From an optimization exercise on the open Yosys and OpenROAD flow, aimed at small area; shortcuts taken in it are not production practice. At most, simulation tests tie the RTL to the original design; equivalence was not proved. Some runs may be left out. An edit can pass the tests and still lose a function that they never use. Function not checked in run 2: the RTL went through the layout flow alone. No driver is modelled on the clock port, so clocking that relies on it looks cheaper here than on a real chip. No activity file was given, so power comes from the tool's default toggle rates.

==> flow/design.v <==
module clock_divider #(
    parameter DIVISOR = 10000
    ) (
    input clock,
    input reset,
    output reg out_tick
    );
    integer counter;
    always @(posedge clock) begin
        if (reset) begin
            counter <= 0;
            out_tick <= 0;
        end else begin
            counter <= (counter >= DIVISOR-1) ? 0 : counter + 1;
            out_tick <= (counter >= DIVISOR-1) ? 1 : 0;
        end
    end
endmodule
module button_debouncer (
    input button,         
    input clock,            
    input reset,
    input enable,
    output reg debounced_button
    );
    parameter IDLE = 2'b00, PRESS_CHECK = 2'b01, PRESSED = 2'b10, RELEASE_CHECK = 2'b11;
    parameter DEBOUNCE_TIME = 10; 
    reg [1:0] state;
    reg [3:0] debounce_counter;
    always @(posedge clock) begin
        if (reset) begin
            debounced_button <= 0;
            debounce_counter <= 0;
            state <= IDLE;
        end else if (enable) begin
            case (state)
                IDLE: begin
                    debounced_button <= 0;
                    debounce_counter <= 0;
                    state <= (button) ? PRESS_CHECK : IDLE;
                end
                PRESS_CHECK: begin
                    if (!button) begin
                        state <= IDLE;
                    end else if (debounce_counter == DEBOUNCE_TIME) begin
                        state <= PRESSED;
                    end else begin
                        debounce_counter <= debounce_counter + 1;
                    end
                end
                PRESSED: begin
                    debounced_button <= 1;
                    debounce_counter <= 0;
                    state <= (!button) ? RELEASE_CHECK : PRESSED;
                end
                RELEASE_CHECK: begin
                    if (button) begin
                        state <= PRESSED;
                    end else if (debounce_counter == DEBOUNCE_TIME) begin
                        state <= IDLE;
                    end else begin 
                        debounce_counter <= debounce_counter + 1;
                    end
                end
            endcase
        end
    end
endmodule
module VGA_Sync_Pulse_Generator #(
    parameter   
    TOTAL_COLS = 800, 
    TOTAL_ROWS = 525,
    ACTIVE_COLS = 640,
    ACTIVE_ROWS = 480
    ) (
    input clock,  
    input reset,
    output out_Hsync,
    output out_Vsync,
    output reg [9:0] column_count,
    output reg [9:0] row_count
    );
    always @(posedge clock) begin
        if (reset) begin
            column_count <= 0;
            row_count <= 0;
        end else if (column_count == TOTAL_COLS-1) begin
            column_count <= 0;
            row_count <= (row_count == TOTAL_ROWS-1) ? 0 : row_count + 1;
        end else begin
            column_count <= column_count + 1;
        end
    end
    assign out_Hsync = (column_count < ACTIVE_COLS-1) ? 1 : 0;
    assign out_Vsync = (row_count < ACTIVE_ROWS-1) ? 1 : 0;
endmodule 
module VGA_Sync_to_Count #(
    parameter
    TOTAL_COLS = 800,
    TOTAL_ROWS = 525
    ) (
    input clock,
    input reset,
    input in_Hsync,
    input in_Vsync,
    output reg out_Hsync,
    output reg out_Vsync,
    output reg [9:0] column_count,
    output reg [9:0] row_count
    );
    wire start;
    assign start = (~in_Vsync & in_Vsync); 
    always @(posedge clock) begin
        if (reset) begin
            out_Hsync <= 0;
            out_Vsync <= 0;
        end else begin
            out_Hsync <= in_Hsync;
            out_Vsync <= in_Vsync;
        end
    end
    always @(posedge clock) begin
        if (reset || start) begin
            row_count <= 0;
            column_count <= 0;
        end else begin
            if (column_count == TOTAL_COLS-1) begin
                row_count <= (row_count == TOTAL_ROWS-1) ? 0 : row_count + 1;
                column_count <= 0;
            end else begin
                column_count <= column_count + 1;
            end
        end
    end
endmodule
module VGA_Sync_Porch #(
    parameter   
    TOTAL_COLS = 800, 
    TOTAL_ROWS = 525,
    ACTIVE_COLS = 640,
    ACTIVE_ROWS = 480,
    H_FRONT_PORCH = 16,
    H_BACK_PORCH = 48,
    V_FRONT_PORCH = 10,
    V_BACK_PORCH = 33
    ) (
    input clock,
    input reset,
    input in_Hsync,
    input in_Vsync,
    input [3:0] in_Red,
    input [3:0] in_Green,
    input [3:0] in_Blue,
    output reg out_Hsync,
    output reg out_Vsync,
    output reg [3:0] out_Red,
    output reg [3:0] out_Green,
    output reg [3:0] out_Blue
    );
    wire temp_Hsync, temp_Vsync;
    wire [9:0] column_count, row_count;
    reg [3:0] temp_Red, temp_Green, temp_Blue;
    VGA_Sync_to_Count #(
        .TOTAL_COLS(TOTAL_COLS),
        .TOTAL_ROWS(TOTAL_ROWS)
        ) Sync_to_Count_wrap (
        .clock(clock),
        .reset(reset),
        .in_Hsync(in_Hsync),
        .in_Vsync(in_Vsync),
        .out_Hsync(temp_Hsync),
        .out_Vsync(temp_Vsync),
        .column_count(column_count),
        .row_count(row_count)
        );
    always @(posedge clock) begin
        if (reset) begin
            out_Hsync <= 0;
            out_Vsync <= 0;
        end else begin
            out_Hsync <=  ((column_count < H_FRONT_PORCH + ACTIVE_COLS-1) 
            || (column_count > TOTAL_COLS - H_BACK_PORCH-1)) ? 1 : temp_Hsync;
            out_Vsync <= ((row_count < V_FRONT_PORCH + ACTIVE_ROWS-1)
            || (row_count > TOTAL_ROWS - V_BACK_PORCH-1)) ? 1 : temp_Vsync;
        end
    end
    always @(posedge clock) begin
        if (reset) begin
            temp_Red <= 0;
            temp_Green <= 0;
            temp_Blue <= 0;
            out_Red <= 0;
            out_Green <= 0;
            out_Blue <= 0;
        end else begin
            temp_Red <= in_Red;
            temp_Green <= in_Green;
            temp_Blue <= in_Blue;
            out_Red <= temp_Red;
            out_Green <= temp_Green;
            out_Blue <= temp_Blue;
        end
    end
endmodule
module Pong_Paddle_Control #(
    parameter
    PADDLE_HEIGHT = 6,
    GAME_HEIGHT = 30
    ) (
    input clock,
    input reset,
    input [5:0] column_count,
    input [5:0] row_count,
    input up, down,
    output reg [5:0] paddle_y
    );
    parameter PADDLE_SPEED = 125000;
    integer paddle_count;
    wire paddle_enable;
    assign paddle_enable = up ^ down;
    always @(posedge clock) begin
        if (reset) begin
            paddle_count <= 0;
            paddle_y <= 0;
        end else begin
            if (paddle_enable) begin
                paddle_count <= (paddle_count == PADDLE_SPEED) ? 0 : paddle_count + 1;
            end
            if (up && (paddle_count == PADDLE_SPEED) && paddle_y != 0) begin
                paddle_y <= paddle_y - 1;
            end else if (down && (paddle_count == PADDLE_SPEED) && paddle_y != GAME_HEIGHT-PADDLE_HEIGHT-1) begin
                paddle_y <= paddle_y + 1;
            end
        end
    end
endmodule
module Pong_Ball_Control #(
    parameter
    GAME_WIDTH = 40,
    GAME_HEIGHT = 30
    ) (
    input clock,
    input reset,
    input reset_n,
    input [5:0] column_count,
    input [5:0] row_count,
    output reg [5:0] ball_x,
    output reg [5:0] ball_y
    );
    parameter BALL_SPEED = 125000;
    reg [5:0] previous_ball_x, previous_ball_y;
    integer ball_count;
    always @(posedge clock) begin
        if (reset) begin
            ball_x <= GAME_WIDTH/2;
            ball_y <= GAME_HEIGHT/2;
            previous_ball_x <= GAME_WIDTH/2 + 1;
            previous_ball_y <= GAME_HEIGHT/2 + 1;
            ball_count <= 0;
        end else if (~reset_n) begin
            ball_x <= GAME_WIDTH/2;
            ball_y <= GAME_HEIGHT/2;
            previous_ball_x <= GAME_WIDTH/2 + 1;
            previous_ball_y <= GAME_HEIGHT/2 + 1;
        end else begin
            if (ball_count < BALL_SPEED) begin
                ball_count <= ball_count + 1;
            end else begin
                ball_count <= 0;
                previous_ball_x <= ball_x;
                previous_ball_y <= ball_y;
                ball_x <= ((previous_ball_x < ball_x && ball_x == GAME_WIDTH-1) 
                || (previous_ball_x > ball_x && ball_x != 0)) ? ball_x - 1 : ball_x + 1;
                ball_y <= ((previous_ball_y < ball_y && ball_y == GAME_HEIGHT-1) 
                || (previous_ball_y > ball_y && ball_y != 0)) ? ball_y - 1 : ball_y + 1;
            end
        end
    end
endmodule
module Draw #(
    parameter
    P1_PADDLE_X = 0,
    P2_PADDLE_X = 39,
    PADDLE_HEIGHT = 6
    ) (
    input clock,
    input reset,
    input [5:0] p1_paddle_y,
    input [5:0] p2_paddle_y,
    input [5:0] ball_x,
    input [5:0] ball_y,
    input [5:0] column_count,
    input [5:0] row_count,
    output [3:0] out_Red,
    output [3:0] out_Green,
    output [3:0] out_Blue
    );
    reg draw_ball, draw_paddle_p1, draw_paddle_p2;
    wire draw; 
    assign draw = draw_ball | draw_paddle_p1 | draw_paddle_p2;
    always @(posedge clock) begin
        if (reset) begin
            draw_paddle_p1 <= 0;
            draw_paddle_p2 <= 0;
            draw_ball <= 0;
        end else begin
            draw_paddle_p1 <= ((column_count == P1_PADDLE_X) && (row_count >= p1_paddle_y)
            && (row_count <= p1_paddle_y + PADDLE_HEIGHT)) ? 1 : 0;
            draw_paddle_p2 <= ((column_count == P2_PADDLE_X) && (row_count >= p2_paddle_y)
            && (row_count <= p2_paddle_y + PADDLE_HEIGHT)) ? 1 : 0;
            draw_ball <= (column_count == ball_x && row_count == ball_y) ? 1 : 0;
        end
    end
    assign out_Red = draw ? 4'b1111 : 4'b0000;
    assign out_Green = draw ? 4'b1111 : 4'b0000;
    assign out_Blue = draw ? 4'b1111 : 4'b0000;
endmodule
module Pong_FSM #(
    parameter
    TOTAL_COLS = 800,
    TOTAL_ROWS = 525,
    ACTIVE_COLS = 640,
    ACTIVE_ROWS = 480
    ) (
    input clock,
    input reset,
    input in_Hsync,
    input in_Vsync,
    input start,
    input p1_up,
    input p1_down,
    input p2_up,
    input p2_down,
    output reg out_Hsync,
    output reg out_Vsync,
    output reg [3:0] p1_score,
    output reg [3:0] p2_score,
    output [3:0] out_Red,
    output [3:0] out_Green,
    output [3:0] out_Blue
    );
    parameter GAME_WIDTH = 40, GAME_HEIGHT = 30;
    parameter SCORE_LIMIT = 9;
    parameter PADDLE_HEIGHT = 6;
    parameter P1_PADDLE_COLUMN = 0, P2_PADDLE_COLUMN = GAME_WIDTH-1;
    parameter IDLE = 3'd0, RUNNING = 3'd1, P1_SCORE = 3'd2, P2_SCORE = 3'd3, RESTART = 3'd4;
    reg [3:0] state;
    wire temp_Hsync, temp_Vsync, p1_draw_paddle, p2_draw_paddle, draw, reset_n;
    wire [9:0] column_count, row_count;
    wire [5:0] p1_paddle_y, p2_paddle_y, ball_x, ball_y;
    wire [5:0] small_column_count, small_row_count;
    assign small_column_count = column_count[9:4];
    assign small_row_count = row_count[9:4];
    assign reset_n = (state == RUNNING) ? 1 : 0;
    VGA_Sync_to_Count #(
        .TOTAL_COLS(TOTAL_COLS),
        .TOTAL_ROWS(TOTAL_ROWS)
        ) VGA_Sync_to_Count_wrap (
        .clock(clock),
        .reset(reset),
        .in_Hsync(in_Hsync),
        .in_Vsync(in_Vsync),
        .out_Hsync(temp_Hsync),
        .out_Vsync(temp_Vsync),
        .column_count(column_count),
        .row_count(row_count)
        );
    always @(posedge clock) begin
        if (reset) begin
            out_Hsync <= 0;
            out_Vsync <= 0;
        end else begin
            out_Hsync <= temp_Hsync;
            out_Vsync <= temp_Vsync;
        end
    end
    Pong_Paddle_Control #(
        .PADDLE_HEIGHT(PADDLE_HEIGHT),
        .GAME_HEIGHT(GAME_HEIGHT)
        ) p1_paddle (
        .clock(clock),
        .reset(reset),
        .column_count(small_column_count),
        .row_count(small_row_count),
        .up(p1_up),
        .down(p1_down),
        .paddle_y(p1_paddle_y)
        );
    Pong_Paddle_Control #(
        .PADDLE_HEIGHT(PADDLE_HEIGHT),
        .GAME_HEIGHT(GAME_HEIGHT)
        ) p2_paddle (
        .clock(clock),
        .reset(reset),
        .column_count(small_column_count),
        .row_count(small_row_count),
        .up(p2_up),
        .down(p2_down),
        .paddle_y(p2_paddle_y)
        );
    Pong_Ball_Control #(
        .GAME_HEIGHT(GAME_HEIGHT),
        .GAME_WIDTH(GAME_WIDTH)
        ) ball_wrap (
        .clock(clock),
        .reset(reset),
        .reset_n(reset_n),
        .column_count(small_column_count),
        .row_count(small_row_count),
        .ball_x(ball_x),
        .ball_y(ball_y)
        );
    Draw #(
        .P1_PADDLE_X(P1_PADDLE_COLUMN),
        .P2_PADDLE_X(P2_PADDLE_COLUMN),
        .PADDLE_HEIGHT(PADDLE_HEIGHT)
        ) draw_wrap (
        .clock(clock),
        .reset(reset),
        .p1_paddle_y(p1_paddle_y),
        .p2_paddle_y(p2_paddle_y),
        .ball_x(ball_x),
        .ball_y(ball_y),
        .column_count(small_column_count),
        .row_count(small_row_count),
        .out_Red(out_Red),
        .out_Green(out_Green),
        .out_Blue(out_Blue)
        );
    always @(posedge clock) begin
        if (reset) begin
            state <= IDLE;
            p1_score <= 0;
            p2_score <= 0;
        end else begin
            case (state)
            IDLE: state <= (start) ? RUNNING : IDLE;
            RUNNING: begin
                if ((ball_x == GAME_WIDTH-1) && ((ball_y < p2_paddle_y)
                    || (ball_y > (p2_paddle_y + PADDLE_HEIGHT)))) begin
                    state <= P1_SCORE;
                end else if ((ball_x == 0) && ((ball_y < p1_paddle_y) 
                    || (ball_y > (p1_paddle_y + PADDLE_HEIGHT)))) begin
                    state <= P2_SCORE;
                end
            end
            P1_SCORE: begin
                if (p1_score == SCORE_LIMIT-1) begin
                    p1_score <= 0;
                    p2_score <= 0;
                end else begin
                    p1_score <= p1_score + 1;
                end
                state <= RESTART;
            end
            P2_SCORE: begin
                if (p2_score == SCORE_LIMIT-1) begin
                    p1_score <= 0;
                    p2_score <= 0;
                end else begin
                    p2_score <= p2_score + 1;
                end
                state <= RESTART;
            end
            RESTART: state <= IDLE;
            default: state <= IDLE;
            endcase
        end
    end
endmodule
module Pong (
    input clock,
    input reset,
    input p1_up,
    input p1_down,
    input p2_up,
    input p2_down,
    input start,
    output out_Hsync,
    output out_Vsync,
    output [3:0] out_Red,
    output [3:0] out_Green,
    output [3:0] out_Blue,
    output [3:0] p1_score,
    output [3:0] p2_score
    );
    parameter TOTAL_COLS = 800, TOTAL_ROWS = 525;
    parameter ACTIVE_COLS = 640, ACTIVE_ROWS = 480;
    wire debounce_tick;
    wire temp1_Hsync, temp1_Vsync, temp2_Hsync, temp2_Vsync;
    wire [3:0] temp_Red, temp_Green, temp_Blue;
    wire p1_up_debounced, p1_down_debounced;
    wire p2_up_debounced, p2_down_debounced;
    clock_divider #(
        .DIVISOR(1250) 
        ) clock_debounce (
        .clock(clock),
        .reset(reset),
        .out_tick(debounce_tick)
        );
    button_debouncer debounce_p1_up(
        .clock(clock),
        .reset(reset),
        .enable(debounce_tick),
        .button(p1_up),
        .debounced_button(p1_up_debounced)
        );
    button_debouncer debounce_p1_down(
        .clock(clock),
        .reset(reset),
        .enable(debounce_tick),
        .button(p1_down),
        .debounced_button(p1_down_debounced)
        );
    button_debouncer debounce_p2_up(
        .clock(clock),
        .reset(reset),
        .enable(debounce_tick),
        .button(p2_up),
        .debounced_button(p2_up_debounced)
        );
    button_debouncer debounce_p2_down(
        .clock(clock),
        .reset(reset),
        .enable(debounce_tick),
        .button(p2_down),
        .debounced_button(p2_down_debounced)
        );
    VGA_Sync_Pulse_Generator #(
        .TOTAL_COLS(TOTAL_COLS),
        .TOTAL_ROWS(TOTAL_ROWS),
        .ACTIVE_COLS(ACTIVE_COLS),
        .ACTIVE_ROWS(ACTIVE_ROWS)
        ) sync_pulse_gen (
        .clock(clock),
        .reset(reset),
        .out_Hsync(temp1_Hsync),
        .out_Vsync(temp1_Vsync),
        .column_count(),
        .row_count()
        );
    Pong_FSM #(
        .TOTAL_COLS(TOTAL_COLS),
        .TOTAL_ROWS(TOTAL_ROWS),
        .ACTIVE_COLS(ACTIVE_COLS),
        .ACTIVE_ROWS(ACTIVE_ROWS)
        ) pong_fsm_wrap (
        .clock(clock),
        .reset(reset),
        .in_Hsync(temp1_Hsync),
        .in_Vsync(temp1_Vsync),
        .start(start),
        .p1_up(p1_up_debounced),
        .p1_down(p1_down_debounced),
        .p2_up(p2_up_debounced),
        .p2_down(p2_down_debounced),
        .out_Hsync(temp2_Hsync),
        .out_Vsync(temp2_Vsync),
        .p1_score(p1_score),
        .p2_score(p2_score),
        .out_Red(temp_Red),
        .out_Green(temp_Green),
        .out_Blue(temp_Blue)
        );
    VGA_Sync_Porch #(
        .TOTAL_COLS(TOTAL_COLS),
        .TOTAL_ROWS(TOTAL_ROWS),
        .ACTIVE_COLS(ACTIVE_COLS),
        .ACTIVE_ROWS(ACTIVE_ROWS)
        ) sync_porch (
        .clock(clock),
        .reset(reset),
        .in_Hsync(temp2_Hsync),
        .in_Vsync(temp2_Vsync),
        .in_Red(temp_Red),
        .in_Green(temp_Green),
        .in_Blue(temp_Blue),
        .out_Hsync(out_Hsync),
        .out_Vsync(out_Vsync),
        .out_Red(out_Red),
        .out_Green(out_Green),
        .out_Blue(out_Blue)
        );
endmodule
==> flow/run.sh <==
#!/bin/bash
# synth_recipe.tcl (not shown) runs the flow's synth.tcl, then flattens the netlist and writes it again
# the make line also repeats each setting of config.mk as NAME=value (left out here)
make -C /OpenROAD-flow-scripts/flow DESIGN_CONFIG=/design/flow/config.mk WORK_HOME=/design/flow/orfs CLKGATE_MAP_FILE= SYNTH_SCRIPT=/design/flow/synth_recipe.tcl finish
==> flow/config.mk <==
export PLATFORM = sky130hd
export DESIGN_NAME = Pong
export DESIGN_NICKNAME = Pong
export VERILOG_FILES = /design/flow/design.v
export SDC_FILE = /design/flow/constraint.sdc
export NUM_CORES = 4
export LEC_CHECK = 0
export CAP_MARGIN = 20
export CORE_MARGIN = 2
export CORE_UTILIZATION = 40
export PLACE_DENSITY = 0.6
export SLEW_MARGIN = 20
==> flow/constraint.sdc <==
create_clock -name core_clock -period 6.0 [get_ports {clock}]
set_input_delay 1.2000 -clock core_clock [delete_from_list [all_inputs] [get_ports {clock}]]
set_output_delay 1.2000 -clock core_clock [all_outputs]
set_load 0.01 [all_outputs]
Fig. 1: run 1, the metal 1 layer
Drawn at 3 px/um. Cells faint in the background.
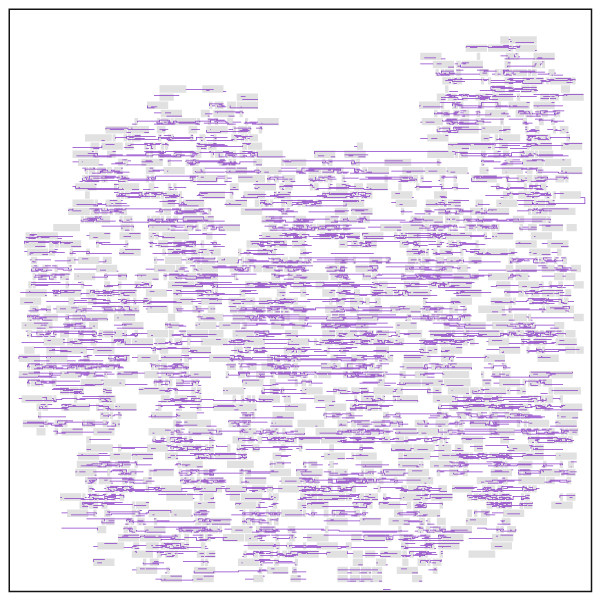
main direction: horizontal
nets with wire on the layer: 1,727
GR Layer Usage met1: 20.1%
vias: 11.3k
Post-Route WL: 28,000 um

Fig. 2: run 1, M2 wires
Drawn at 3 px/um.
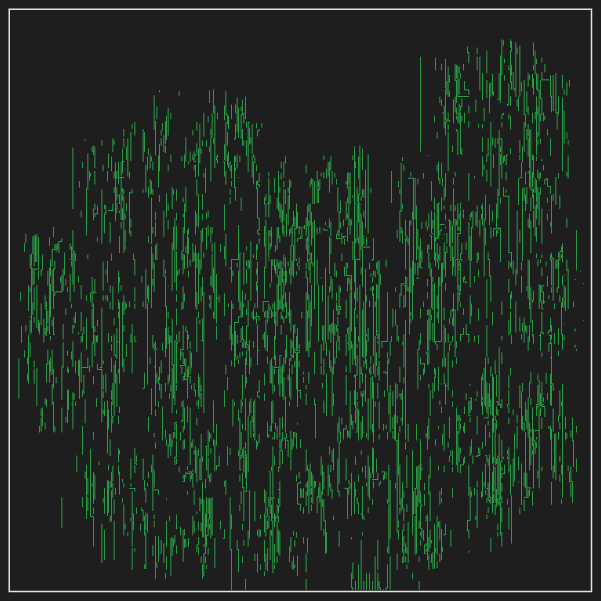
longest straight run: 45.2 um
nets with wire on the layer: 1,447
wire length on this layer: 12,500 um
share of all routed wire: 45%
grt met2 use: 24.7%

Fig. 3: run 1, met3 routing
Drawn at 2 px/um.
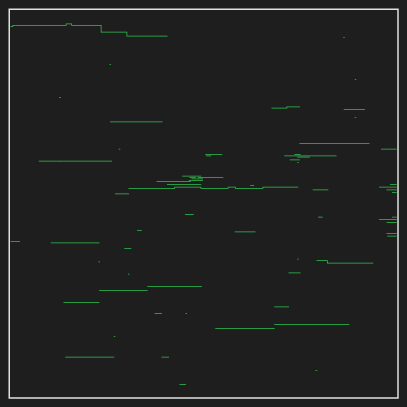
nets with wire on the layer: 34
longest straight run: 37.3 um
main direction: horizontal
met3 GRT Util: 2.53%

Fig. 4: run 1, M4 wires
Drawn at 3 px/um.
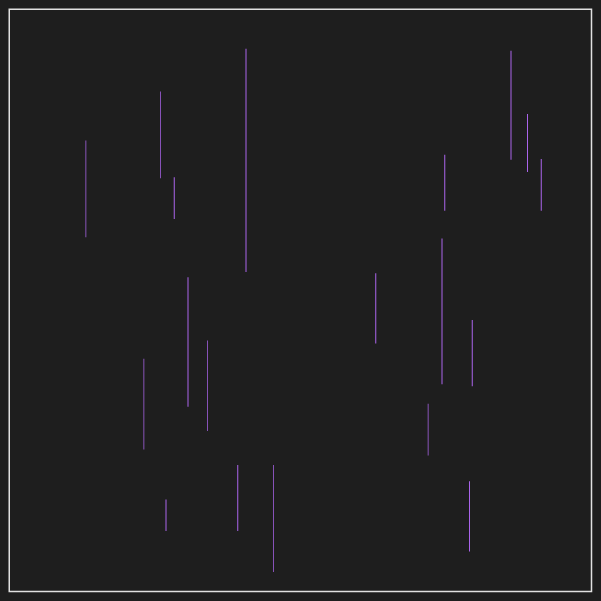
share of all routed wire: 1.9%
main direction: vertical
longest straight run: 74.1 um

==> results.sh, run 1 <==
export IMPL_core_area_um2=35500
export IMPL_r2r_end="pong_fsm_wrap.ball_wrap.ball_x[5]$_SDFFE_PP0N_"
export IMPL_cp_arrival_ns=4.17
export IMPL_synth_mux_area_share_pct=0.983
export IMPL_slowest_delay_ns=0.58
export IMPL_htree_levels=2
export IMPL_die_y_um=194
export IMPL_synth_seq_area_share_pct=38.6
export IMPL_hp_class="flop to flop"
export IMPL_setup_violations_final=0
export IMPL_ys_types=68
export IMPL_status="timing/DRC/antenna clean"
export IMPL_synthSimpleGateAreaFrac_pct=25.4
export IMPL_worstSetupStartpoint="pong_fsm_wrap.ball_wrap.ball_x[3]$_SDFFE_PP0N_"
export IMPL_worst_path_stages=14
export IMPL_rows=69
export IMPL_grt_pass1_wl_um=49700
export IMPL_postPlaceCellArea_um2=15000
export IMPL_power_frac_clock_pct=50.8
export IMPL_netlist_instances=1705
export IMPL_worstPathRequired_ns=6.45
export IMPL_min_period_ns=3.72
export IMPL_hold_viol=0
export IMPL_powerDensity_nw_per_um2=244
export IMPL_power_uw=3940
export IMPL_cts_setup_buffers=0
export IMPL_swShare_pct=21.7
export IMPL_first_global_vias=10878
export IMPL_synth_fa_ha_area_share_pct=9.43
export IMPL_holdWs_ns=0.445
export IMPL_gp_congestion=0.801
export IMPL_final_setup_worst_slack_ns=2.28
export IMPL_synthesis_nets=1818
## run 1: state kept, by name (all words and copies together) (netlist names), 6 cells and up, named ones only
name and cells:
pong_fsm_wrap.ball_wrap.ball_y 6, pong_fsm_wrap.ball_wrap.ball_count 32, sync_pulse_gen.row_count 10, sync_pulse_gen.column_count 10, pong_fsm_wrap.VGA_Sync_to_Count_wrap.row_count 10, pong_fsm_wrap.p1_paddle.paddle_count 32
pong_fsm_wrap.p2_paddle.paddle_y 6, pong_fsm_wrap.VGA_Sync_to_Count_wrap.column_count 10, sync_porch.Sync_to_Count_wrap.column_count 10, pong_fsm_wrap.ball_wrap.previous_ball_x 6, pong_fsm_wrap.p1_paddle.paddle_y 6, pong_fsm_wrap.ball_wrap.previous_ball_y 6
pong_fsm_wrap.p2_paddle.paddle_count 32, pong_fsm_wrap.ball_wrap.ball_x 6, sync_porch.Sync_to_Count_wrap.row_count 10, clock_debounce.counter 32
## run 1: power groups by stage
| stage | Sequential [uW] | Combinational, uW | Clock, uW |
|---|---|---|---|
| global route | 1860 | 89.0 | 2150 |
| finish | 1860 | 77.4 | 2000 |
| detailed placement | 1900 | 78.5 | 0 |
| global placement | 1900 | 78.6 | 0 |
| floorplan | 1900 | 56.9 | 0 |
| CTS | 1860 | 79.5 | 2070 |
## run 1: metal layers
layer	wire [um]	track usage, %
met5	0	0
met4	541	4.58
met3	747	2.53
met2	12500	24.7
met1	14200	20.1
## run 1: cell usage after synthesis (8+ instances only)
master / n
and3_1: 35
ha_1: 102
xor2_1: 132
nor3_1: 33
buf_4: 11
and2_1: 11
clkbuf_1: 38
o21ai_0: 56
dfxtp_1: 277
xnor2_1: 68
o211ai_1: 8
inv_1: 66
mux2i_1: 13
nand4_1: 65
a21oi_1: 83
nor2b_1: 20
nor2_1: 283
a21o_1: 18
nor4_1: 22
and4_1: 11
nand2_1: 135
nand2b_1: 12
nor4b_1: 10
or3_1: 20
nand3_1: 76
## run 1: layout make-up
class	count	area, um^2	share of cell area [%]
Multi-Input combinational cell	1304	8330	51.6
Sequential cell	277	5550	34.4
Clock buffer	49	1040	6.43
Tap cell	461	577	3.57
Timing Repair Buffer	33	315	1.95
Inverter	67	251	1.56
Clock inverter	12	86.3	0.535
Fig. 5: run 1, the clock network
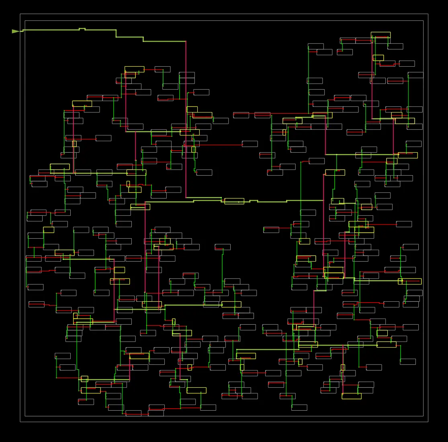

## Run 2: files that changed since run 1, shown whole
==> flow/design.v <==
module Pong (
    input clock,
    input reset,
    input p1_up,
    input p1_down,
    input p2_up,
    input p2_down,
    input start,
    output reg out_Hsync,
    output reg out_Vsync,
    output [3:0] out_Red,
    output [3:0] out_Green,
    output [3:0] out_Blue,
    output reg [3:0] p1_score,
    output reg [3:0] p2_score
    );
    reg [9:0] col, row;
    wire col_end = (col[9:8] == 2'b11) && (col[4:0] == 5'h1f);    
    wire row_end = row[9] && row[3] && row[2];                     
    always @(posedge clock) begin
        if (reset) begin
            col <= 0;
            row <= 0;
        end else if (col_end) begin
            col <= 0;
            row <= row_end ? 10'd0 : row + 1'b1;
        end else begin
            col <= col + 1'b1;
        end
    end
    always @(posedge clock) begin
        if (reset) begin
            out_Hsync <= 0;
            out_Vsync <= 0;
        end else begin
            out_Hsync <= !((col >= 655) && (col <= 751));
            out_Vsync <= !((row >= 489) && (row <= 491));
        end
    end
    reg [10:0] tcnt;
    reg tick;
    wire tcnt_end = tcnt[10] && tcnt[7] && tcnt[6] && tcnt[5] && tcnt[0];  
    always @(posedge clock) begin
        if (reset) begin
            tcnt <= 0;
            tick <= 0;
        end else begin
            tcnt <= tcnt_end ? 11'd0 : tcnt + 1'b1;
            tick <= tcnt_end;
        end
    end
    wire [3:0] btn = {p2_down, p2_up, p1_down, p1_up};
    reg  [3:0] deb;
    reg  [1:0] dst [0:3];
    reg  [3:0] dcnt [0:3];
    integer i;
    always @(posedge clock) begin
        for (i = 0; i < 4; i = i + 1) begin
            if (reset) begin
                deb[i] <= 0;
                dst[i] <= 2'b00;
            end else if (tick) begin
                case (dst[i])
                2'b00: begin
                    deb[i] <= 0;
                    dcnt[i] <= 0;
                    dst[i] <= btn[i] ? 2'b01 : 2'b00;
                end
                2'b01: begin
                    if (!btn[i]) dst[i] <= 2'b00;
                    else if (dcnt[i][3] && dcnt[i][1]) dst[i] <= 2'b10;
                    else dcnt[i] <= dcnt[i] + 1'b1;
                end
                2'b10: begin
                    deb[i] <= 1;
                    dcnt[i] <= 0;
                    dst[i] <= btn[i] ? 2'b10 : 2'b11;
                end
                2'b11: begin
                    if (btn[i]) dst[i] <= 2'b10;
                    else if (dcnt[i][3] && dcnt[i][1]) dst[i] <= 2'b00;
                    else dcnt[i] <= dcnt[i] + 1'b1;
                end
                endcase
            end
        end
    end
    reg [16:0] pc1, pc2;
    reg [4:0] py1, py2;
    wire pl1 = pc1[16] & pc1[15] & pc1[14] & pc1[13] & pc1[11] & pc1[6] & pc1[3];
    wire pl2 = pc2[16] & pc2[15] & pc2[14] & pc2[13] & pc2[11] & pc2[6] & pc2[3];
    always @(posedge clock) begin
        if (reset) begin
            pc1 <= 0;
            py1 <= 0;
        end else begin
            if (deb[0] ^ deb[1]) pc1 <= pl1 ? 17'd0 : pc1 + 1'b1;
            if (deb[0] && pl1 && py1 != 0) py1 <= py1 - 1'b1;
            else if (deb[1] && pl1 && py1 != 23) py1 <= py1 + 1'b1;
        end
    end
    always @(posedge clock) begin
        if (reset) begin
            pc2 <= 0;
            py2 <= 0;
        end else begin
            if (deb[2] ^ deb[3]) pc2 <= pl2 ? 17'd0 : pc2 + 1'b1;
            if (deb[2] && pl2 && py2 != 0) py2 <= py2 - 1'b1;
            else if (deb[3] && pl2 && py2 != 23) py2 <= py2 + 1'b1;
        end
    end
    localparam IDLE = 2'd0, RUNNING = 2'd1, SCORE = 2'd2, RESTART = 2'd3;
    reg [1:0] state;
    wire running = (state == RUNNING);
    reg [16:0] bc;
    reg [5:0] bx;
    reg [4:0] by;
    reg bxl, byu;    
    wire bl = bc[16] & bc[15] & bc[14] & bc[13] & bc[11] & bc[6] & bc[3];
    wire decx = bxl ? (bx != 0) : (bx == 39);
    wire decy = byu ? (by != 0) : (by == 29);
    always @(posedge clock) begin
        if (reset) begin
            bc <= 0;
        end else if (running) begin
            bc <= bl ? 17'd0 : bc + 1'b1;
        end
    end
    always @(posedge clock) begin
        if (reset || !running) begin
            bx <= 20;
            by <= 15;
            bxl <= 1;
            byu <= 1;
        end else if (bl) begin
            bx <= decx ? bx - 1'b1 : bx + 1'b1;
            by <= decy ? by - 1'b1 : by + 1'b1;
            bxl <= decx;
            byu <= decy;
        end
    end
    wire [4:0] pys = bx[5] ? py2 : py1;
    wire [5:0] pys_end = pys + 6;
    wire miss = (by < pys) || (by > pys_end);
    wire at_edge = (bx == 39) || (bx == 0);
    always @(posedge clock) begin
        if (reset) begin
            state <= IDLE;
            p1_score <= 0;
            p2_score <= 0;
        end else begin
            case (state)
            IDLE: state <= start ? RUNNING : IDLE;
            RUNNING: if (at_edge && miss) state <= SCORE;
            SCORE: begin
                if (bx[5]) begin
                    if (p1_score[3]) begin
                        p1_score <= 0;
                        p2_score <= 0;
                    end else begin
                        p1_score <= p1_score + 1'b1;
                    end
                end else begin
                    if (p2_score[3]) begin
                        p1_score <= 0;
                        p2_score <= 0;
                    end else begin
                        p2_score <= p2_score + 1'b1;
                    end
                end
                state <= RESTART;
            end
            RESTART: state <= IDLE;
            endcase
        end
    end
    wire [5:0] cc = col[9:4];
    wire [5:0] rc = row[9:4];
    wire [4:0] pyd = cc[5] ? py2 : py1;    
    wire [5:0] pyd_end = pyd + 6;
    wire on_paddle_col = (cc == 0) || (cc == 39);
    wire draw_now = (on_paddle_col && (rc >= pyd) && (rc <= pyd_end))
                  || (cc == bx && rc == {1'b0, by});
    reg d1, d2, d3;
    always @(posedge clock) begin
        if (reset) begin
            d1 <= 0;
            d2 <= 0;
            d3 <= 0;
        end else begin
            d1 <= draw_now;
            d2 <= d1;
            d3 <= d2;
        end
    end
    assign out_Red = {4{d3}};
    assign out_Green = {4{d3}};
    assign out_Blue = {4{d3}};
endmodule
Fig. 6: run 2, the clock network
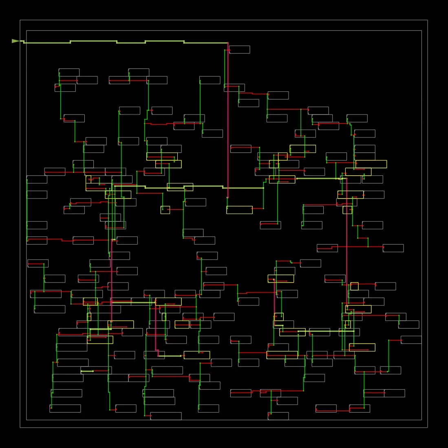
CTS Buf Count: 17
Clock Sinks: 149
sequential cell count: 149
CLK BUF: 21
Clk Latency, worst-skew pair: 0.43 ns

Fig. 7: run 2, M4 wires
Drawn at 4 px/um.
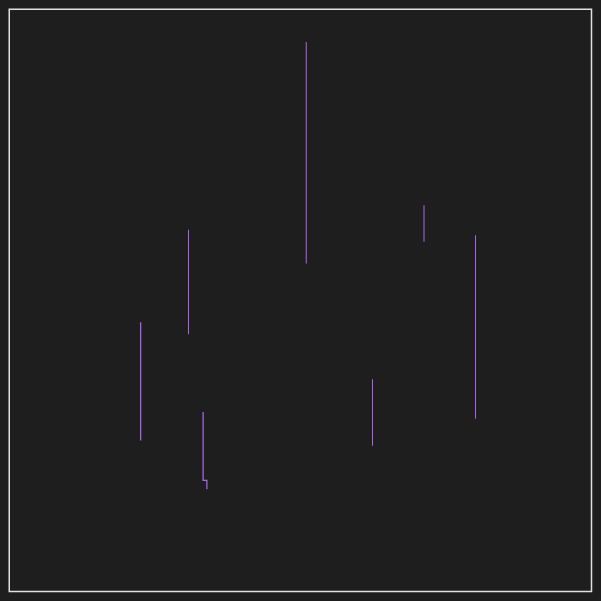
wire length on this layer: 201 um
share of all routed wire: 1.3%
Post-Route WL: 15,200 um
vias: 6,063

==> results.sh, run 2 <==
export IMPL_cp_arrival_ns=3.52
export IMPL_tns_ns=0
export IMPL_die_y_um=145
export IMPL_yosysMostFrequentCell="dfxtp_1"
export IMPL_worstPathRequired_ns=6.35
export IMPL_reg_top3="bc: 17 flops, pc1: 17 flops, pc2: 17 flops"
export IMPL_hold_viol=0
export IMPL_ys_types=48
export IMPL_cts_setup_buffers=0
export IMPL_powerDensity_nw_per_um2=257
export IMPL_netlist_instances=897
export IMPL_rows=51
export IMPL_ant_nets=0
export IMPL_portBuffers=28
export IMPL_htree_levels=4
export IMPL_core_area_um2=19500
export IMPL_diodes=0
export IMPL_layout_nets=973
export IMPL_synthesis_nets=961
export IMPL_ys_top_cells_by_count="133 x dfxtp_1, 127 x nor2_1, 65 x nand2_1, 61 x xnor2_1, 53 x ha_1"
export IMPL_seq_area_um2=3140
export IMPL_hp_start="d1$_SDFF_PP0_"
export IMPL_cellLeakagePower_uw=0.00337
export IMPL_first_global_vias=5573
export IMPL_grt_pass1_wl_um=26600
export IMPL_worstSetupStartpoint="bx[5]$_SDFFE_PP0P_"
export IMPL_multi_input_area_um2=4550
export IMPL_hp_class="flop to flop"
export IMPL_wl_per_cell_um=12.8
export IMPL_min_period_ns=3.17
export IMPL_grt_max_degree=47
export IMPL_synthTopCellsByArea="dfxtp_1 33%, ha_1 8.3%, xnor2_1 6.7%, edfxtp_1 6.0%, nor2_1 6.0%"
export IMPL_gp_congestion=0.772
export IMPL_via_per_inst=5.11
export IMPL_setup_violations_final=0
export IMPL_async_flop_share_pct=0
export IMPL_final_common_cell="dfxtp_1"
export IMPL_synth_seq_area_share_pct=39.4
export IMPL_status="timing/DRC/antenna clean"
export IMPL_peakVddDrop_mv=0.155
Fig. 8: run 2, the metal 1 layer
Drawn at 4 px/um. Cells faint in the background.
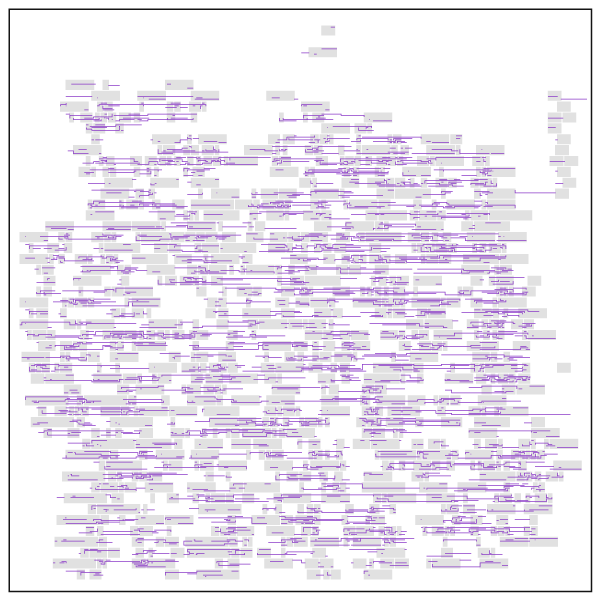
longest straight run: 40.0 um
share of all routed wire: 51%
wire length on this layer: 7,750 um
main direction: horizontal
nets with wire on the layer: 913
GR Layer Usage met1: 20.3%

## run 2: cell count changes after synthesis, sizes merged, moves of 38 or more
cell,previous run,this run
nand4,65,25
a21oi,84,43
xor2,132,42
nand2,135,65
ha,102,53
nor2,283,127
dfxtp,277,133
inv,67,29
## run 2: worst paths after layout
kind	to	slack [ns]
max	bx[5]$_SDFFE_PP0P_	2.83
min	d2$_SDFF_PP0_	0.44
max reg2reg	bx[5]$_SDFFE_PP0P_	2.83
min reg2reg	d2$_SDFF_PP0_	0.44
## run 2: cell families after synthesis
| logic type | after synthesis | synth area share [%] |
|---|---|---|
| AO/OA/AOI/OAI | 125 | 9.82 |
| XOR/XNOR | 103 | 11.3 |
| adder cells (fa/ha/maj) | 57 | 9.32 |
| buffers and inverters | 65 | 3.62 |
| flip-flops | 149 | 39.4 |
| multiplexers | 35 | 4.57 |
| AND/OR/NAND/NOR | 363 | 21.9 |
## run 2: per-layer routing
metal / global-route usage, % / wire length [um]
met5: 0 / 0
met4: 5.59 / 200
met3: 3.30 / 469
met2: 23.2 / 6750
met1: 20.3 / 7750
## run 2: area by class of cell
type	count	share of cell area [%]
tap	265	3.67
sequential	149	34.8
clock buffer	21	5.10
timing repair buffer	29	3.13
multi-input combinational	683	50.4
inverter	29	1.21
clock inverter	11	1.68
## run 2: through the flow
step | power, uW | utilization, % | instance area, um^2 | worst slack (ns) | hold WS [ns]
finish | 2320 | 46.2 | 9030 | 2.83 | 0.441
global route | 2410 | 46.2 | 9030 | 2.60 | 0.453
CTS | 2350 | 46.2 | 9020 | 2.53 | 0.439
detailed placement | 1230 | 43.1 | 8410 | 2.48 | 0.425
global placement | 1230 | 43.1 | 8410 | 2.57 | 0.420
floorplan | 1190 | - | 7970 | 3.30 | 0.414
## run 2: worst max-delay path: stages (launching register included)
cell,delay (ns)
dfxtp_1,1.00
a41oi_1,0.25
a211oi_2,0.60
ha_1,0.30
nand3_1,0.09
o211ai_1,0.23
mux4_2,0.53
o2111ai_1,0.09
## run 2: report_power, final
group          total (uW)  internal, uW  leakage, uW  switching, uW
combinational         168          68.6      0.00182           99.4
clock                1110           679     0.000298            435
sequential           1040          1020      0.00125           17.4
total                2320          1770      0.00337            552
Fig. 9: run 2, met3 routing
Drawn at 2 px/um.
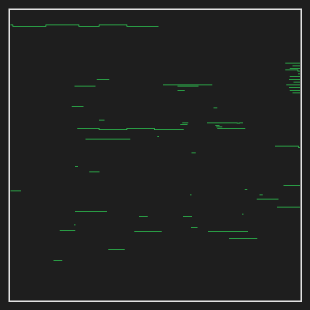

--- run 3 (changed files replaced; the others as in run 2) ---
==> flow/design.v <==
module Pong (
    input clock,
    input reset,
    input p1_up,
    input p1_down,
    input p2_up,
    input p2_down,
    input start,
    output reg out_Hsync,
    output reg out_Vsync,
    output [3:0] out_Red,
    output [3:0] out_Green,
    output [3:0] out_Blue,
    output reg [3:0] p1_score,
    output reg [3:0] p2_score
    );
    reg [9:0] col, row;
    wire col_end = col[9] & col[8] & col[4] & col[3] & col[2] & col[1] & col[0];  
    wire row_end = row[9] & row[3] & row[2];                                      
    wire [10:0] ccar;
    wire [10:0] rcar;
    assign ccar[0] = 1'b1;
    assign rcar[0] = col_end;
    genvar g;
    generate
        for (g = 0; g < 10; g = g + 1) begin : rast
            assign ccar[g+1] = ccar[g] & col[g];
            assign rcar[g+1] = rcar[g] & row[g];
        end
    endgenerate
    always @(posedge clock) begin
        if (reset || col_end) col <= 0;
        else col <= col ^ ccar[9:0];
        if (reset || (col_end && row_end)) row <= 0;
        else row <= row ^ rcar[9:0];
    end
    wire h_low = (col[9:7] == 3'b101) && (col[6:4] != 3'b111)
               && ((col[6:4] != 3'b000) || (col[3:0] == 4'b1111));
    wire v_low = (row[9:2] == 8'b0111_1010) && (row[1:0] != 2'b00);
    always @(posedge clock) begin
        if (reset) begin
            out_Hsync <= 0;
            out_Vsync <= 0;
        end else begin
            out_Hsync <= !h_low;
            out_Vsync <= !v_low;
        end
    end
    reg [10:0] tw;
    wire tick = (tw == 11'b00000111100);
    always @(posedge clock) begin
        if (reset) tw <= 11'b01111111111;
        else if (tick) tw <= 0;
        else tw <= {~tw[9:0], tw[10] ~^ tw[8]};
    end
    wire [3:0] btn = {p2_down, p2_up, p1_down, p1_up};
    reg  [3:0] L, C;
    reg  [3:0] dc [0:3];
    wire [3:0] x = btn ^ L;
    wire [3:0] t11;
    generate
        for (g = 0; g < 4; g = g + 1) begin : deb
            assign t11[g] = (dc[g] == 4'b0011);
            always @(posedge clock) begin
                if (reset) begin
                    L[g] <= 0;
                    C[g] <= 0;
                end else if (tick) begin
                    L[g] <= L[g] ^ (C[g] & t11[g]);
                    C[g] <= x[g] ^ (C[g] & t11[g]);
                end
                if (tick) begin
                    if (C[g] & x[g] & !t11[g]) dc[g] <= {~dc[g][2:0], dc[g][3] ~^ dc[g][2]};
                    else dc[g] <= 0;
                end
            end
        end
    endgenerate
    localparam [16:0] LIM = 17'b10000101100000111;
    reg [16:0] pc1, pc2;
    reg [4:0] py1, py2;
    wire pl1 = (pc1 == LIM);
    wire pl2 = (pc2 == LIM);
    wire pe1 = L[0] ^ L[1];
    wire pe2 = L[2] ^ L[3];
    always @(posedge clock) begin
        if (reset || (pe1 && pl1)) pc1 <= 0;
        else if (pe1) pc1 <= {~pc1[15:0], pc1[16] ~^ pc1[13]};
        if (reset || (pe2 && pl2)) pc2 <= 0;
        else if (pe2) pc2 <= {~pc2[15:0], pc2[16] ~^ pc2[13]};
    end
    wire m1 = pl1 & (L[0] ? (py1 != 0) : (L[1] & (py1 != 23)));
    wire m2 = pl2 & (L[2] ? (py2 != 0) : (L[3] & (py2 != 23)));
    wire [5:0] t1, t2;
    assign t1[0] = m1;
    assign t2[0] = m2;
    generate
        for (g = 0; g < 5; g = g + 1) begin : pad
            assign t1[g+1] = t1[g] & (py1[g] ^ L[0]);
            assign t2[g+1] = t2[g] & (py2[g] ^ L[2]);
        end
    endgenerate
    always @(posedge clock) begin
        if (reset) begin
            py1 <= 0;
            py2 <= 0;
        end else begin
            py1 <= py1 ^ t1[4:0];
            py2 <= py2 ^ t2[4:0];
        end
    end
    reg s0, s1;
    wire running = s0 & !s1;
    wire scoring = s0 & s1;
    reg [16:0] bc;
    reg [5:0] bx;
    reg [4:0] by;
    reg bxl, byu;    
    wire bl = (bc == LIM);
    always @(posedge clock) begin
        if (reset || (running && bl)) bc <= 0;
        else if (running) bc <= {~bc[15:0], bc[16] ~^ bc[13]};
    end
    wire decx = bxl ? (bx != 0) : (bx == 39);
    wire decy = byu ? (by != 0) : (by == 29);
    wire [6:0] tx;
    wire [5:0] ty;
    assign tx[0] = 1'b1;
    assign ty[0] = 1'b1;
    generate
        for (g = 0; g < 6; g = g + 1) begin : bxg
            assign tx[g+1] = tx[g] & (bx[g] ^ decx);
        end
        for (g = 0; g < 5; g = g + 1) begin : byg
            assign ty[g+1] = ty[g] & (by[g] ^ decy);
        end
    endgenerate
    always @(posedge clock) begin
        if (reset || !running) begin
            bx <= 20;
            by <= 15;
            bxl <= 1;
            byu <= 1;
        end else if (bl) begin
            bx <= bx ^ tx[5:0];
            by <= by ^ ty[4:0];
            bxl <= decx;
            byu <= decy;
        end
    end
    wire [4:0] pys = bx[5] ? py2 : py1;
    wire [6:0] sd = {2'b00, by} - {2'b00, pys};
    wire hit = (sd[6:3] == 0) && (sd[2:0] != 3'b111);
    wire at_edge = (bx == 39) || (bx == 0);
    wire [4:0] s1c, s2c;
    assign s1c[0] = 1'b1;
    assign s2c[0] = 1'b1;
    generate
        for (g = 0; g < 4; g = g + 1) begin : scg
            assign s1c[g+1] = s1c[g] & p1_score[g];
            assign s2c[g+1] = s2c[g] & p2_score[g];
        end
    endgenerate
    always @(posedge clock) begin
        if (reset) begin
            s0 <= 0;
            s1 <= 0;
            p1_score <= 0;
            p2_score <= 0;
        end else begin
            s0 <= !s1 & (s0 | start);
            s1 <= s0 & (s1 | (at_edge & !hit));
            if (scoring) begin
                if (bx[5] ? p1_score[3] : p2_score[3]) begin
                    p1_score <= 0;
                    p2_score <= 0;
                end else if (bx[5]) begin
                    p1_score <= p1_score ^ s1c[3:0];
                end else begin
                    p2_score <= p2_score ^ s2c[3:0];
                end
            end
        end
    end
    wire [5:0] cc = col[9:4];
    wire [5:0] rc = row[9:4];
    wire [4:0] pyd = cc[5] ? py2 : py1;    
    wire [6:0] dd = {1'b0, rc} - {2'b00, pyd};
    wire on_paddle_col = (cc == 0) || (cc == 39);
    wire draw_now = (on_paddle_col && (dd[6:3] == 0) && (dd[2:0] != 3'b111))
                  || (cc == bx && rc == {1'b0, by});
    reg d1, d2, d3;
    always @(posedge clock) begin
        if (reset) begin
            d1 <= 0;
            d2 <= 0;
            d3 <= 0;
        end else begin
            d1 <= draw_now;
            d2 <= d1;
            d3 <= d2;
        end
    end
    assign out_Red = {4{d3}};
    assign out_Green = {4{d3}};
    assign out_Blue = {4{d3}};
endmodule
Fig. 10: run 3, met3 routing
Drawn at 3 px/um.
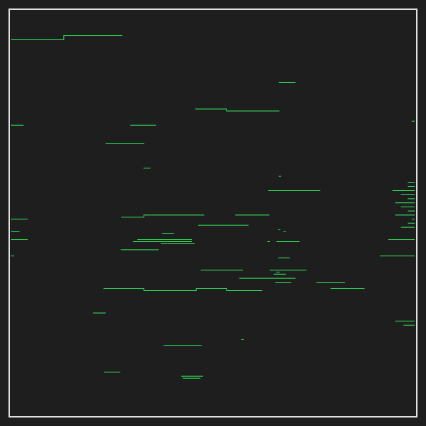
main direction: horizontal
wire length on this layer: 498 um
longest straight run: 20.0 um
met3 GRT Util: 3.89%
vias: 5,106
Post-Route WL: 13,400 um

Fig. 11: run 3, the clock network
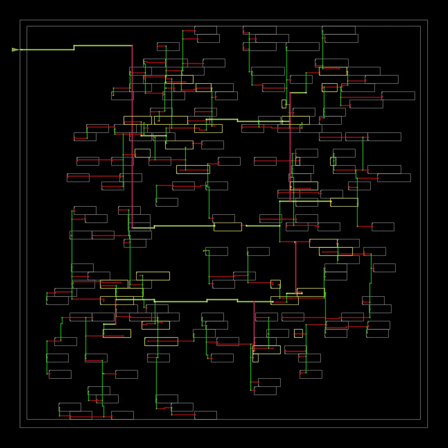
Post-Route Skew: 0.00696 ns
sequential cell count: 144
clk pwr: 1200 uW
Clock Sinks: 144

Fig. 12: run 3, M2 wires
Drawn at 4 px/um.
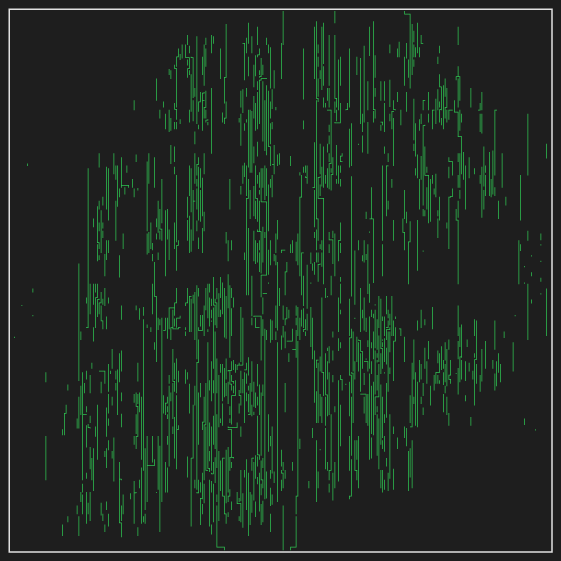
share of all routed wire: 46%
wire length on this layer: 6,230 um
nets with wire on the layer: 635
grt met2 use: 24.2%

==> results.sh, run 3 <==
export IMPL_synthesis_nets=799
export IMPL_synthTopCellsByArea="dfxtp_1 37%, nor2_1 7.5%, edfxtp_1 7.0%, ha_1 6.3%, a211oi_1 3.7%"
export IMPL_synth_top_family_by_area="simple AND/OR/NAND/NOR gates"
export IMPL_slowest_stage="dfxtp_1"
export IMPL_peakVddDrop_mv=0.194
export IMPL_die_x_um=135
export IMPL_ys_types=66
export IMPL_path_buf_inv=0
export IMPL_diodes=0
export IMPL_cp_arrival_ns=3.08
export IMPL_ant_nets=0
export IMPL_via_per_inst=5.15
export IMPL_synth_fa_ha_area_share_pct=6.93
export IMPL_postPlaceCellArea_um2=7230
export IMPL_status="timing/DRC/antenna clean"
export IMPL_netlist_instances=755
export IMPL_clk_latency_ns=0.42
export IMPL_synth_compound_area_share_pct=13.9
export IMPL_ys_top_cells_by_count="137 x nor2_1, 128 x dfxtp_1, 49 x a21oi_1, 35 x ha_1, 34 x a211oi_1"
export IMPL_synth_top_area_cell="dfxtp_1"
export IMPL_hold_viol=0
export IMPL_first_pass_iters=5
export IMPL_powerDensity_nw_per_um2=287
export IMPL_die_y_um=135
export IMPL_synth_mux_area_share_pct=3.75
export IMPL_reg_top3="bc: 17 flops, pc1: 17 flops, pc2: 17 flops"
export IMPL_tns_ns=0
export IMPL_worstPathRequired_ns=6.31
export IMPL_cts_made_buffers=17
export IMPL_hp_class="flop to flop"
export IMPL_yosysMostFrequentCell="nor2_1"
export IMPL_htree_levels=4
export IMPL_cpLargestDelayFamily="adder cells"
export IMPL_async_flop_share_pct=0
export IMPL_rows=48
export IMPL_gp_congestion=0.777
export IMPL_layout_nets=797
export IMPL_stdcell_area_um2=7910
export IMPL_synth_seq_area_share_pct=44.1
export IMPL_final_common_cell="nor2_1"
export IMPL_drv_slew=0
export IMPL_first_global_vias=4670
export IMPL_grt_pass1_wl_um=22400
export IMPL_grt_max_degree=60
export IMPL_min_period_ns=2.77
export IMPL_cellLeakagePower_uw=0.00302
export IMPL_wl_per_cell_um=13.5
export IMPL_slowest_delay_ns=0.47
export IMPL_core_area_um2=17100
export IMPL_portBuffers=28
export IMPL_crit_chain="nand4_1 -> nor2_1 -> ha_1 -> ha_1 -> ha_1 -> ha_1 -> ha_1 -> ha_1 -> ha_1 -> ha_1 -> ha_1 -> xor2_1 -> and2_1"
[run 3: cell types whose count changed in the layout (fill, tap and decap cells not counted), sizes merged, moves of 13 or more]
| cell | delta |
|---|---|
| nand4 | -15 |
| and3 | -13 |
| a211oi | +27 |
| nand3 | -21 |
| ha | -18 |
| mux2i | -15 |
| xor2 | -19 |
| nand2 | -37 |
| xnor2 | -50 |
[run 3: final cells by class]
cell class | count | area [um^2] | area share, %
Clock inverter | 10 | 206 | 2.61
Multi-Input combinational cell | 537 | 3520 | 44.5
Tap cell | 225 | 282 | 3.56
Inverter | 21 | 78.8 | 0.996
Timing Repair Buffer | 32 | 305 | 3.86
Sequential cell | 144 | 3040 | 38.5
Clock buffer | 22 | 474 | 5.99
[run 3: power by group]
group | switching (uW) | total [uW] | internal (uW)
Combinational | 35.8 | 65.6 | 29.8
Sequential | 14.0 | 1000 | 990
Clock | 392 | 1200 | 812
Total | 442 | 2270 | 1830
[run 3: per-stage QoR]
stage	setup slack [ns]	total power (uW)	cells	hold WS (ns)
after floorplan	3.42	1070	755	0.365
after detailed placement	3.24	1090	959	0.378
final	3.23	2270	991	0.387
after global placement	3.31	1090	959	0.373
after CTS	3.22	2300	991	0.392
after global routing	3.04	2350	991	0.414
[run 3: path summary, 6_finish.rpt]
check                     from           endpoint  slack (ns)  depth (start not counted)
min reg2reg   tw[4]$_SDFF_PP1_   tw[5]$_SDFF_PP1_        0.39                          1
max          col[9]$_SDFF_PP0_  row[9]$_SDFF_PP0_        3.23                         13
max reg2reg  col[9]$_SDFF_PP0_  row[9]$_SDFF_PP0_        3.23                         13
min           tw[4]$_SDFF_PP1_   tw[5]$_SDFF_PP1_        0.39                          1
[run 3: logic make-up after synthesis]
logic type,count (synthesis)
xor gates and xnor gates,34
and+or+nand+nor,300
muxes,25
AOI/OAI and AO/OA,141
buffers and inverters,74
adders and majority gates,37
DFF,144
[run 3: per-layer routing]
metal | track usage, % | wire [um] | up-vias
met5 | 0 | 0 | -
li1 | - | - | 2652
met3 | 3.89 | 497 | 18
met4 | 5.56 | 172 | 0
met1 | 20.3 | 6510 | 2353
met2 | 24.2 | 6230 | 83
Fig. 13: run 3, the metal 1 layer
Drawn at 4 px/um. Cells faint in the background.
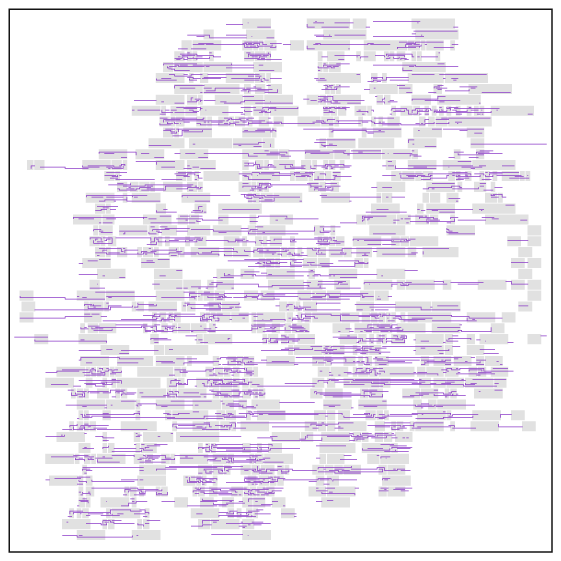

==> run 4, diff against run 3 <==
--- a/flow/config.mk
+++ b/flow/config.mk
@@ -8,5 +8,8 @@
 export CAP_MARGIN = 20
 export CORE_MARGIN = 2
 export CORE_UTILIZATION = 40
+export CTS_BUF_LIST = sky130_fd_sc_hd__clkbuf_2 sky130_fd_sc_hd__clkbuf_4 sky130_fd_sc_hd__clkbuf_8
+export CTS_CLUSTER_DIAMETER = 100
+export CTS_CLUSTER_SIZE = 30
 export PLACE_DENSITY = 0.6
 export SLEW_MARGIN = 20
Fig. 14: run 4, the metal 1 layer
Drawn at 4 px/um. Cells faint in the background.
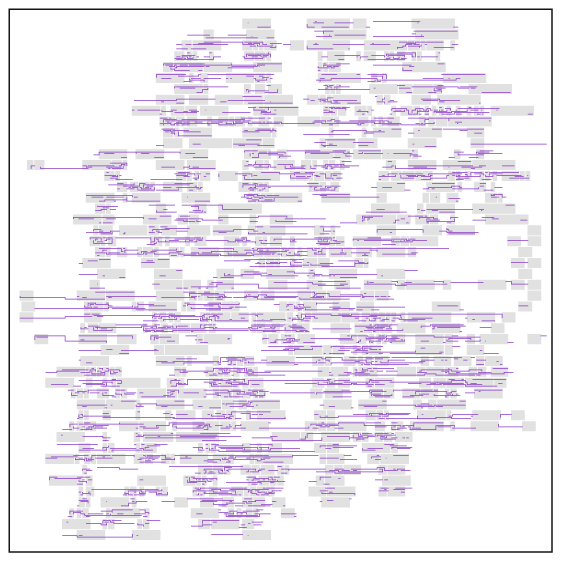
share of all routed wire: 49%
nets with wire on the layer: 758
longest straight run: 37.7 um
wire length on this layer: 6,510 um
Post-Route WL: 13,400 um
GR Layer Usage met1: 20.2%

Fig. 15: run 4, M2 wires
Drawn at 4 px/um.
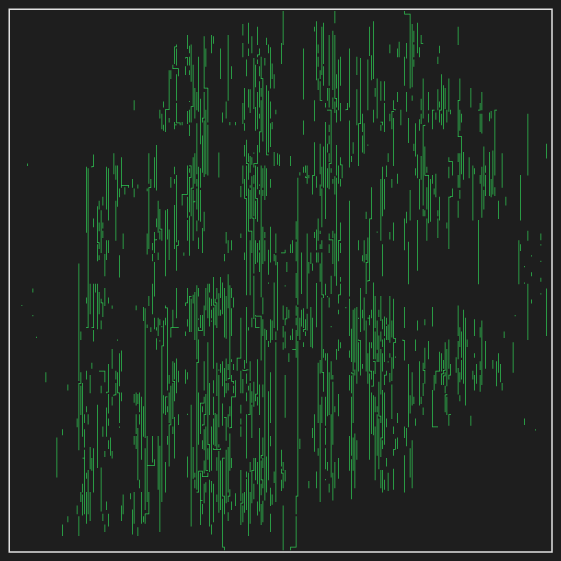
main direction: vertical
share of all routed wire: 46%
wire length on this layer: 6,080 um
longest straight run: 42.8 um
nets with wire on the layer: 636
grt met2 use: 24.0%
vias: 5,105

Fig. 16: run 4, met3 routing
Drawn at 3 px/um.
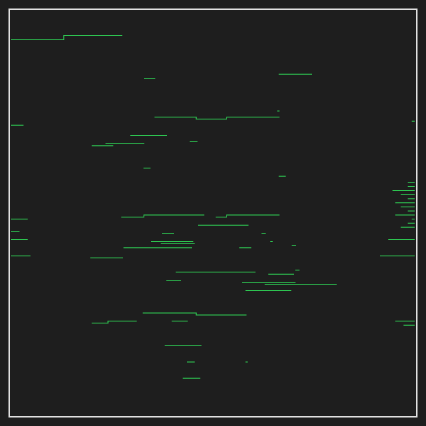
share of all routed wire: 4.0%
main direction: horizontal
met3 GRT Util: 4.41%

==> results.sh, run 4 <==
export IMPL_status="timing/DRC/antenna clean"
export IMPL_grt_max_degree=60
export IMPL_die_area_um2=18300
export IMPL_yosysMostFrequentCell="nor2_1"
export IMPL_holdPathStages=1
export IMPL_synth_top_area_cell="dfxtp_1"
export IMPL_portBuffers=28
export IMPL_worstReg2RegStart="col[9]$_SDFF_PP0_"
export IMPL_syn_area_um2=6900
export IMPL_stdcell_area_um2=7730
export IMPL_async_flop_share_pct=0
export IMPL_tns_ns=0
export IMPL_first_pass_iters=5
export IMPL_peakVddDrop_mv=0.126
export IMPL_final_common_cell="nor2_1"
export IMPL_crit_chain="nand4_1 -> nor2_1 -> ha_1 -> ha_1 -> ha_1 -> ha_1 -> ha_1 -> ha_1 -> ha_1 -> ha_1 -> ha_1 -> xor2_1 -> and2_1"
export IMPL_hp_start="tw[4]$_SDFF_PP1_"
export IMPL_worstSetupStartpoint="col[9]$_SDFF_PP0_"
export IMPL_slowest_stage="dfxtp_1"
export IMPL_cts_made_buffers=17
export IMPL_synthesis_nets=799
export IMPL_worstPathRequired_ns=6.34
export IMPL_gp_congestion=0.777
export IMPL_path_buf_inv=0
export IMPL_reg_top3="bc: 17 flops, pc1: 17 flops, pc2: 17 flops"
export IMPL_ys_types=66
export IMPL_via_per_inst=5.15
export IMPL_ff2ff_path_depth=13
export IMPL_diodes=0
export IMPL_fill_cells=1640
export IMPL_netlist_instances=755
export IMPL_min_period_ns=2.77
export IMPL_rows=48
export IMPL_layout_nets=797
export IMPL_hold_viol=0
export IMPL_ys_top_cells_by_count="137 x nor2_1, 128 x dfxtp_1, 49 x a21oi_1, 35 x ha_1, 34 x a211oi_1"
export IMPL_postPlaceCellArea_um2=7230
export IMPL_hp_class="flop to flop"
export IMPL_worst_path_stages=13
export IMPL_die_y_um=135
export IMPL_powerDensity_nw_per_um2=260
export IMPL_yosys_warnings=2
export IMPL_ant_nets=0
export IMPL_drv_slew=0
export IMPL_first_global_vias=4730
export IMPL_core_area_um2=17100
export IMPL_synth_seq_area_share_pct=44.1
export IMPL_grt_pass1_wl_um=22300
export IMPL_cp_arrival_ns=3.11
export IMPL_slowest_delay_ns=0.47
export IMPL_post_route_period_util_pct=46.1
export IMPL_clk_latency_ns=0.45
export IMPL_htree_levels=4
==> run 4: cell counts after synthesis <==
No cell type changed its count.
==> run 4: area by class of cell <==
cell class	count	area [um^2]	area share [%]
Inverter	21	78.8	1.02
Tap cell	225	282	3.64
Sequential cell	144	3040	39.4
Clock buffer	22	290	3.76
Multi-Input combinational cell	537	3520	45.6
Clock inverter	10	206	2.67
Timing Repair Buffer	32	305	3.95
==> run 4: worst reg2reg max path, cell delays in order, from the launching register on <==
cell and delay, ns:
dfxtp_1 0.47, nand4_1 0.18, nor2_1 0.09, ha_1 0.19
ha_1 0.18, ha_1 0.18, ha_1 0.18, ha_1 0.18
ha_1 0.18, ha_1 0.18, ha_1 0.18, ha_1 0.19
xor2_1 0.14, and2_1 0.16
==> run 4: cell families (layout without fill, tap and decap cells) <==
| logic type | Yosys count | in the layout | synth area share [%] |
|---|---|---|---|
| multiplexers | 25 | 25 | 3.75 |
| adder cells (fa/ha/maj) | 37 | 37 | 6.93 |
| AO/OA/AOI/OAI | 141 | 141 | 13.9 |
| buffers and inverters | 74 | 85 | 5.06 |
| XOR/XNOR | 34 | 34 | 4.32 |
| AND/OR/NAND/NOR | 300 | 300 | 21.9 |
| flip-flops | 144 | 144 | 44.1 |
==> run 4: through the flow <==
stage	util (%)	setup WS [ns]	power, uW	hold slack [ns]	instances
after floorplan	-	3.42	1070	0.365	755
after detailed placement	42.4	3.24	1090	0.378	959
after global routing	45.3	3.04	2080	0.420	991
final	45.3	3.23	2010	0.392	991
after CTS	45.3	3.18	2030	0.396	991
after global placement	42.4	3.31	1090	0.373	959
==> run 4: report_power, final <==
| part | switching, uW | total, uW | internal, uW |
|---|---|---|---|
| combinational | 35.7 | 65.6 | 29.8 |
| clock | 362 | 941 | 579 |
| sequential | 14.0 | 1000 | 989 |
| total | 412 | 2010 | 1600 |
==> run 4: layer usage <==
metal  global-route usage (%)  part of all wire [%]
met5                        0                     0
met4                     5.67                   1.7
met3                     4.41                   4.0
met2                     24.0                    46
met1                     20.2                    49
==> run 4: path summary, 6_finish.rpt <==
kind                       end  slack, ns
max          row[9]$_SDFF_PP0_       3.23
min           tw[5]$_SDFF_PP1_       0.39
max reg2reg  row[9]$_SDFF_PP0_       3.23
min reg2reg   tw[5]$_SDFF_PP1_       0.39
Fig. 17: run 4, the clock network
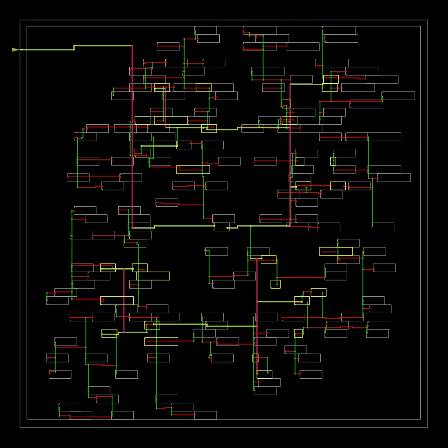

==> run 5, diff against run 4 <==
==> flow/flow/run.sh (new file) <==
#!/bin/bash
export CTS_ARGS="-sink_clustering_enable -repair_clock_nets -dont_use_dummy_load -buf_list {sky130_fd_sc_hd__clkbuf_8} -sink_clustering_size 40 -sink_clustering_max_diameter 150"
export BUFFER_PORTS_ARGS="-buffer_cell sky130_fd_sc_hd__buf_1"
bash standard.sh > standard.log 2>&1
==> flow/standard.sh (new file) <==
#!/bin/bash
# synth_recipe.tcl (not shown) runs the flow's synth.tcl, then flattens the netlist and writes it again
# the make line also repeats each setting of config.mk as NAME=value (left out here)
make -C /OpenROAD-flow-scripts/flow DESIGN_CONFIG=/design/flow/config.mk WORK_HOME=/design/flow/orfs CLKGATE_MAP_FILE= SYNTH_SCRIPT=/design/flow/synth_recipe.tcl "${@:-finish}"
removed: flow/run.sh
Fig. 18: run 5, the clock network
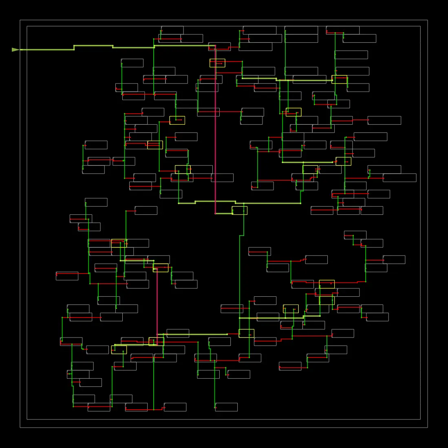
Clk Latency, worst-skew pair: 0.44 ns
Post-Route Skew: 0.0177 ns
clk pwr: 550 uW
CLK BUF: 17

Fig. 19: run 5, power grid
Drawn at 3 px/um. Pins as bars on the die edge. Tap cells in gray.
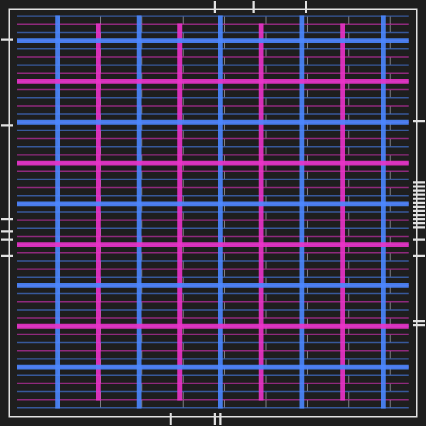
| net | color |
|---|---|
| VSS | blue |
| VDD | magenta |
met4 straps: 9
signal pins: 29
die width: 135 um
core region area: 17,100 um^2
Die Ht: 135 um
largest vdd supply drop: 0.120 mV

==> results.sh, run 5 <==
export IMPL_status="timing/DRC/antenna clean"
export IMPL_timing_reg2reg_setup_slack_ns=3.23
export IMPL_crit_chain="nand4_1 -> nor2_1 -> ha_1 -> ha_1 -> ha_1 -> ha_1 -> ha_1 -> ha_1 -> ha_1 -> ha_1 -> ha_1 -> xor2_1 -> and2_1"
export IMPL_hp_class="flop to flop"
export IMPL_drv_slew=0
export IMPL_gp_congestion=0.862
export IMPL_first_pass_iters=4
export IMPL_async_flop_share_pct=0
export IMPL_holdPathEnd="tw[6]$_SDFF_PP1_"
export IMPL_synth_seq_area_share_pct=44.1
export IMPL_hold_viol=0
export IMPL_worstReg2RegStart="col[9]$_SDFF_PP0_"
export IMPL_drive_gt1_share_pct=6.79
export IMPL_clock_path_buffers=2
export IMPL_holdPathStages=1
export IMPL_tns_ns=0
export IMPL_drc_errors=0
export IMPL_via_per_inst=5.25
export IMPL_final_common_cell="nor2_1"
export IMPL_worstPathRequired_ns=6.33
export IMPL_ys_top_cells_by_count="137 x nor2_1, 128 x dfxtp_1, 49 x a21oi_1, 35 x ha_1, 34 x a211oi_1"
export IMPL_first_global_vias=4812
export IMPL_ys_types=66
export IMPL_reg_top3="bc: 17 flops, pc1: 17 flops, pc2: 17 flops"
export IMPL_postPlaceCellArea_um2=7060
export IMPL_path_buf_inv=0
export IMPL_ff2ff_path_depth=13
export IMPL_fill_cells=1652
export IMPL_die_area_um2=18300
export IMPL_r2r_end="row[9]$_SDFF_PP0_"
export IMPL_min_period_ns=2.77
export IMPL_cts_made_buffers=17
export IMPL_grt_pass1_wl_um=22800
export IMPL_diodes=0
export IMPL_cts_root_buf="clkbuf_8"
export IMPL_cp_arrival_ns=3.10
export IMPL_track_usage_pct=15.5
export IMPL_netlist_instances=755
export IMPL_grt_max_degree=60
export IMPL_synthesis_nets=799
export IMPL_yosys_warnings=2
export IMPL_powerDensity_nw_per_um2=221
export IMPL_rows=48
export IMPL_syn_area_um2=6900
export IMPL_synthTopCellsByArea="dfxtp_1 37%, nor2_1 7.5%, edfxtp_1 7.0%, ha_1 6.3%, a211oi_1 3.7%"
export IMPL_htree_levels=4
export IMPL_synth_top_area_cell="dfxtp_1"
export IMPL_yosysMostFrequentCell="nor2_1"
export IMPL_ant_nets=0
export IMPL_portBuffers=28
export IMPL_start_util_pct=40.4
export IMPL_post_route_period_util_pct=46.1
export IMPL_maxCapViolations=0
export IMPL_slowest_stage="dfxtp_1"
export IMPL_layout_nets=797
export IMPL_stdcell_area_um2=7300
export IMPL_hp_start="tw[5]$_SDFF_PP1_"
export IMPL_cts_setup_buffers=0
export IMPL_slowest_delay_ns=0.47
Fig. 20: run 5, met3 routing
Drawn at 3 px/um.
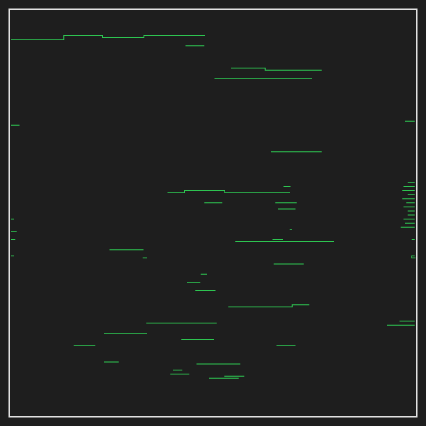
wire length on this layer: 480 um
longest straight run: 32.7 um
main direction: horizontal
nets with wire on the layer: 43
vias: 5,127
Post-Route WL: 13,300 um
met3 GRT Util: 4.45%

run 5: cell counts after synthesis:
Identical to the previous run, type by type.
run 5: cells by family (layout without fill, tap and decap cells):
kind of cell / Yosys count / count (layout) / share of synthesized area [%]
flops: 144 / 144 / 44.1
mux: 25 / 25 / 3.75
xor+xnor: 34 / 34 / 4.32
buf+inv: 74 / 70 / 5.06
simple gates: 300 / 300 / 21.9
fa+ha+maj: 37 / 37 / 6.93
compound gates: 141 / 141 / 13.9
run 5: final cells by class:
cell class	count	area (um^2)	share of cell area (%)
multi-input combinational	537	3520	48.3
inverter	21	78.8	1.08
sequential	144	3040	41.7
tap	225	282	3.86
timing repair buffer	32	136	1.87
clock buffer	17	234	3.21
run 5: report_power, final:
group          internal (uW)  total (uW)  switching (uW)  leakage (uW)
Sequential               990        1000            14.0       0.00118
Clock                    249         550             301      0.000122
Combinational           23.0        59.2            36.2       0.00145
Total                   1260        1610             351       0.00274
run 5: how the worst max path moves through the flow:
| stage | startpoint | endpoint | cells past startpoint |
|---|---|---|---|
| CTS | col[9]$_SDFF_PP0_ | row[9]$_SDFF_PP0_ | 13 |
| floorplan | col[9]$_SDFF_PP0_ | row[9]$_SDFF_PP0_ | 14 |
| finish | col[9]$_SDFF_PP0_ | row[9]$_SDFF_PP0_ | 13 |
| detailed placement | col[9]$_SDFF_PP0_ | row[9]$_SDFF_PP0_ | 13 |
| global route | col[9]$_SDFF_PP0_ | row[9]$_SDFF_PP0_ | 13 |
| global placement | col[9]$_SDFF_PP0_ | row[9]$_SDFF_PP0_ | 13 |
run 5: routing by layer:
metal  GRT usage (%)  vias to the layer above  part of all wire (%)
li1                -                     2626                     -
met5               0                        -                     0
met4            5.50                        0                  0.71
met2            25.0                       84                    47
met1            20.0                     2410                    49
met3            4.45                        7                   3.6
run 5: metrics by stage:
step                      cells  power [uW]  utilization, %  worst slack [ns]  hold WS (ns)
after global routing        976        1690            42.8              2.99         0.400
after global placement      959        1080            41.4              3.31         0.369
final                       976        1610            42.8              3.23         0.390
after detailed placement    959        1090            41.4              3.25         0.376
after floorplan             755        1070               -              3.42         0.365
after CTS                   976        1640            42.8              3.23         0.390
Fig. 21: run 5, M2 wires
Drawn at 4 px/um.
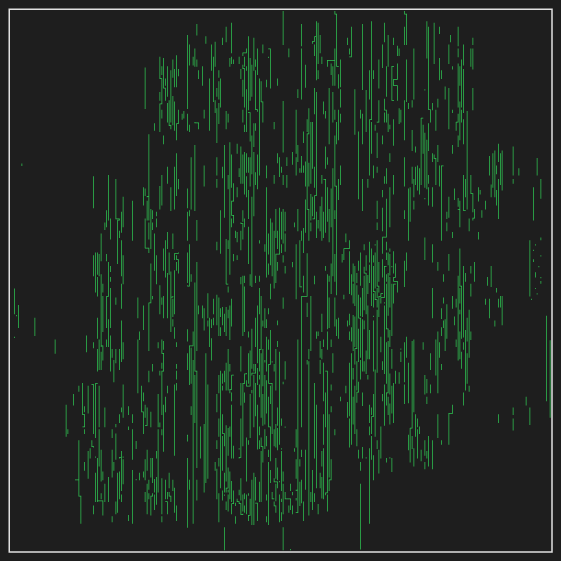

==> run 6, diff against run 5 <==
==> flow/config.mk (replaced) <==
export PLATFORM = sky130hd
export DESIGN_NAME = Pong
export DESIGN_NICKNAME = Pong
export VERILOG_FILES = /design/flow/design.v
export SDC_FILE = /design/flow/constraint.sdc
export NUM_CORES = 4
export LEC_CHECK = 0
export CAP_MARGIN = 20
export CORE_MARGIN = 2
export CORE_UTILIZATION = 65
export PLACE_DENSITY = 0.75
export SLEW_MARGIN = 20
Fig. 22: run 6, M2 wires
Drawn at 6 px/um.
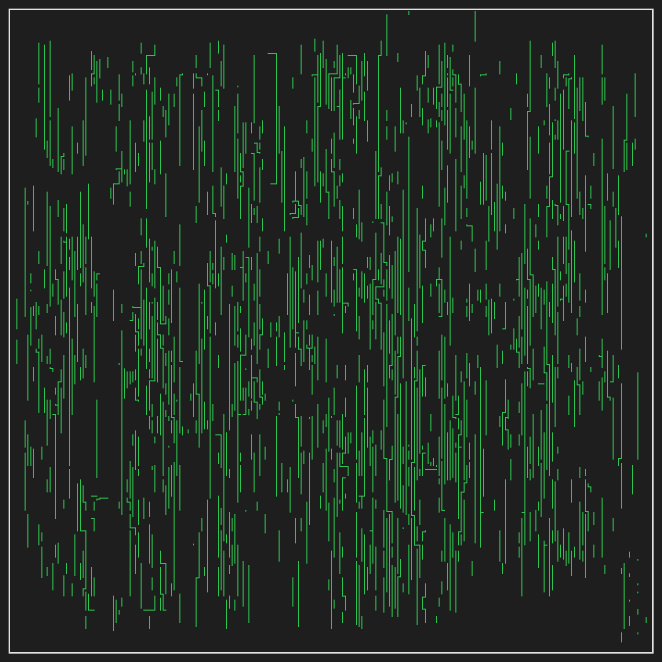
wire length on this layer: 5,850 um
share of all routed wire: 47%
nets with wire on the layer: 675
longest straight run: 31.3 um
main direction: vertical
vias: 5,181
Post-Route WL: 12,400 um
grt met2 use: 37.6%

Fig. 23: run 6, M4 wires
Drawn at 6 px/um.
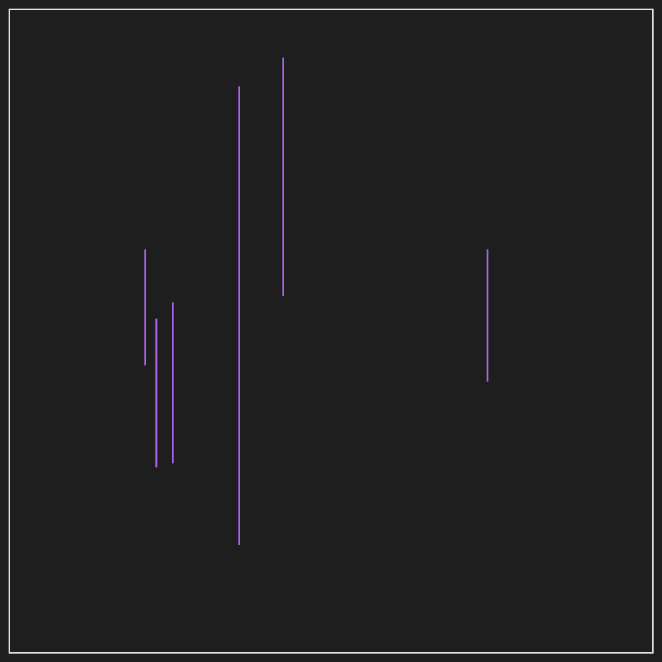
longest straight run: 76.2 um
share of all routed wire: 1.7%
main direction: vertical
nets with wire on the layer: 5

==> results.sh, run 6 <==
export IMPL_diodes=0
export IMPL_crit_chain="nand4_1 -> nor2_1 -> ha_1 -> ha_1 -> ha_1 -> ha_1 -> ha_1 -> ha_1 -> ha_1 -> ha_1 -> ha_1 -> xor2_1 -> and2_1"
export IMPL_tns_ns=0
export IMPL_synth_xor_area_share_pct=4.32
export IMPL_layout_nets=797
export IMPL_synth_top_family_by_area="simple AND/OR/NAND/NOR gates"
export IMPL_ant_nets=0
export IMPL_peakVddDrop_mv=0.161
export IMPL_status="timing/DRC/antenna clean"
export IMPL_die_area_um2=11500
export IMPL_busiest_layer="met2"
export IMPL_slowest_delay_ns=0.45
export IMPL_yosys_warnings=2
export IMPL_ys_top_cells_by_count="137 x nor2_1, 128 x dfxtp_1, 49 x a21oi_1, 35 x ha_1, 34 x a211oi_1"
export IMPL_power_frac_clock_pct=33.6
export IMPL_hold_viol=0
export IMPL_timing_reg2reg_setup_slack_ns=3.28
export IMPL_synthSimpleGateAreaFrac_pct=21.9
export IMPL_gp_congestion=0.785
export IMPL_async_flop_share_pct=0
export IMPL_power_uw=1600
export IMPL_hp_class="flop to flop"
export IMPL_post_route_period_util_pct=45.4
export IMPL_fill_cells=830
export IMPL_worstPathRequired_ns=6.31
export IMPL_track_usage_pct=22.8
export IMPL_power_frac_seq_pct=62.7
export IMPL_start_util_pct=66.8
export IMPL_synth_compound_area_share_pct=13.9
export IMPL_grt_max_degree=60
export IMPL_ys_types=66
export IMPL_netlist_instances=755
export IMPL_portBuffers=28
export IMPL_cp_arrival_ns=3.04
export IMPL_rows=37
export IMPL_synth_seq_area_share_pct=44.1
export IMPL_synth_fa_ha_area_share_pct=6.93
export IMPL_p_int_uw=1260
export IMPL_clock_path_buffers=2
export IMPL_drv_slew=0
export IMPL_met1_usage_pct=29.4
export IMPL_first_pass_iters=5
export IMPL_final_common_cell="nor2_1"
export IMPL_use_met3_pct=4.01
export IMPL_drc_errors=0
export IMPL_die_y_um=107
Fig. 24: run 6, the clock network
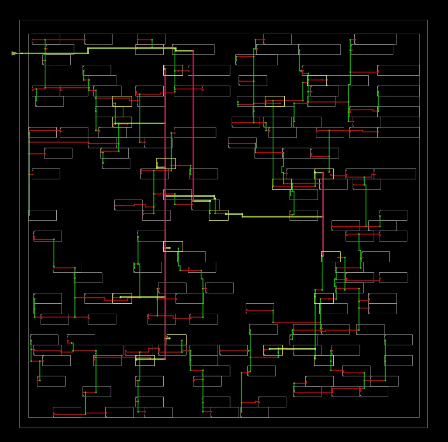
clk pwr: 539 uW
Clk Latency, worst-skew pair: 0.43 ns
Post-Route Skew: 0.0230 ns

[run 6: cell counts in the layout (fill, tap and decap cells not counted)]
Identical to the previous run, type by type.
[run 6: final cells by class]
class                   count  area share, %
well taps                 136           2.37
inverters                  21           1.10
clock buffers              17           3.26
multi-input cells         537           49.0
flip-flops and latches    144           42.4
repair buffers             32           1.90
[run 6: kinds of logic (layout without fill, tap and decap cells)]
family | count (synthesis) | count (layout)
flip-flops | 144 | 144
XOR/XNOR | 34 | 34
AO/OA/AOI/OAI | 141 | 141
adder cells (fa/ha/maj) | 37 | 37
multiplexers | 25 | 25
AND/OR/NAND/NOR | 300 | 300
buffers and inverters | 74 | 70
[run 6: worst reg2reg max path, cell delays in order, from the launching register on]
cell     delay (ns)
dfxtp_1        0.45
nand4_1        0.17
nor2_1         0.09
ha_1           0.19
ha_1           0.18
ha_1           0.18
ha_1           0.18
ha_1           0.18
ha_1           0.18
ha_1           0.18
ha_1           0.18
ha_1           0.18
xor2_1         0.13
and2_1         0.16
[run 6: worst min path at each step]
stage,end,slack [ns],start,cells past startpoint
floorplan,tw[5]$_SDFF_PP1_,0.37,tw[4]$_SDFF_PP1_,1
global placement,tw[6]$_SDFF_PP1_,0.37,tw[5]$_SDFF_PP1_,1
detailed placement,tw[4]$_SDFF_PP1_,0.38,tw[3]$_SDFF_PP1_,1
CTS,tw[5]$_SDFF_PP1_,0.38,tw[4]$_SDFF_PP1_,1
global route,tw[5]$_SDFF_PP1_,0.40,tw[4]$_SDFF_PP1_,1
finish,tw[5]$_SDFF_PP1_,0.38,tw[4]$_SDFF_PP1_,1
[run 6: power by group through the flow]
stage | registers [uW] | logic (uW) | clock network, uW
floorplan | 1020 | 52.0 | 0
global placement | 1020 | 57.2 | 0
detailed placement | 1030 | 59.5 | 0
CTS | 1000 | 59.9 | 556
global route | 1010 | 67.7 | 590
finish | 1000 | 59.1 | 539
[run 6: metal layers]
layer  vias to the layer above  part of all wire (%)
met2                        94                    47
met3                        19                   3.0
met1                      2438                    48
met4                         0                   1.7
li1                       2630                     -
met5                         -                     0
[run 6: stage by stage]
step	utilization (%)	std cells	instance area [um^2]	worst slack [ns]	hold slack (ns)
floorplan	-	755	6900	3.42	0.365
global placement	67.3	870	6950	3.33	0.370
detailed placement	67.3	870	6950	3.25	0.381
CTS	69.6	887	7180	3.26	0.382
global route	69.6	887	7180	3.11	0.404
finish	69.6	887	7180	3.28	0.384
Fig. 25: run 6, met3 routing
Drawn at 3 px/um.
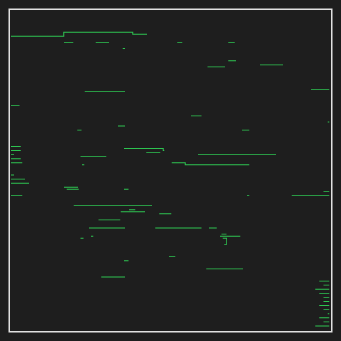

==> run 7, diff against run 6 <==
--- a/flow/config.mk
+++ b/flow/config.mk
@@ -7,6 +7,6 @@
 export LEC_CHECK = 0
 export CAP_MARGIN = 20
 export CORE_MARGIN = 2
-export CORE_UTILIZATION = 65
-export PLACE_DENSITY = 0.75
+export CORE_UTILIZATION = 80
+export PLACE_DENSITY = 0.88
 export SLEW_MARGIN = 20
Fig. 26: run 7, met3 routing
Drawn at 4 px/um.
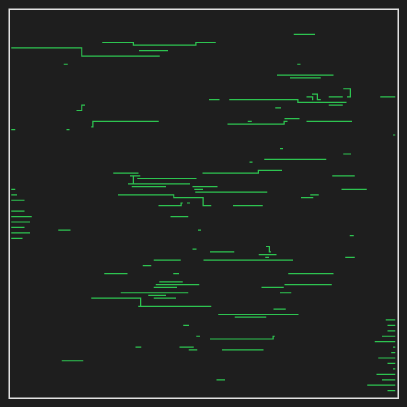
wire length on this layer: 678 um
share of all routed wire: 4.9%
longest straight run: 22.1 um
main direction: horizontal
met3 GRT Util: 7.37%
vias: 5,359
Post-Route WL: 13,900 um

Fig. 27: run 7, M2 wires
Drawn at 6 px/um.
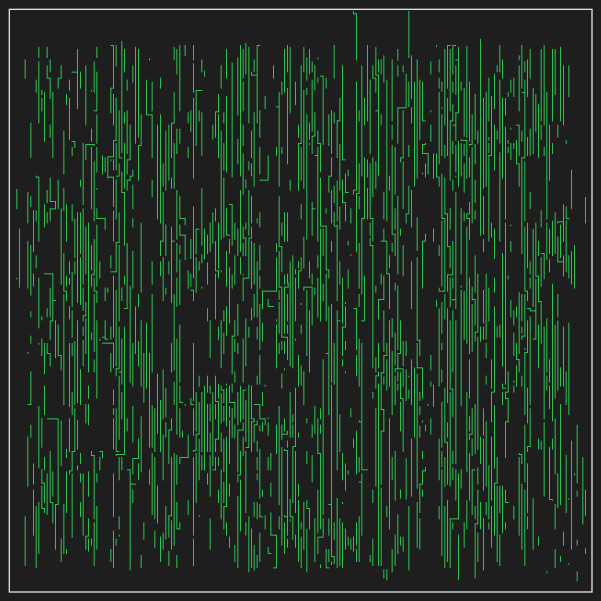
share of all routed wire: 49%
longest straight run: 32.6 um
grt met2 use: 51.5%

Fig. 28: run 7, M4 wires
Drawn at 6 px/um.
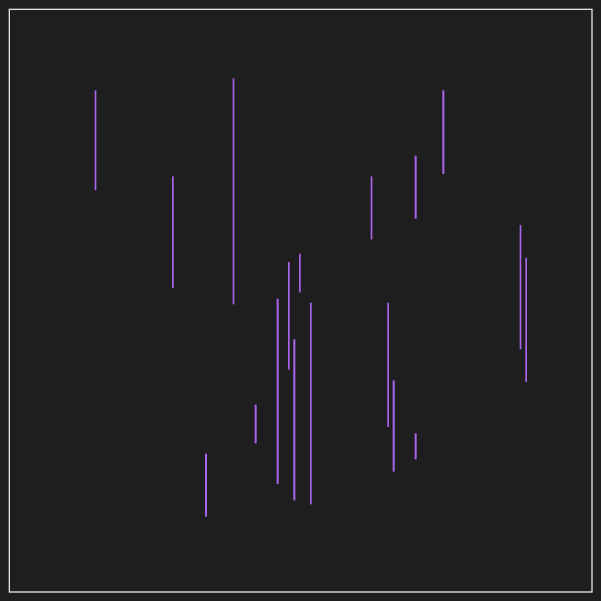
share of all routed wire: 2.3%
wire length on this layer: 317 um
main direction: vertical

==> results.sh, run 7 <==
export IMPL_rows=33
export IMPL_peakVddDrop_mv=0.185
export IMPL_clock_path_buffers=2
export IMPL_ys_types=66
export IMPL_pg_clk_uw=547
export IMPL_power_frac_seq_pct=62.3
export IMPL_die_area_um2=9380
export IMPL_skew_ns=0.0301
export IMPL_pg_seq_uw=1000
export IMPL_tns_ns=0
export IMPL_power_frac_clock_pct=33.9
export IMPL_holdPathEnd="tw[6]$_SDFF_PP1_"
export IMPL_cp_arrival_ns=3.22
export IMPL_gp_congestion=0.828
export IMPL_stdcell_area_um2=7150
export IMPL_drv_slew=0
export IMPL_synth_seq_area_share_pct=44.1
export IMPL_post_route_period_util_pct=47.2
export IMPL_power_leader="sequential cells"
export IMPL_power_uw=1610
export IMPL_comb_power_uw=60.5
export IMPL_grt_max_degree=48
export IMPL_yosys_warnings=2
export IMPL_holdPathStages=1
export IMPL_worstPathRequired_ns=6.39
export IMPL_final_common_cell="nor2_1"
export IMPL_drc_errors=0
export IMPL_portBuffers=28
export IMPL_timing_reg2reg_setup_slack_ns=3.17
export IMPL_ant_nets=0
export IMPL_hp_class="flop to flop"
export IMPL_status="timing/DRC/antenna clean"
export IMPL_async_flop_share_pct=0
export IMPL_diodes=0
==> run 7: cells by family (layout without fill, tap and decap cells) <==
group,Yosys count,after routing,share of synthesized area [%]
AO/OA/AOI/OAI,141,141,13.9
XOR/XNOR,34,34,4.32
adder cells (fa/ha/maj),37,37,6.93
buffers and inverters,74,70,5.06
flip-flops,144,144,44.1
multiplexers,25,25,3.75
AND/OR/NAND/NOR,300,300,21.9
==> run 7: worst max-delay path: stages, from the launching register on <==
cell and delay, ns:
dfxtp_1 0.63, nand4_1 0.23, nor2_1 0.31, ha_1 0.21, ha_1 0.14, ha_1 0.13, ha_1 0.14, ha_1 0.14
ha_1 0.14, ha_1 0.13, ha_1 0.15, ha_1 0.17, xor2_1 0.15, and2_1 0.13
==> run 7: area by class of cell <==
| cell class | count | share of cell area [%] |
|---|---|---|
| clock buffers | 17 | 3.27 |
| flip-flops and latches | 144 | 42.6 |
| repair buffers | 32 | 1.91 |
| inverters | 21 | 1.10 |
| well taps | 105 | 1.84 |
| multi-input cells | 537 | 49.3 |
==> run 7: layer usage <==
layer / global-route usage, % / share of wire [%]
met3: 7.37 / 4.9
met2: 51.5 / 49
met5: 0 / 0
met1: 38.2 / 44
met4: 11.7 / 2.3
==> run 7: how the worst max path moves through the flow <==
stage | slack (ns) | from | end
finish | 3.17 | col[9]$_SDFF_PP0_ | row[9]$_SDFF_PP0_
floorplan | 3.42 | col[9]$_SDFF_PP0_ | row[9]$_SDFF_PP0_
CTS | 3.15 | col[9]$_SDFF_PP0_ | row[9]$_SDFF_PP0_
global placement | 3.35 | col[9]$_SDFF_PP0_ | row[9]$_SDFF_PP0_
detailed placement | 3.25 | col[9]$_SDFF_PP0_ | row[9]$_SDFF_PP0_
global route | 2.90 | col[9]$_SDFF_PP0_ | row[9]$_SDFF_PP0_
==> run 7: per-stage QoR <==
stage / util (%) / hold WS [ns] / worst slack (ns) / std cells
after floorplan: - / 0.365 / 3.42 / 755
after global placement: 83.3 / 0.373 / 3.35 / 839
after global routing: 86.1 / 0.421 / 2.90 / 856
after CTS: 86.1 / 0.408 / 3.15 / 856
after detailed placement: 83.3 / 0.376 / 3.25 / 839
final: 86.1 / 0.414 / 3.17 / 856
Fig. 29: run 7, the clock network
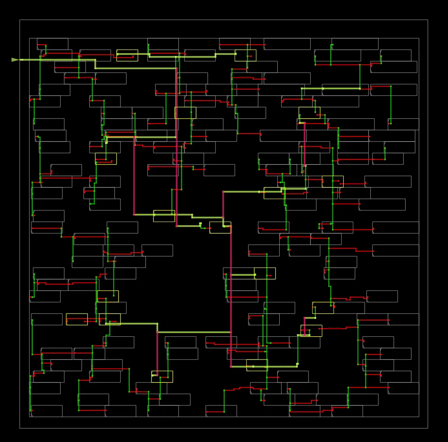

==> run 8, diff against run 7 <==
==> flow/flow/run.sh (replaced) <==
#!/bin/bash
export CTS_ARGS="-sink_clustering_enable -repair_clock_nets -dont_use_dummy_load -buf_list {sky130_fd_sc_hd__clkbuf_2 sky130_fd_sc_hd__clkbuf_4 sky130_fd_sc_hd__clkbuf_8} -sink_clustering_size 30 -sink_clustering_max_diameter 100"
export BUFFER_PORTS_ARGS="-buffer_cell sky130_fd_sc_hd__buf_1"
export RECOVER_POWER=100
bash standard.sh > standard.log 2>&1
--- a/flow/config.mk
+++ b/flow/config.mk
@@ -7,6 +7,9 @@
 export LEC_CHECK = 0
 export CAP_MARGIN = 20
 export CORE_MARGIN = 2
-export CORE_UTILIZATION = 80
-export PLACE_DENSITY = 0.88
+export CORE_UTILIZATION = 40
+export CTS_BUF_LIST = sky130_fd_sc_hd__clkbuf_2 sky130_fd_sc_hd__clkbuf_4 sky130_fd_sc_hd__clkbuf_8
+export CTS_CLUSTER_DIAMETER = 100
+export CTS_CLUSTER_SIZE = 30
+export PLACE_DENSITY = 0.6
 export SLEW_MARGIN = 20
Fig. 30: run 8, the clock network
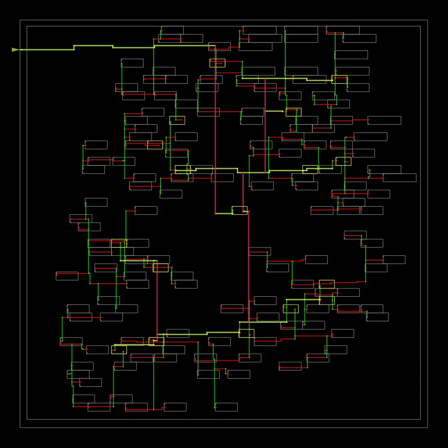
Clk Latency, worst-skew pair: 0.44 ns
clk pwr: 553 uW
Post-Route Skew: 0.0173 ns

Fig. 31: run 8, M2 wires
Drawn at 4 px/um.
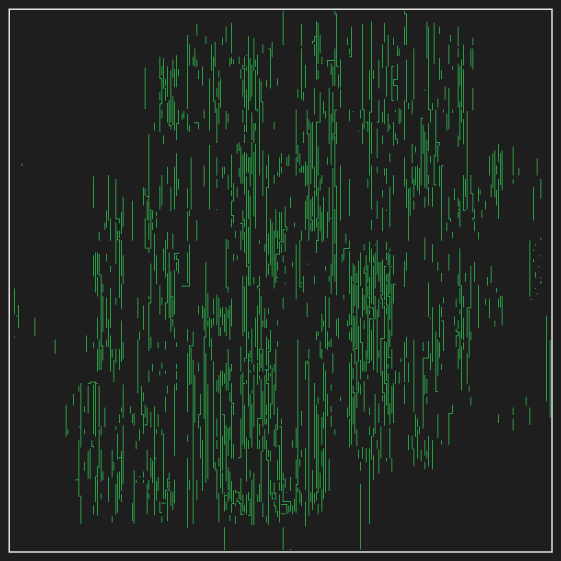
nets with wire on the layer: 663
wire length on this layer: 6,180 um
Post-Route WL: 13,300 um
grt met2 use: 25.0%

==> results.sh, run 8 <==
export IMPL_synth_compound_area_share_pct=13.9
export IMPL_preCtsSetupSlack_ns=3.25
export IMPL_ant_nets=0
export IMPL_peakVddDrop_mv=0.122
export IMPL_synth_top_family_by_area="simple AND/OR/NAND/NOR gates"
export IMPL_worstPathRequired_ns=6.33
export IMPL_placed_cells=959
export IMPL_final_cell_mix="137 x nor2_1, 128 x dfxtp_1, 49 x a21oi_1, 35 x ha_1, 34 x a211oi_1"
export IMPL_gp_congestion=0.862
export IMPL_die_y_um=135
export IMPL_syn_area_per_cell_um2=9.14
export IMPL_final_cells=976
export IMPL_hp_class="flop to flop"
export IMPL_final_setup_worst_slack_ns=2.11
export IMPL_synthSimpleGateAreaFrac_pct=21.9
export IMPL_final_common_cell="nor2_1"
export IMPL_die_area_um2=18300
export IMPL_layout_nets=797
export IMPL_ys_top_cells_by_count="137 x nor2_1, 128 x dfxtp_1, 49 x a21oi_1, 35 x ha_1, 34 x a211oi_1"
export IMPL_synth_fa_ha_area_share_pct=6.93
export IMPL_clock_path_buffers=2
export IMPL_ys_types=66
export IMPL_netlist_area_leader_share_pct=37.1
export IMPL_rows=48
export IMPL_cts_made_buffers=17
export IMPL_maxCapViolations=1
export IMPL_grt_overflow=0
export IMPL_syn_area_um2=6900
export IMPL_wl_per_cell_um=13.6
export IMPL_hold_viol=0
export IMPL_portBuffers=28
export IMPL_diodes=0
export IMPL_ctsHoldBuffers=0
export IMPL_synth_mux_area_share_pct=3.75
export IMPL_power_frac_clock_pct=34.2
export IMPL_grt_max_degree=60
export IMPL_clk_pin_slew_ns=0.06
export IMPL_drc_errors=0
export IMPL_postLayoutCoreUtil_pct=42.7
export IMPL_power_uw=1620
export IMPL_async_flop_share_pct=0
export IMPL_post_route_period_util_pct=64.8
export IMPL_power_frac_seq_pct=62.1
export IMPL_antenna_found_initial=0
export IMPL_fill_cells=1654
export IMPL_synth_xor_area_share_pct=4.32
export IMPL_die_x_um=135
export IMPL_drv_slew=60
export IMPL_status="complete, but fails checks"
export IMPL_cp_arrival_ns=4.22
export IMPL_synth_seq_area_share_pct=44.1
export IMPL_synth_edf_count=16
export IMPL_failed_checks="capacitance limit, slew limit"
export IMPL_yosys_warnings=2
export IMPL_tns_ns=0
export IMPL_yosysMostFrequentCell="nor2_1"
Fig. 32: run 8, M4 wires
Drawn at 4 px/um.
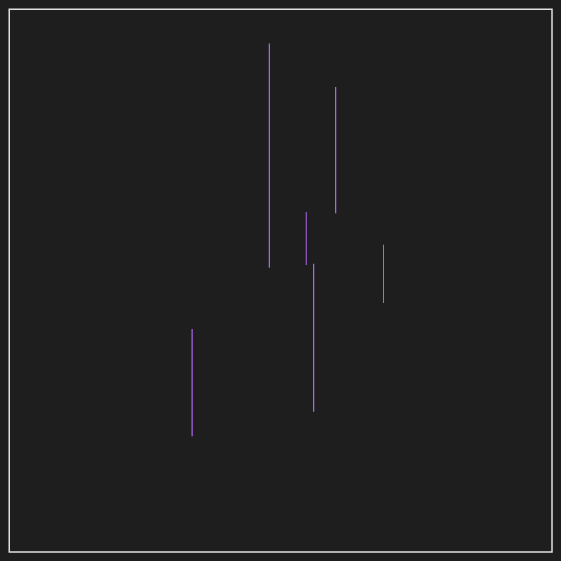
share of all routed wire: 1.3%
wire length on this layer: 178 um
nets with wire on the layer: 3
main direction: vertical
longest straight run: 55.8 um
vias: 5,107

-- run 8: cell families after synthesis --
kind of cell	count (synthesis)
simple gates	300
compound gates	141
mux	25
flops	144
buf+inv	74
fa+ha+maj	37
xor+xnor	34
-- run 8: cell type report --
type / instances / area share, %
flip-flops and latches: 144 / 41.8
clock buffers: 17 / 3.21
inverters: 21 / 1.08
repair buffers: 32 / 1.82
multi-input cells: 537 / 48.2
well taps: 225 / 3.87
-- run 8: worst max-delay path: stages --
cell and delay [ns]:
clkbuf_2 0.07, clkbuf_1 1.82, nor2_1 0.61, nand2_1 0.22, a21oi_1 0.06, a31o_2 0.21
-- run 8: power by group through the flow --
stage | combinational [uW] | clock, uW | sequential [uW]
after floorplan | 52.0 | 0 | 1020
after global placement | 57.6 | 0 | 1020
after detailed placement | 60.0 | 0 | 1030
after CTS | 60.2 | 575 | 1000
after global routing | 67.2 | 615 | 1010
final | 58.6 | 553 | 1000
-- run 8: worst paths after layout --
| path | to | slack, ns | cells past startpoint | from |
|---|---|---|---|---|
| setup / recovery | bx[5]$_SDFFE_PP0P_ | 2.11 | 6 | reset |
| setup reg to reg | row[9]$_SDFF_PP0_ | 3.24 | 13 | col[9]$_SDFF_PP0_ |
| hold reg to reg | tw[6]$_SDFF_PP1_ | 0.39 | 1 | tw[5]$_SDFF_PP1_ |
| hold / removal | tw[6]$_SDFF_PP1_ | 0.39 | 1 | tw[5]$_SDFF_PP1_ |
-- run 8: per-stage QoR --
stage | cell area (um^2) | hold slack [ns]
4_1_cts | 7300 | 0.390
2_1_floorplan | 6900 | 0.365
3_3_place_gp | 7060 | 0.369
3_5_place_dp | 7060 | 0.376
5_1_grt | 7280 | 0.400
6_report | 7280 | 0.389
-- run 8: per-layer routing --
metal / global-route usage, % / wire length (um) / vias to the layer above
met4: 5.50 / 177 / 0
met1: 20.0 / 6470 / 2385
met3: 4.45 / 479 / 14
met5: 0 / 0 / -
li1: - / - / 2625
met2: 25.0 / 6180 / 83
Fig. 33: run 8, the metal 1 layer
Drawn at 4 px/um. Cells faint in the background.
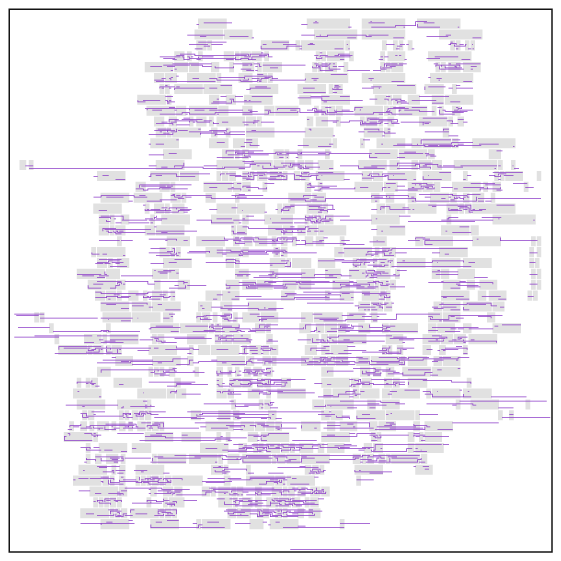

==> run 9, diff against run 8 <==
==> flow/flow/run.sh (replaced) <==
#!/bin/bash
export CTS_ARGS="-sink_clustering_enable -repair_clock_nets -dont_use_dummy_load -buf_list {sky130_fd_sc_hd__clkbuf_2 sky130_fd_sc_hd__clkbuf_4 sky130_fd_sc_hd__clkbuf_8} -sink_clustering_size 30 -sink_clustering_max_diameter 100"
export BUFFER_PORTS_ARGS="-buffer_cell sky130_fd_sc_hd__buf_1"
bash standard.sh > standard.log 2>&1
Fig. 34: run 9, the metal 1 layer
Drawn at 4 px/um. Cells faint in the background.
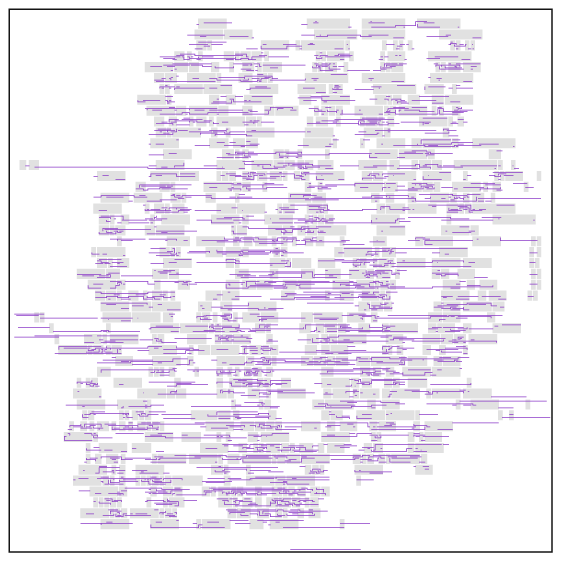
main direction: horizontal
longest straight run: 46.9 um
nets with wire on the layer: 748
vias: 5,127
Post-Route WL: 13,300 um
GR Layer Usage met1: 20.0%

==> results.sh, run 9 <==
export IMPL_crit_chain="nand4_1 -> nor2_1 -> ha_1 -> ha_1 -> ha_1 -> ha_1 -> ha_1 -> ha_1 -> ha_1 -> ha_1 -> ha_1 -> xor2_1 -> and2_1"
export IMPL_tns_ns=0
export IMPL_status="timing/DRC/antenna clean"
export IMPL_worstPathRequired_ns=6.33
export IMPL_antenna_found_initial=0
export IMPL_hp_class="flop to flop"
export IMPL_preCtsSetupSlack_ns=3.25
export IMPL_syn_area_um2=6900
export IMPL_post_route_period_util_pct=46.1
export IMPL_ys_types=66
export IMPL_final_cells=976
export IMPL_power_frac_seq_pct=62.2
export IMPL_yosys_warnings=2
export IMPL_skew_ns=0.0177
export IMPL_portBuffers=28
export IMPL_die_y_um=135
export IMPL_slowest_stage="dfxtp_1"
export IMPL_peakVddDrop_mv=0.120
export IMPL_final_cell_mix="137 x nor2_1, 128 x dfxtp_1, 49 x a21oi_1, 35 x ha_1, 34 x a211oi_1"
export IMPL_cp_common_cell="ha_1"
export IMPL_wl_per_cell_um=13.6
export IMPL_ff2ff_path_depth=13
export IMPL_ant_nets=0
export IMPL_synth_seq_area_share_pct=44.1
export IMPL_synth_edf_count=16
export IMPL_slowest_delay_ns=0.47
export IMPL_gp_congestion=0.862
export IMPL_grt_max_degree=60
export IMPL_layout_nets=797
export IMPL_yosysMostFrequentCell="nor2_1"
export IMPL_drc_errors=0
export IMPL_die_area_um2=18300
export IMPL_ctsHoldBuffers=0
export IMPL_drv_slew=0
export IMPL_netlist_area_leader_share_pct=37.1
export IMPL_power_uw=1610
[run 9: cell counts after synthesis]
No cell type changed its count.
[run 9: cell families (layout without fill, tap and decap cells)]
group | count (synthesis) | count (layout) | synth area share (%)
mux | 25 | 25 | 3.75
simple gates | 300 | 300 | 21.9
fa+ha+maj | 37 | 37 | 6.93
compound gates | 141 | 141 | 13.9
buf+inv | 74 | 70 | 5.06
flops | 144 | 144 | 44.1
xor+xnor | 34 | 34 | 4.32
[run 9: worst max-delay path, delay by kind of cell, from the launching register on]
| kind | cells | cell delay [ns] |
|---|---|---|
| adder cells (fa/ha/maj) | 9 | 1.63 |
| AND/OR/NAND/NOR | 3 | 0.42 |
| flip-flops | 1 | 0.47 |
| XOR/XNOR | 1 | 0.14 |
[run 9: cell type report]
cell class | instances | area, um^2 | share of cell area (%)
inverter | 21 | 78.8 | 1.08
sequential | 144 | 3040 | 41.7
clock buffer | 17 | 234 | 3.21
tap | 225 | 282 | 3.86
timing repair buffer | 32 | 136 | 1.87
multi-input combinational | 537 | 3520 | 48.3
[run 9: metal layers]
metal / wire (um) / part of all wire [%] / track usage, %
met3: 479 / 3.6 / 4.45
met1: 6480 / 49 / 20.0
met5: 0 / 0 / 0
met2: 6260 / 47 / 25.0
met4: 95 / 0.71 / 5.50
[run 9: final timing paths]
kind,start,endpoint,slack [ns]
setup / recovery,col[9]$_SDFF_PP0_,row[9]$_SDFF_PP0_,3.23
hold / removal,tw[5]$_SDFF_PP1_,tw[6]$_SDFF_PP1_,0.39
setup reg to reg,col[9]$_SDFF_PP0_,row[9]$_SDFF_PP0_,3.23
hold reg to reg,tw[5]$_SDFF_PP1_,tw[6]$_SDFF_PP1_,0.39
[run 9: per-stage QoR]
stage,area (um^2),util (%)
global route,7300,42.8
detailed placement,7060,41.4
CTS,7300,42.8
global placement,7060,41.4
floorplan,6900,-
finish,7300,42.8
[run 9: power by group through the flow]
stage               registers (uW)  logic, uW  clock network (uW)
floorplan                     1020       52.0                   0
global placement              1020       57.6                   0
detailed placement            1030       60.0                   0
CTS                           1000       60.2                 575
global route                  1010       67.9                 615
finish                        1000       59.2                 550
## Run 10: large edit since run 9, in outline
flow/design.v: 207 -> 237 lines; modules unchanged: 0
  Pong: edited, 207 -> 37 lines
  raster: new, 34 lines
  ticker: new, 9 lines
  debounce: new, 19 lines
  paddle: new, 23 lines
  ball: new, 38 lines
  game: new, 43 lines
  draw: new, 23 lines
  sub5: new, 11 lines
==> module raster as of run 10 <==
module raster(input clock, input reset, output reg [9:0] col, output reg [9:0] row,
              output reg out_Hsync, output reg out_Vsync);
    wire col_end = col[9] & col[8] & col[4] & col[3] & col[2] & col[1] & col[0];  
    wire row_end = row[9] & row[3] & row[2];                                      
    wire [10:0] ccar;
    wire [10:0] rcar;
    assign ccar[0] = 1'b1;
    assign rcar[0] = col_end;
    genvar g;
    generate
        for (g = 0; g < 10; g = g + 1) begin : rast
            assign ccar[g+1] = ccar[g] & col[g];
            assign rcar[g+1] = rcar[g] & row[g];
        end
    endgenerate
    always @(posedge clock) begin
        if (reset || col_end) col <= 0;
        else col <= col ^ ccar[9:0];
        if (reset || (col_end && row_end)) row <= 0;
        else row <= row ^ rcar[9:0];
    end
    wire h_low = (col[9:7] == 3'b101) && (col[6:4] != 3'b111)
               && ((col[6:4] != 3'b000) || (col[3:0] == 4'b1111));
    wire v_low = (row[9:2] == 8'b0111_1010) && (row[1:0] != 2'b00);
    always @(posedge clock) begin
        if (reset) begin
            out_Hsync <= 0;
            out_Vsync <= 0;
        end else begin
            out_Hsync <= !h_low;
            out_Vsync <= !v_low;
        end
    end
endmodule
==> module Pong as of run 10 <==
module Pong (
    input clock,
    input reset,
    input p1_up,
    input p1_down,
    input p2_up,
    input p2_down,
    input start,
    output out_Hsync,
    output out_Vsync,
    output [3:0] out_Red,
    output [3:0] out_Green,
    output [3:0] out_Blue,
    output [3:0] p1_score,
    output [3:0] p2_score
    );
    wire [9:0] col, row;
    wire tick, d3, running;
    wire [3:0] L;
    wire [4:0] py1, py2, by;
    wire [5:0] bx;
    raster u_r(.clock(clock), .reset(reset), .col(col), .row(row), .out_Hsync(out_Hsync), .out_Vsync(out_Vsync));
    ticker u_t(.clock(clock), .reset(reset), .tick(tick));
    debounce u_d0(.clock(clock), .reset(reset), .tick(tick), .b(p1_up), .L(L[0]));
    debounce u_d1(.clock(clock), .reset(reset), .tick(tick), .b(p1_down), .L(L[1]));
    debounce u_d2(.clock(clock), .reset(reset), .tick(tick), .b(p2_up), .L(L[2]));
    debounce u_d3(.clock(clock), .reset(reset), .tick(tick), .b(p2_down), .L(L[3]));
    paddle u_p1(.clock(clock), .reset(reset), .up(L[0]), .down(L[1]), .py(py1));
    paddle u_p2(.clock(clock), .reset(reset), .up(L[2]), .down(L[3]), .py(py2));
    ball u_b(.clock(clock), .reset(reset), .running(running), .bx(bx), .by(by));
    game u_g(.clock(clock), .reset(reset), .start(start), .bx(bx), .by(by), .py1(py1), .py2(py2),
             .running(running), .p1_score(p1_score), .p2_score(p2_score));
    draw u_dr(.clock(clock), .reset(reset), .col(col), .row(row), .bx(bx), .by(by), .py1(py1), .py2(py2), .d3(d3));
    assign out_Red = {4{d3}};
    assign out_Green = {4{d3}};
    assign out_Blue = {4{d3}};
endmodule
==> module ball as of run 10 <==
module ball(input clock, input reset, input running, output reg [5:0] bx, output reg [4:0] by);
    localparam [16:0] LIM = 17'b10000101100000111;
    reg [16:0] bc;
    reg bxl, byu;
    wire bl = (bc == LIM);
    always @(posedge clock) begin
        if (reset || (running && bl)) bc <= 0;
        else if (running) bc <= {~bc[15:0], bc[16] ~^ bc[13]};
    end
    wire decx = bxl ? (bx != 0) : (bx == 39);
    wire decy = byu ? (by != 0) : (by == 29);
    wire [6:0] tx;
    wire [5:0] ty;
    assign tx[0] = 1'b1;
    assign ty[0] = 1'b1;
    genvar g;
    generate
        for (g = 0; g < 6; g = g + 1) begin : bxg
            assign tx[g+1] = tx[g] & (bx[g] ^ decx);
        end
        for (g = 0; g < 5; g = g + 1) begin : byg
            assign ty[g+1] = ty[g] & (by[g] ^ decy);
        end
    endgenerate
    always @(posedge clock) begin
        if (reset || !running) begin
            bx <= 20;
            by <= 15;
            bxl <= 1;
            byu <= 1;
        end else if (bl) begin
            bx <= bx ^ tx[5:0];
            by <= by ^ ty[4:0];
            bxl <= decx;
            byu <= decy;
        end
    end
endmodule
==> module draw as of run 10 <==
module draw(input clock, input reset, input [9:0] col, input [9:0] row, input [5:0] bx, input [4:0] by,
            input [4:0] py1, input [4:0] py2, output reg d3);
    wire [5:0] cc = col[9:4];
    wire [5:0] rc = row[9:4];
    wire [4:0] pyd = cc[5] ? py2 : py1;
    wire [4:0] dd;
    sub5 u_s(.a(rc[4:0]), .b(pyd), .d(dd));
    wire on_paddle_col = (cc == 0) || (cc == 39);
    wire draw_now = (on_paddle_col && !rc[5] && (dd[4:3] == 2'b00) && (dd[2:0] != 3'b111))
                  || (cc == bx && rc == {1'b0, by});
    reg d1, d2;
    always @(posedge clock) begin
        if (reset) begin
            d1 <= 0;
            d2 <= 0;
            d3 <= 0;
        end else begin
            d1 <= draw_now;
            d2 <= d1;
            d3 <= d2;
        end
    end
endmodule
==> module ticker as of run 10 <==
module ticker(input clock, input reset, output tick);
    reg [10:0] tw;
    assign tick = (tw == 11'b00000111100);
    always @(posedge clock) begin
        if (reset) tw <= 11'b01111111111;
        else if (tick) tw <= 0;
        else tw <= {~tw[9:0], tw[10] ~^ tw[8]};
    end
endmodule
==> flow/flow/run.sh (replaced) <==
#!/bin/bash
# Layout flow: the standard ORFS flow (standard.sh) with three changes:
#  - synthesis is the standard flow's script with an area-oriented ABC script (area.abc);
#    everything before ABC, and so every register, is the standard one;
#  - the clock tree is built by pre_cts.tcl / mtree.tcl instead of TritonCTS;
#  - ports are buffered with sky130_fd_sc_hd__buf_1.
# Each tool's output goes to the ORFS logs under orfs/logs and to flow_make.log.
set -euo pipefail
HERE=$(pwd)
F=$HERE/flow
sed "s#^source \$::env(SCRIPTS_DIR)/synth_preamble.tcl#&\nset abc_args [lreplace \$abc_args 1 1 $F/area.abc]#" \
    "$FLOW_HOME/scripts/synth.tcl" > "$HERE/synth_body.tcl"
grep -q "area.abc" "$HERE/synth_body.tcl"
sed "s#\$::env(SCRIPTS_DIR)/synth.tcl#$HERE/synth_body.tcl#" synth_recipe.tcl > "$HERE/my_synth.tcl"
grep -q "synth_body.tcl" "$HERE/my_synth.tcl"
sed "s#SYNTH_SCRIPT=[^ ]*#SYNTH_SCRIPT=$HERE/my_synth.tcl#" standard.sh > "$HERE/my_standard.sh"
grep -q "my_synth.tcl" "$HERE/my_standard.sh"
export PRE_CTS_TCL=$F/pre_cts.tcl
export BUFFER_PORTS_ARGS="-buffer_cell sky130_fd_sc_hd__buf_1"
bash "$HERE/my_standard.sh" > "$HERE/flow_make.log" 2>&1
==> flow/flow/area.abc (new file) <==
strash
balance -l
resub -K 6 -l
rewrite -l
resub -K 6 -N 2 -l
refactor -l
resub -K 8 -l
balance -l
resub -K 8 -N 2 -l
rewrite -l
resub -K 10 -l
rewrite -z -l
resub -K 10 -N 2 -l
balance -l
resub -K 12 -l
refactor -z -l
resub -K 12 -N 2 -l
rewrite -z -l
balance -l
dch -f
amap
topo
==> flow/flow/mtree.tcl (new file) <==
# Manual clock tree for a small design: the flip-flops are split into
# 2^L groups by recursive median bisection of their placed locations, each
# group is driven by one clock buffer at its centre, and the clock port
# drives those buffers (through one root buffer when there are more than 4).

proc mt_split { sinks levels } {
  if { $levels == 0 } { return [list $sinks] }
  set xs [lsort -integer [lmap s $sinks { lindex $s 1 }]]
  set ys [lsort -integer [lmap s $sinks { lindex $s 2 }]]
  set w [expr { [lindex $xs end] - [lindex $xs 0] }]
  set h [expr { [lindex $ys end] - [lindex $ys 0] }]
  set idx [expr { $w >= $h ? 1 : 2 }]
  set sorted [lsort -integer -index $idx $sinks]
  set half [expr { [llength $sorted] / 2 }]
  return [concat [mt_split [lrange $sorted 0 [expr { $half - 1 }]] [expr { $levels - 1 }]] \
                 [mt_split [lrange $sorted $half end] [expr { $levels - 1 }]]]
}

proc mt_buffer { block master name innet outnet x y } {
  set b [odb::dbInst_create $block $master $name]
  [$b findITerm A] connect $innet
  [$b findITerm X] connect $outnet
  $b setLocation [expr { $x - [$master getWidth] / 2 }] [expr { $y - [$master getHeight] / 2 }]
  $b setPlacementStatus PLACED
  return $b
}

proc manual_clock_tree { levels leaf_master root_master } {
  set db [ord::get_db]
  set block [ord::get_db_block]
  set clknet [$block findNet clock]
  set lm [$db findMaster $leaf_master]
  set sinks {}
  foreach it [$clknet getITerms] {
    set bb [[$it getInst] getBBox]
    lappend sinks [list $it [expr { ([$bb xMin] + [$bb xMax]) / 2 }] [expr { ([$bb yMin] + [$bb yMax]) / 2 }]]
  }
  set groups [mt_split $sinks $levels]
  set K [llength $groups]
  set srcnet $clknet
  if { $K > 4 } {
    set srcnet [odb::dbNet_create $block "clknet_root"]
    $srcnet setSigType CLOCK
  }
  set k 0
  set ax 0; set ay 0
  foreach g $groups {
    set net [odb::dbNet_create $block "clknet_leaf_$k"]
    $net setSigType CLOCK
    set sx 0; set sy 0
    foreach s $g { incr sx [lindex $s 1]; incr sy [lindex $s 2] }
    set cx [expr { $sx / [llength $g] }]
    set cy [expr { $sy / [llength $g] }]
    incr ax $cx; incr ay $cy
    foreach s $g {
      set it [lindex $s 0]
      $it disconnect
      $it connect $net
    }
    mt_buffer $block $lm "clkbuf_leaf_$k" $srcnet $net $cx $cy
    puts "clock leaf $k: [llength $g] sinks at ($cx, $cy)"
    incr k
  }
  if { $K > 4 } {
    mt_buffer $block [$db findMaster $root_master] "clkbuf_root" $clknet $srcnet \
      [expr { $ax / $K }] [expr { $ay / $K }]
  }
}
==> flow/flow/pre_cts.tcl (new file) <==
# Hook run by ORFS's cts.tcl before clock_tree_synthesis: build the clock
# tree by hand (see mtree.tcl) and leave TritonCTS nothing to do.
source [file join [file dirname [info script]] mtree.tcl]
manual_clock_tree 3 sky130_fd_sc_hd__clkbuf_8 sky130_fd_sc_hd__clkbuf_8
set skip {clock clknet_root}
for {set k 0} {$k < 8} {incr k} { lappend skip "clknet_leaf_$k" }
set_cts_config -skip_nets $skip
set_propagated_clock [all_clocks]
==> flow/config.mk (replaced) <==
export PLATFORM = sky130hd
export DESIGN_NAME = Pong
export DESIGN_NICKNAME = Pong
export VERILOG_FILES = /design/flow/design.v
export SDC_FILE = /design/flow/constraint.sdc
export NUM_CORES = 4
export LEC_CHECK = 0
export CAP_MARGIN = 20
export CORE_MARGIN = 2
export CORE_UTILIZATION = 65
export PLACE_DENSITY = 0.75
export SLEW_MARGIN = 20
Fig. 35: run 10, met3 routing
Drawn at 4 px/um.
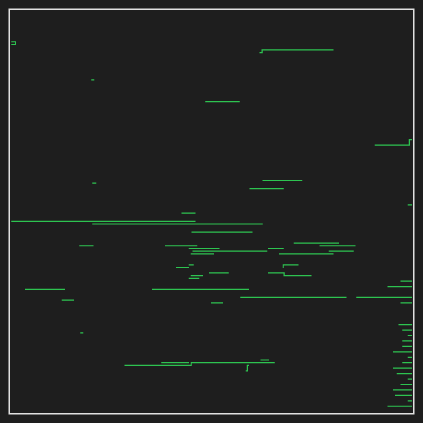
wire length on this layer: 462 um
longest straight run: 45.8 um
main direction: horizontal
share of all routed wire: 4.2%
nets with wire on the layer: 46
met3 GRT Util: 1.80%
vias: 4,784
Post-Route WL: 11,100 um

Fig. 36: run 10, the metal 1 layer
Drawn at 6 px/um. Cells faint in the background.
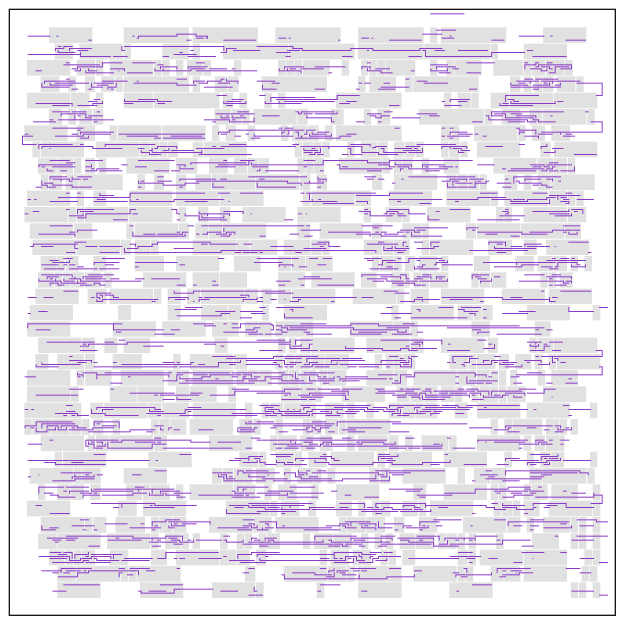
longest straight run: 27.1 um
wire length on this layer: 5,350 um
GR Layer Usage met1: 31.4%

Fig. 37: run 10, M4 wires
Drawn at 6 px/um.
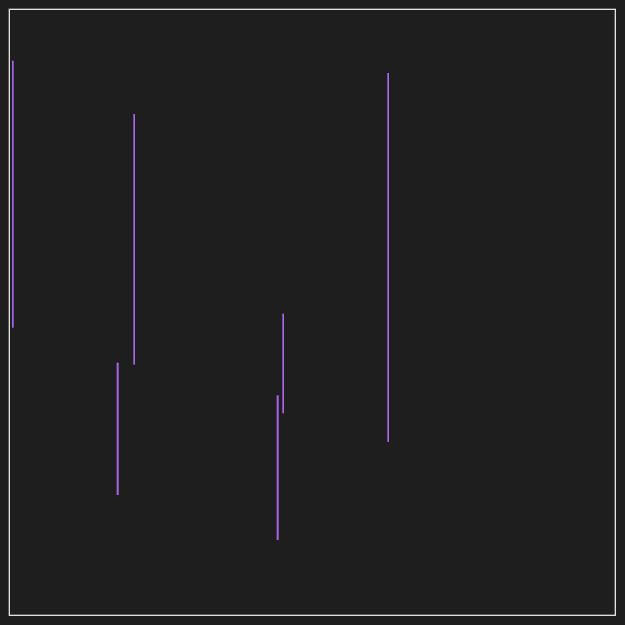
longest straight run: 61.2 um
share of all routed wire: 1.9%
wire length on this layer: 209 um
main direction: vertical

==> results.sh, run 10 <==
export IMPL_status="timing/DRC/antenna clean"
export IMPL_yosys_warnings=7
export IMPL_synth_edf_count=16
export IMPL_postPlaceCellArea_um2=6300
export IMPL_die_area_um2=10200
export IMPL_gp_congestion=0.920
export IMPL_hp_class="flop to flop"
export IMPL_portBuffers=28
export IMPL_ff2ff_path_depth=12
export IMPL_final_cells=798
export IMPL_drc_errors=0
export IMPL_drv_slew=0
export IMPL_power_uw=1460
export IMPL_synthSimpleGateAreaFrac_pct=15.0
export IMPL_final_cell_mix="128 x dfxtp_1, 98 x nor2_1, 89 x clkinv_1, 33 x o22ai_1, 33 x a221oi_1"
export IMPL_wl_per_cell_um=13.9
export IMPL_ctsHoldBuffers=0
export IMPL_synth_seq_area_share_pct=50.0
export IMPL_peakVddDrop_mv=0.198
export IMPL_synth_mux_area_share_pct=0
export IMPL_skew_ns=0.0174
export IMPL_synth_top_family_by_area="compound AO/OA/AOI/OAI gates"
export IMPL_synth_xor_area_share_pct=0.144
export IMPL_power_frac_seq_pct=68.6
export IMPL_worstPathRequired_ns=6.34
export IMPL_antenna_found_initial=0
## run 10: cell count changes after synthesis, moves of 11 or more
cell      before  now
a211oi_1      34   22
a21oi_1       49   22
a221oi_1       0   33
and2_1        22    0
clkbuf_1      25    0
clkinv_1       0   89
inv_1         21    0
mux2i_1       18    0
nor2_1       137   98
o21ai_0       13   24
o221ai_1       0   18
o22ai_1        1   33
xnor2_1       11    0
xor2_1        23    1
## run 10: worst max-delay path, cell delays in order, from the launching register on
cell and delay [ns]:
dfxtp_1 0.53, clkinv_1 0.31, o22ai_1 0.25, ha_1 0.18, clkinv_1 0.07, fa_1 0.38
fa_1 0.40, fa_1 0.44, nor4_1 0.27, o221ai_1 0.16, nor2_1 0.13, a41oi_1 0.05
nor2_1 0.10
## run 10: cell families (layout without fill, tap and decap cells)
family	after synthesis	after routing
adders and majority gates	33	33
and+or+nand+nor	199	199
buffers and inverters	101	134
xor gates and xnor gates	1	1
DFF	144	144
AOI/OAI and AO/OA	176	176
## run 10: cell type report
cell class                 instances  area (um^2)  area share (%)
tap                              111          139            2.16
timing repair buffer              36          165            2.57
inverter                          89          334            5.20
multi-input combinational        409         2620            40.8
buffer                             9          124            1.93
sequential                       144         3040            47.3
## run 10: power groups by stage
stage                     logic (uW)  clock network [uW]  registers [uW]
after floorplan                 39.4                   0            1020
after global placement          52.9                   0            1020
after detailed placement        54.8                   0            1020
after CTS                       55.1                 418            1000
after global routing            62.6                 445            1000
final                           54.4                 404            1000
## run 10: final timing paths
check                              from                   end  slack (ns)
setup / recovery  u_r.col[9]$_SDFF_PP0_    u_dr.d1$_SDFF_PP0_        2.68
hold / removal     u_t.tw[4]$_SDFF_PP1_  u_t.tw[5]$_SDFF_PP1_        0.40
setup reg to reg  u_r.col[9]$_SDFF_PP0_    u_dr.d1$_SDFF_PP0_        2.68
hold reg to reg    u_t.tw[4]$_SDFF_PP1_  u_t.tw[5]$_SDFF_PP1_        0.40
## run 10: routing by layer
layer / wire length (um) / part of all wire, % / vias to the layer above
met1: 5350 / 48 / 2197
met2: 5040 / 46 / 93
met5: 0 / 0 / -
li1: - / - / 2478
met4: 208 / 1.9 / 0
met3: 462 / 4.2 / 16
## run 10: metrics by stage
step	util, %	setup WS [ns]
finish	70.2	2.68
global route	70.2	2.46
CTS	70.2	2.73
detailed placement	68.9	2.75
global placement	68.9	2.92
floorplan	-	2.58

port drivers added, routing unchanged:
No port has a modelled driver above. Below, the same layouts with a new extraction and two added sets of constraints. Step 1 sets driving cells, clkbuf_16 on the clock port and buf_2 on the other inputs (assumed; they add their load-dependent delay and slew). Step 2 moves the port delays by t, midway between the first and last clock arrival at a register: inputs arrive t later, outputs are due t later. That takes back most of the time a late clock gives input paths. Three values: ideal ports, drivers, drivers and shift; two values: the first two.
run | t, ns | setup slack, ns | worst setup path after step 2 | worst data-port slew with drivers (ns)
run 1 | 0.563 | 2.278 / 2.278 / 2.278 | register to register | 0.04
run 2 | 0.467 | 2.828 / 2.828 / 2.494 | input to register | 0.04
run 3 | 0.455 | 3.227 / 3.227 / 3.227 | register to register | 0.04
run 4 | 0.481 | 3.235 / 3.219 / 3.235 | register to register | 0.04
run 5 | 0.471 | 3.234 / 3.234 / 3.234 | register to register | 0.03
run 6 | 0.453 | 3.277 / 3.277 / 3.277 | register to register | 0.03
run 7 | 0.465 | 3.170 / 3.170 / 3.170 | register to register | 0.03
run 8 | 0.476 | 2.111 / 2.128 / 1.652 | input to register | 0.03
run 9 | 0.471 | 3.234 / 3.234 / 3.234 | register to register | 0.03
run 10 | 0.420 | 2.683 / 2.683 / 2.683 | register to register | 0.04
The setup slack of run 8, which loses most, moves by +0.017 ns with the drivers and by -0.459 ns with both steps.
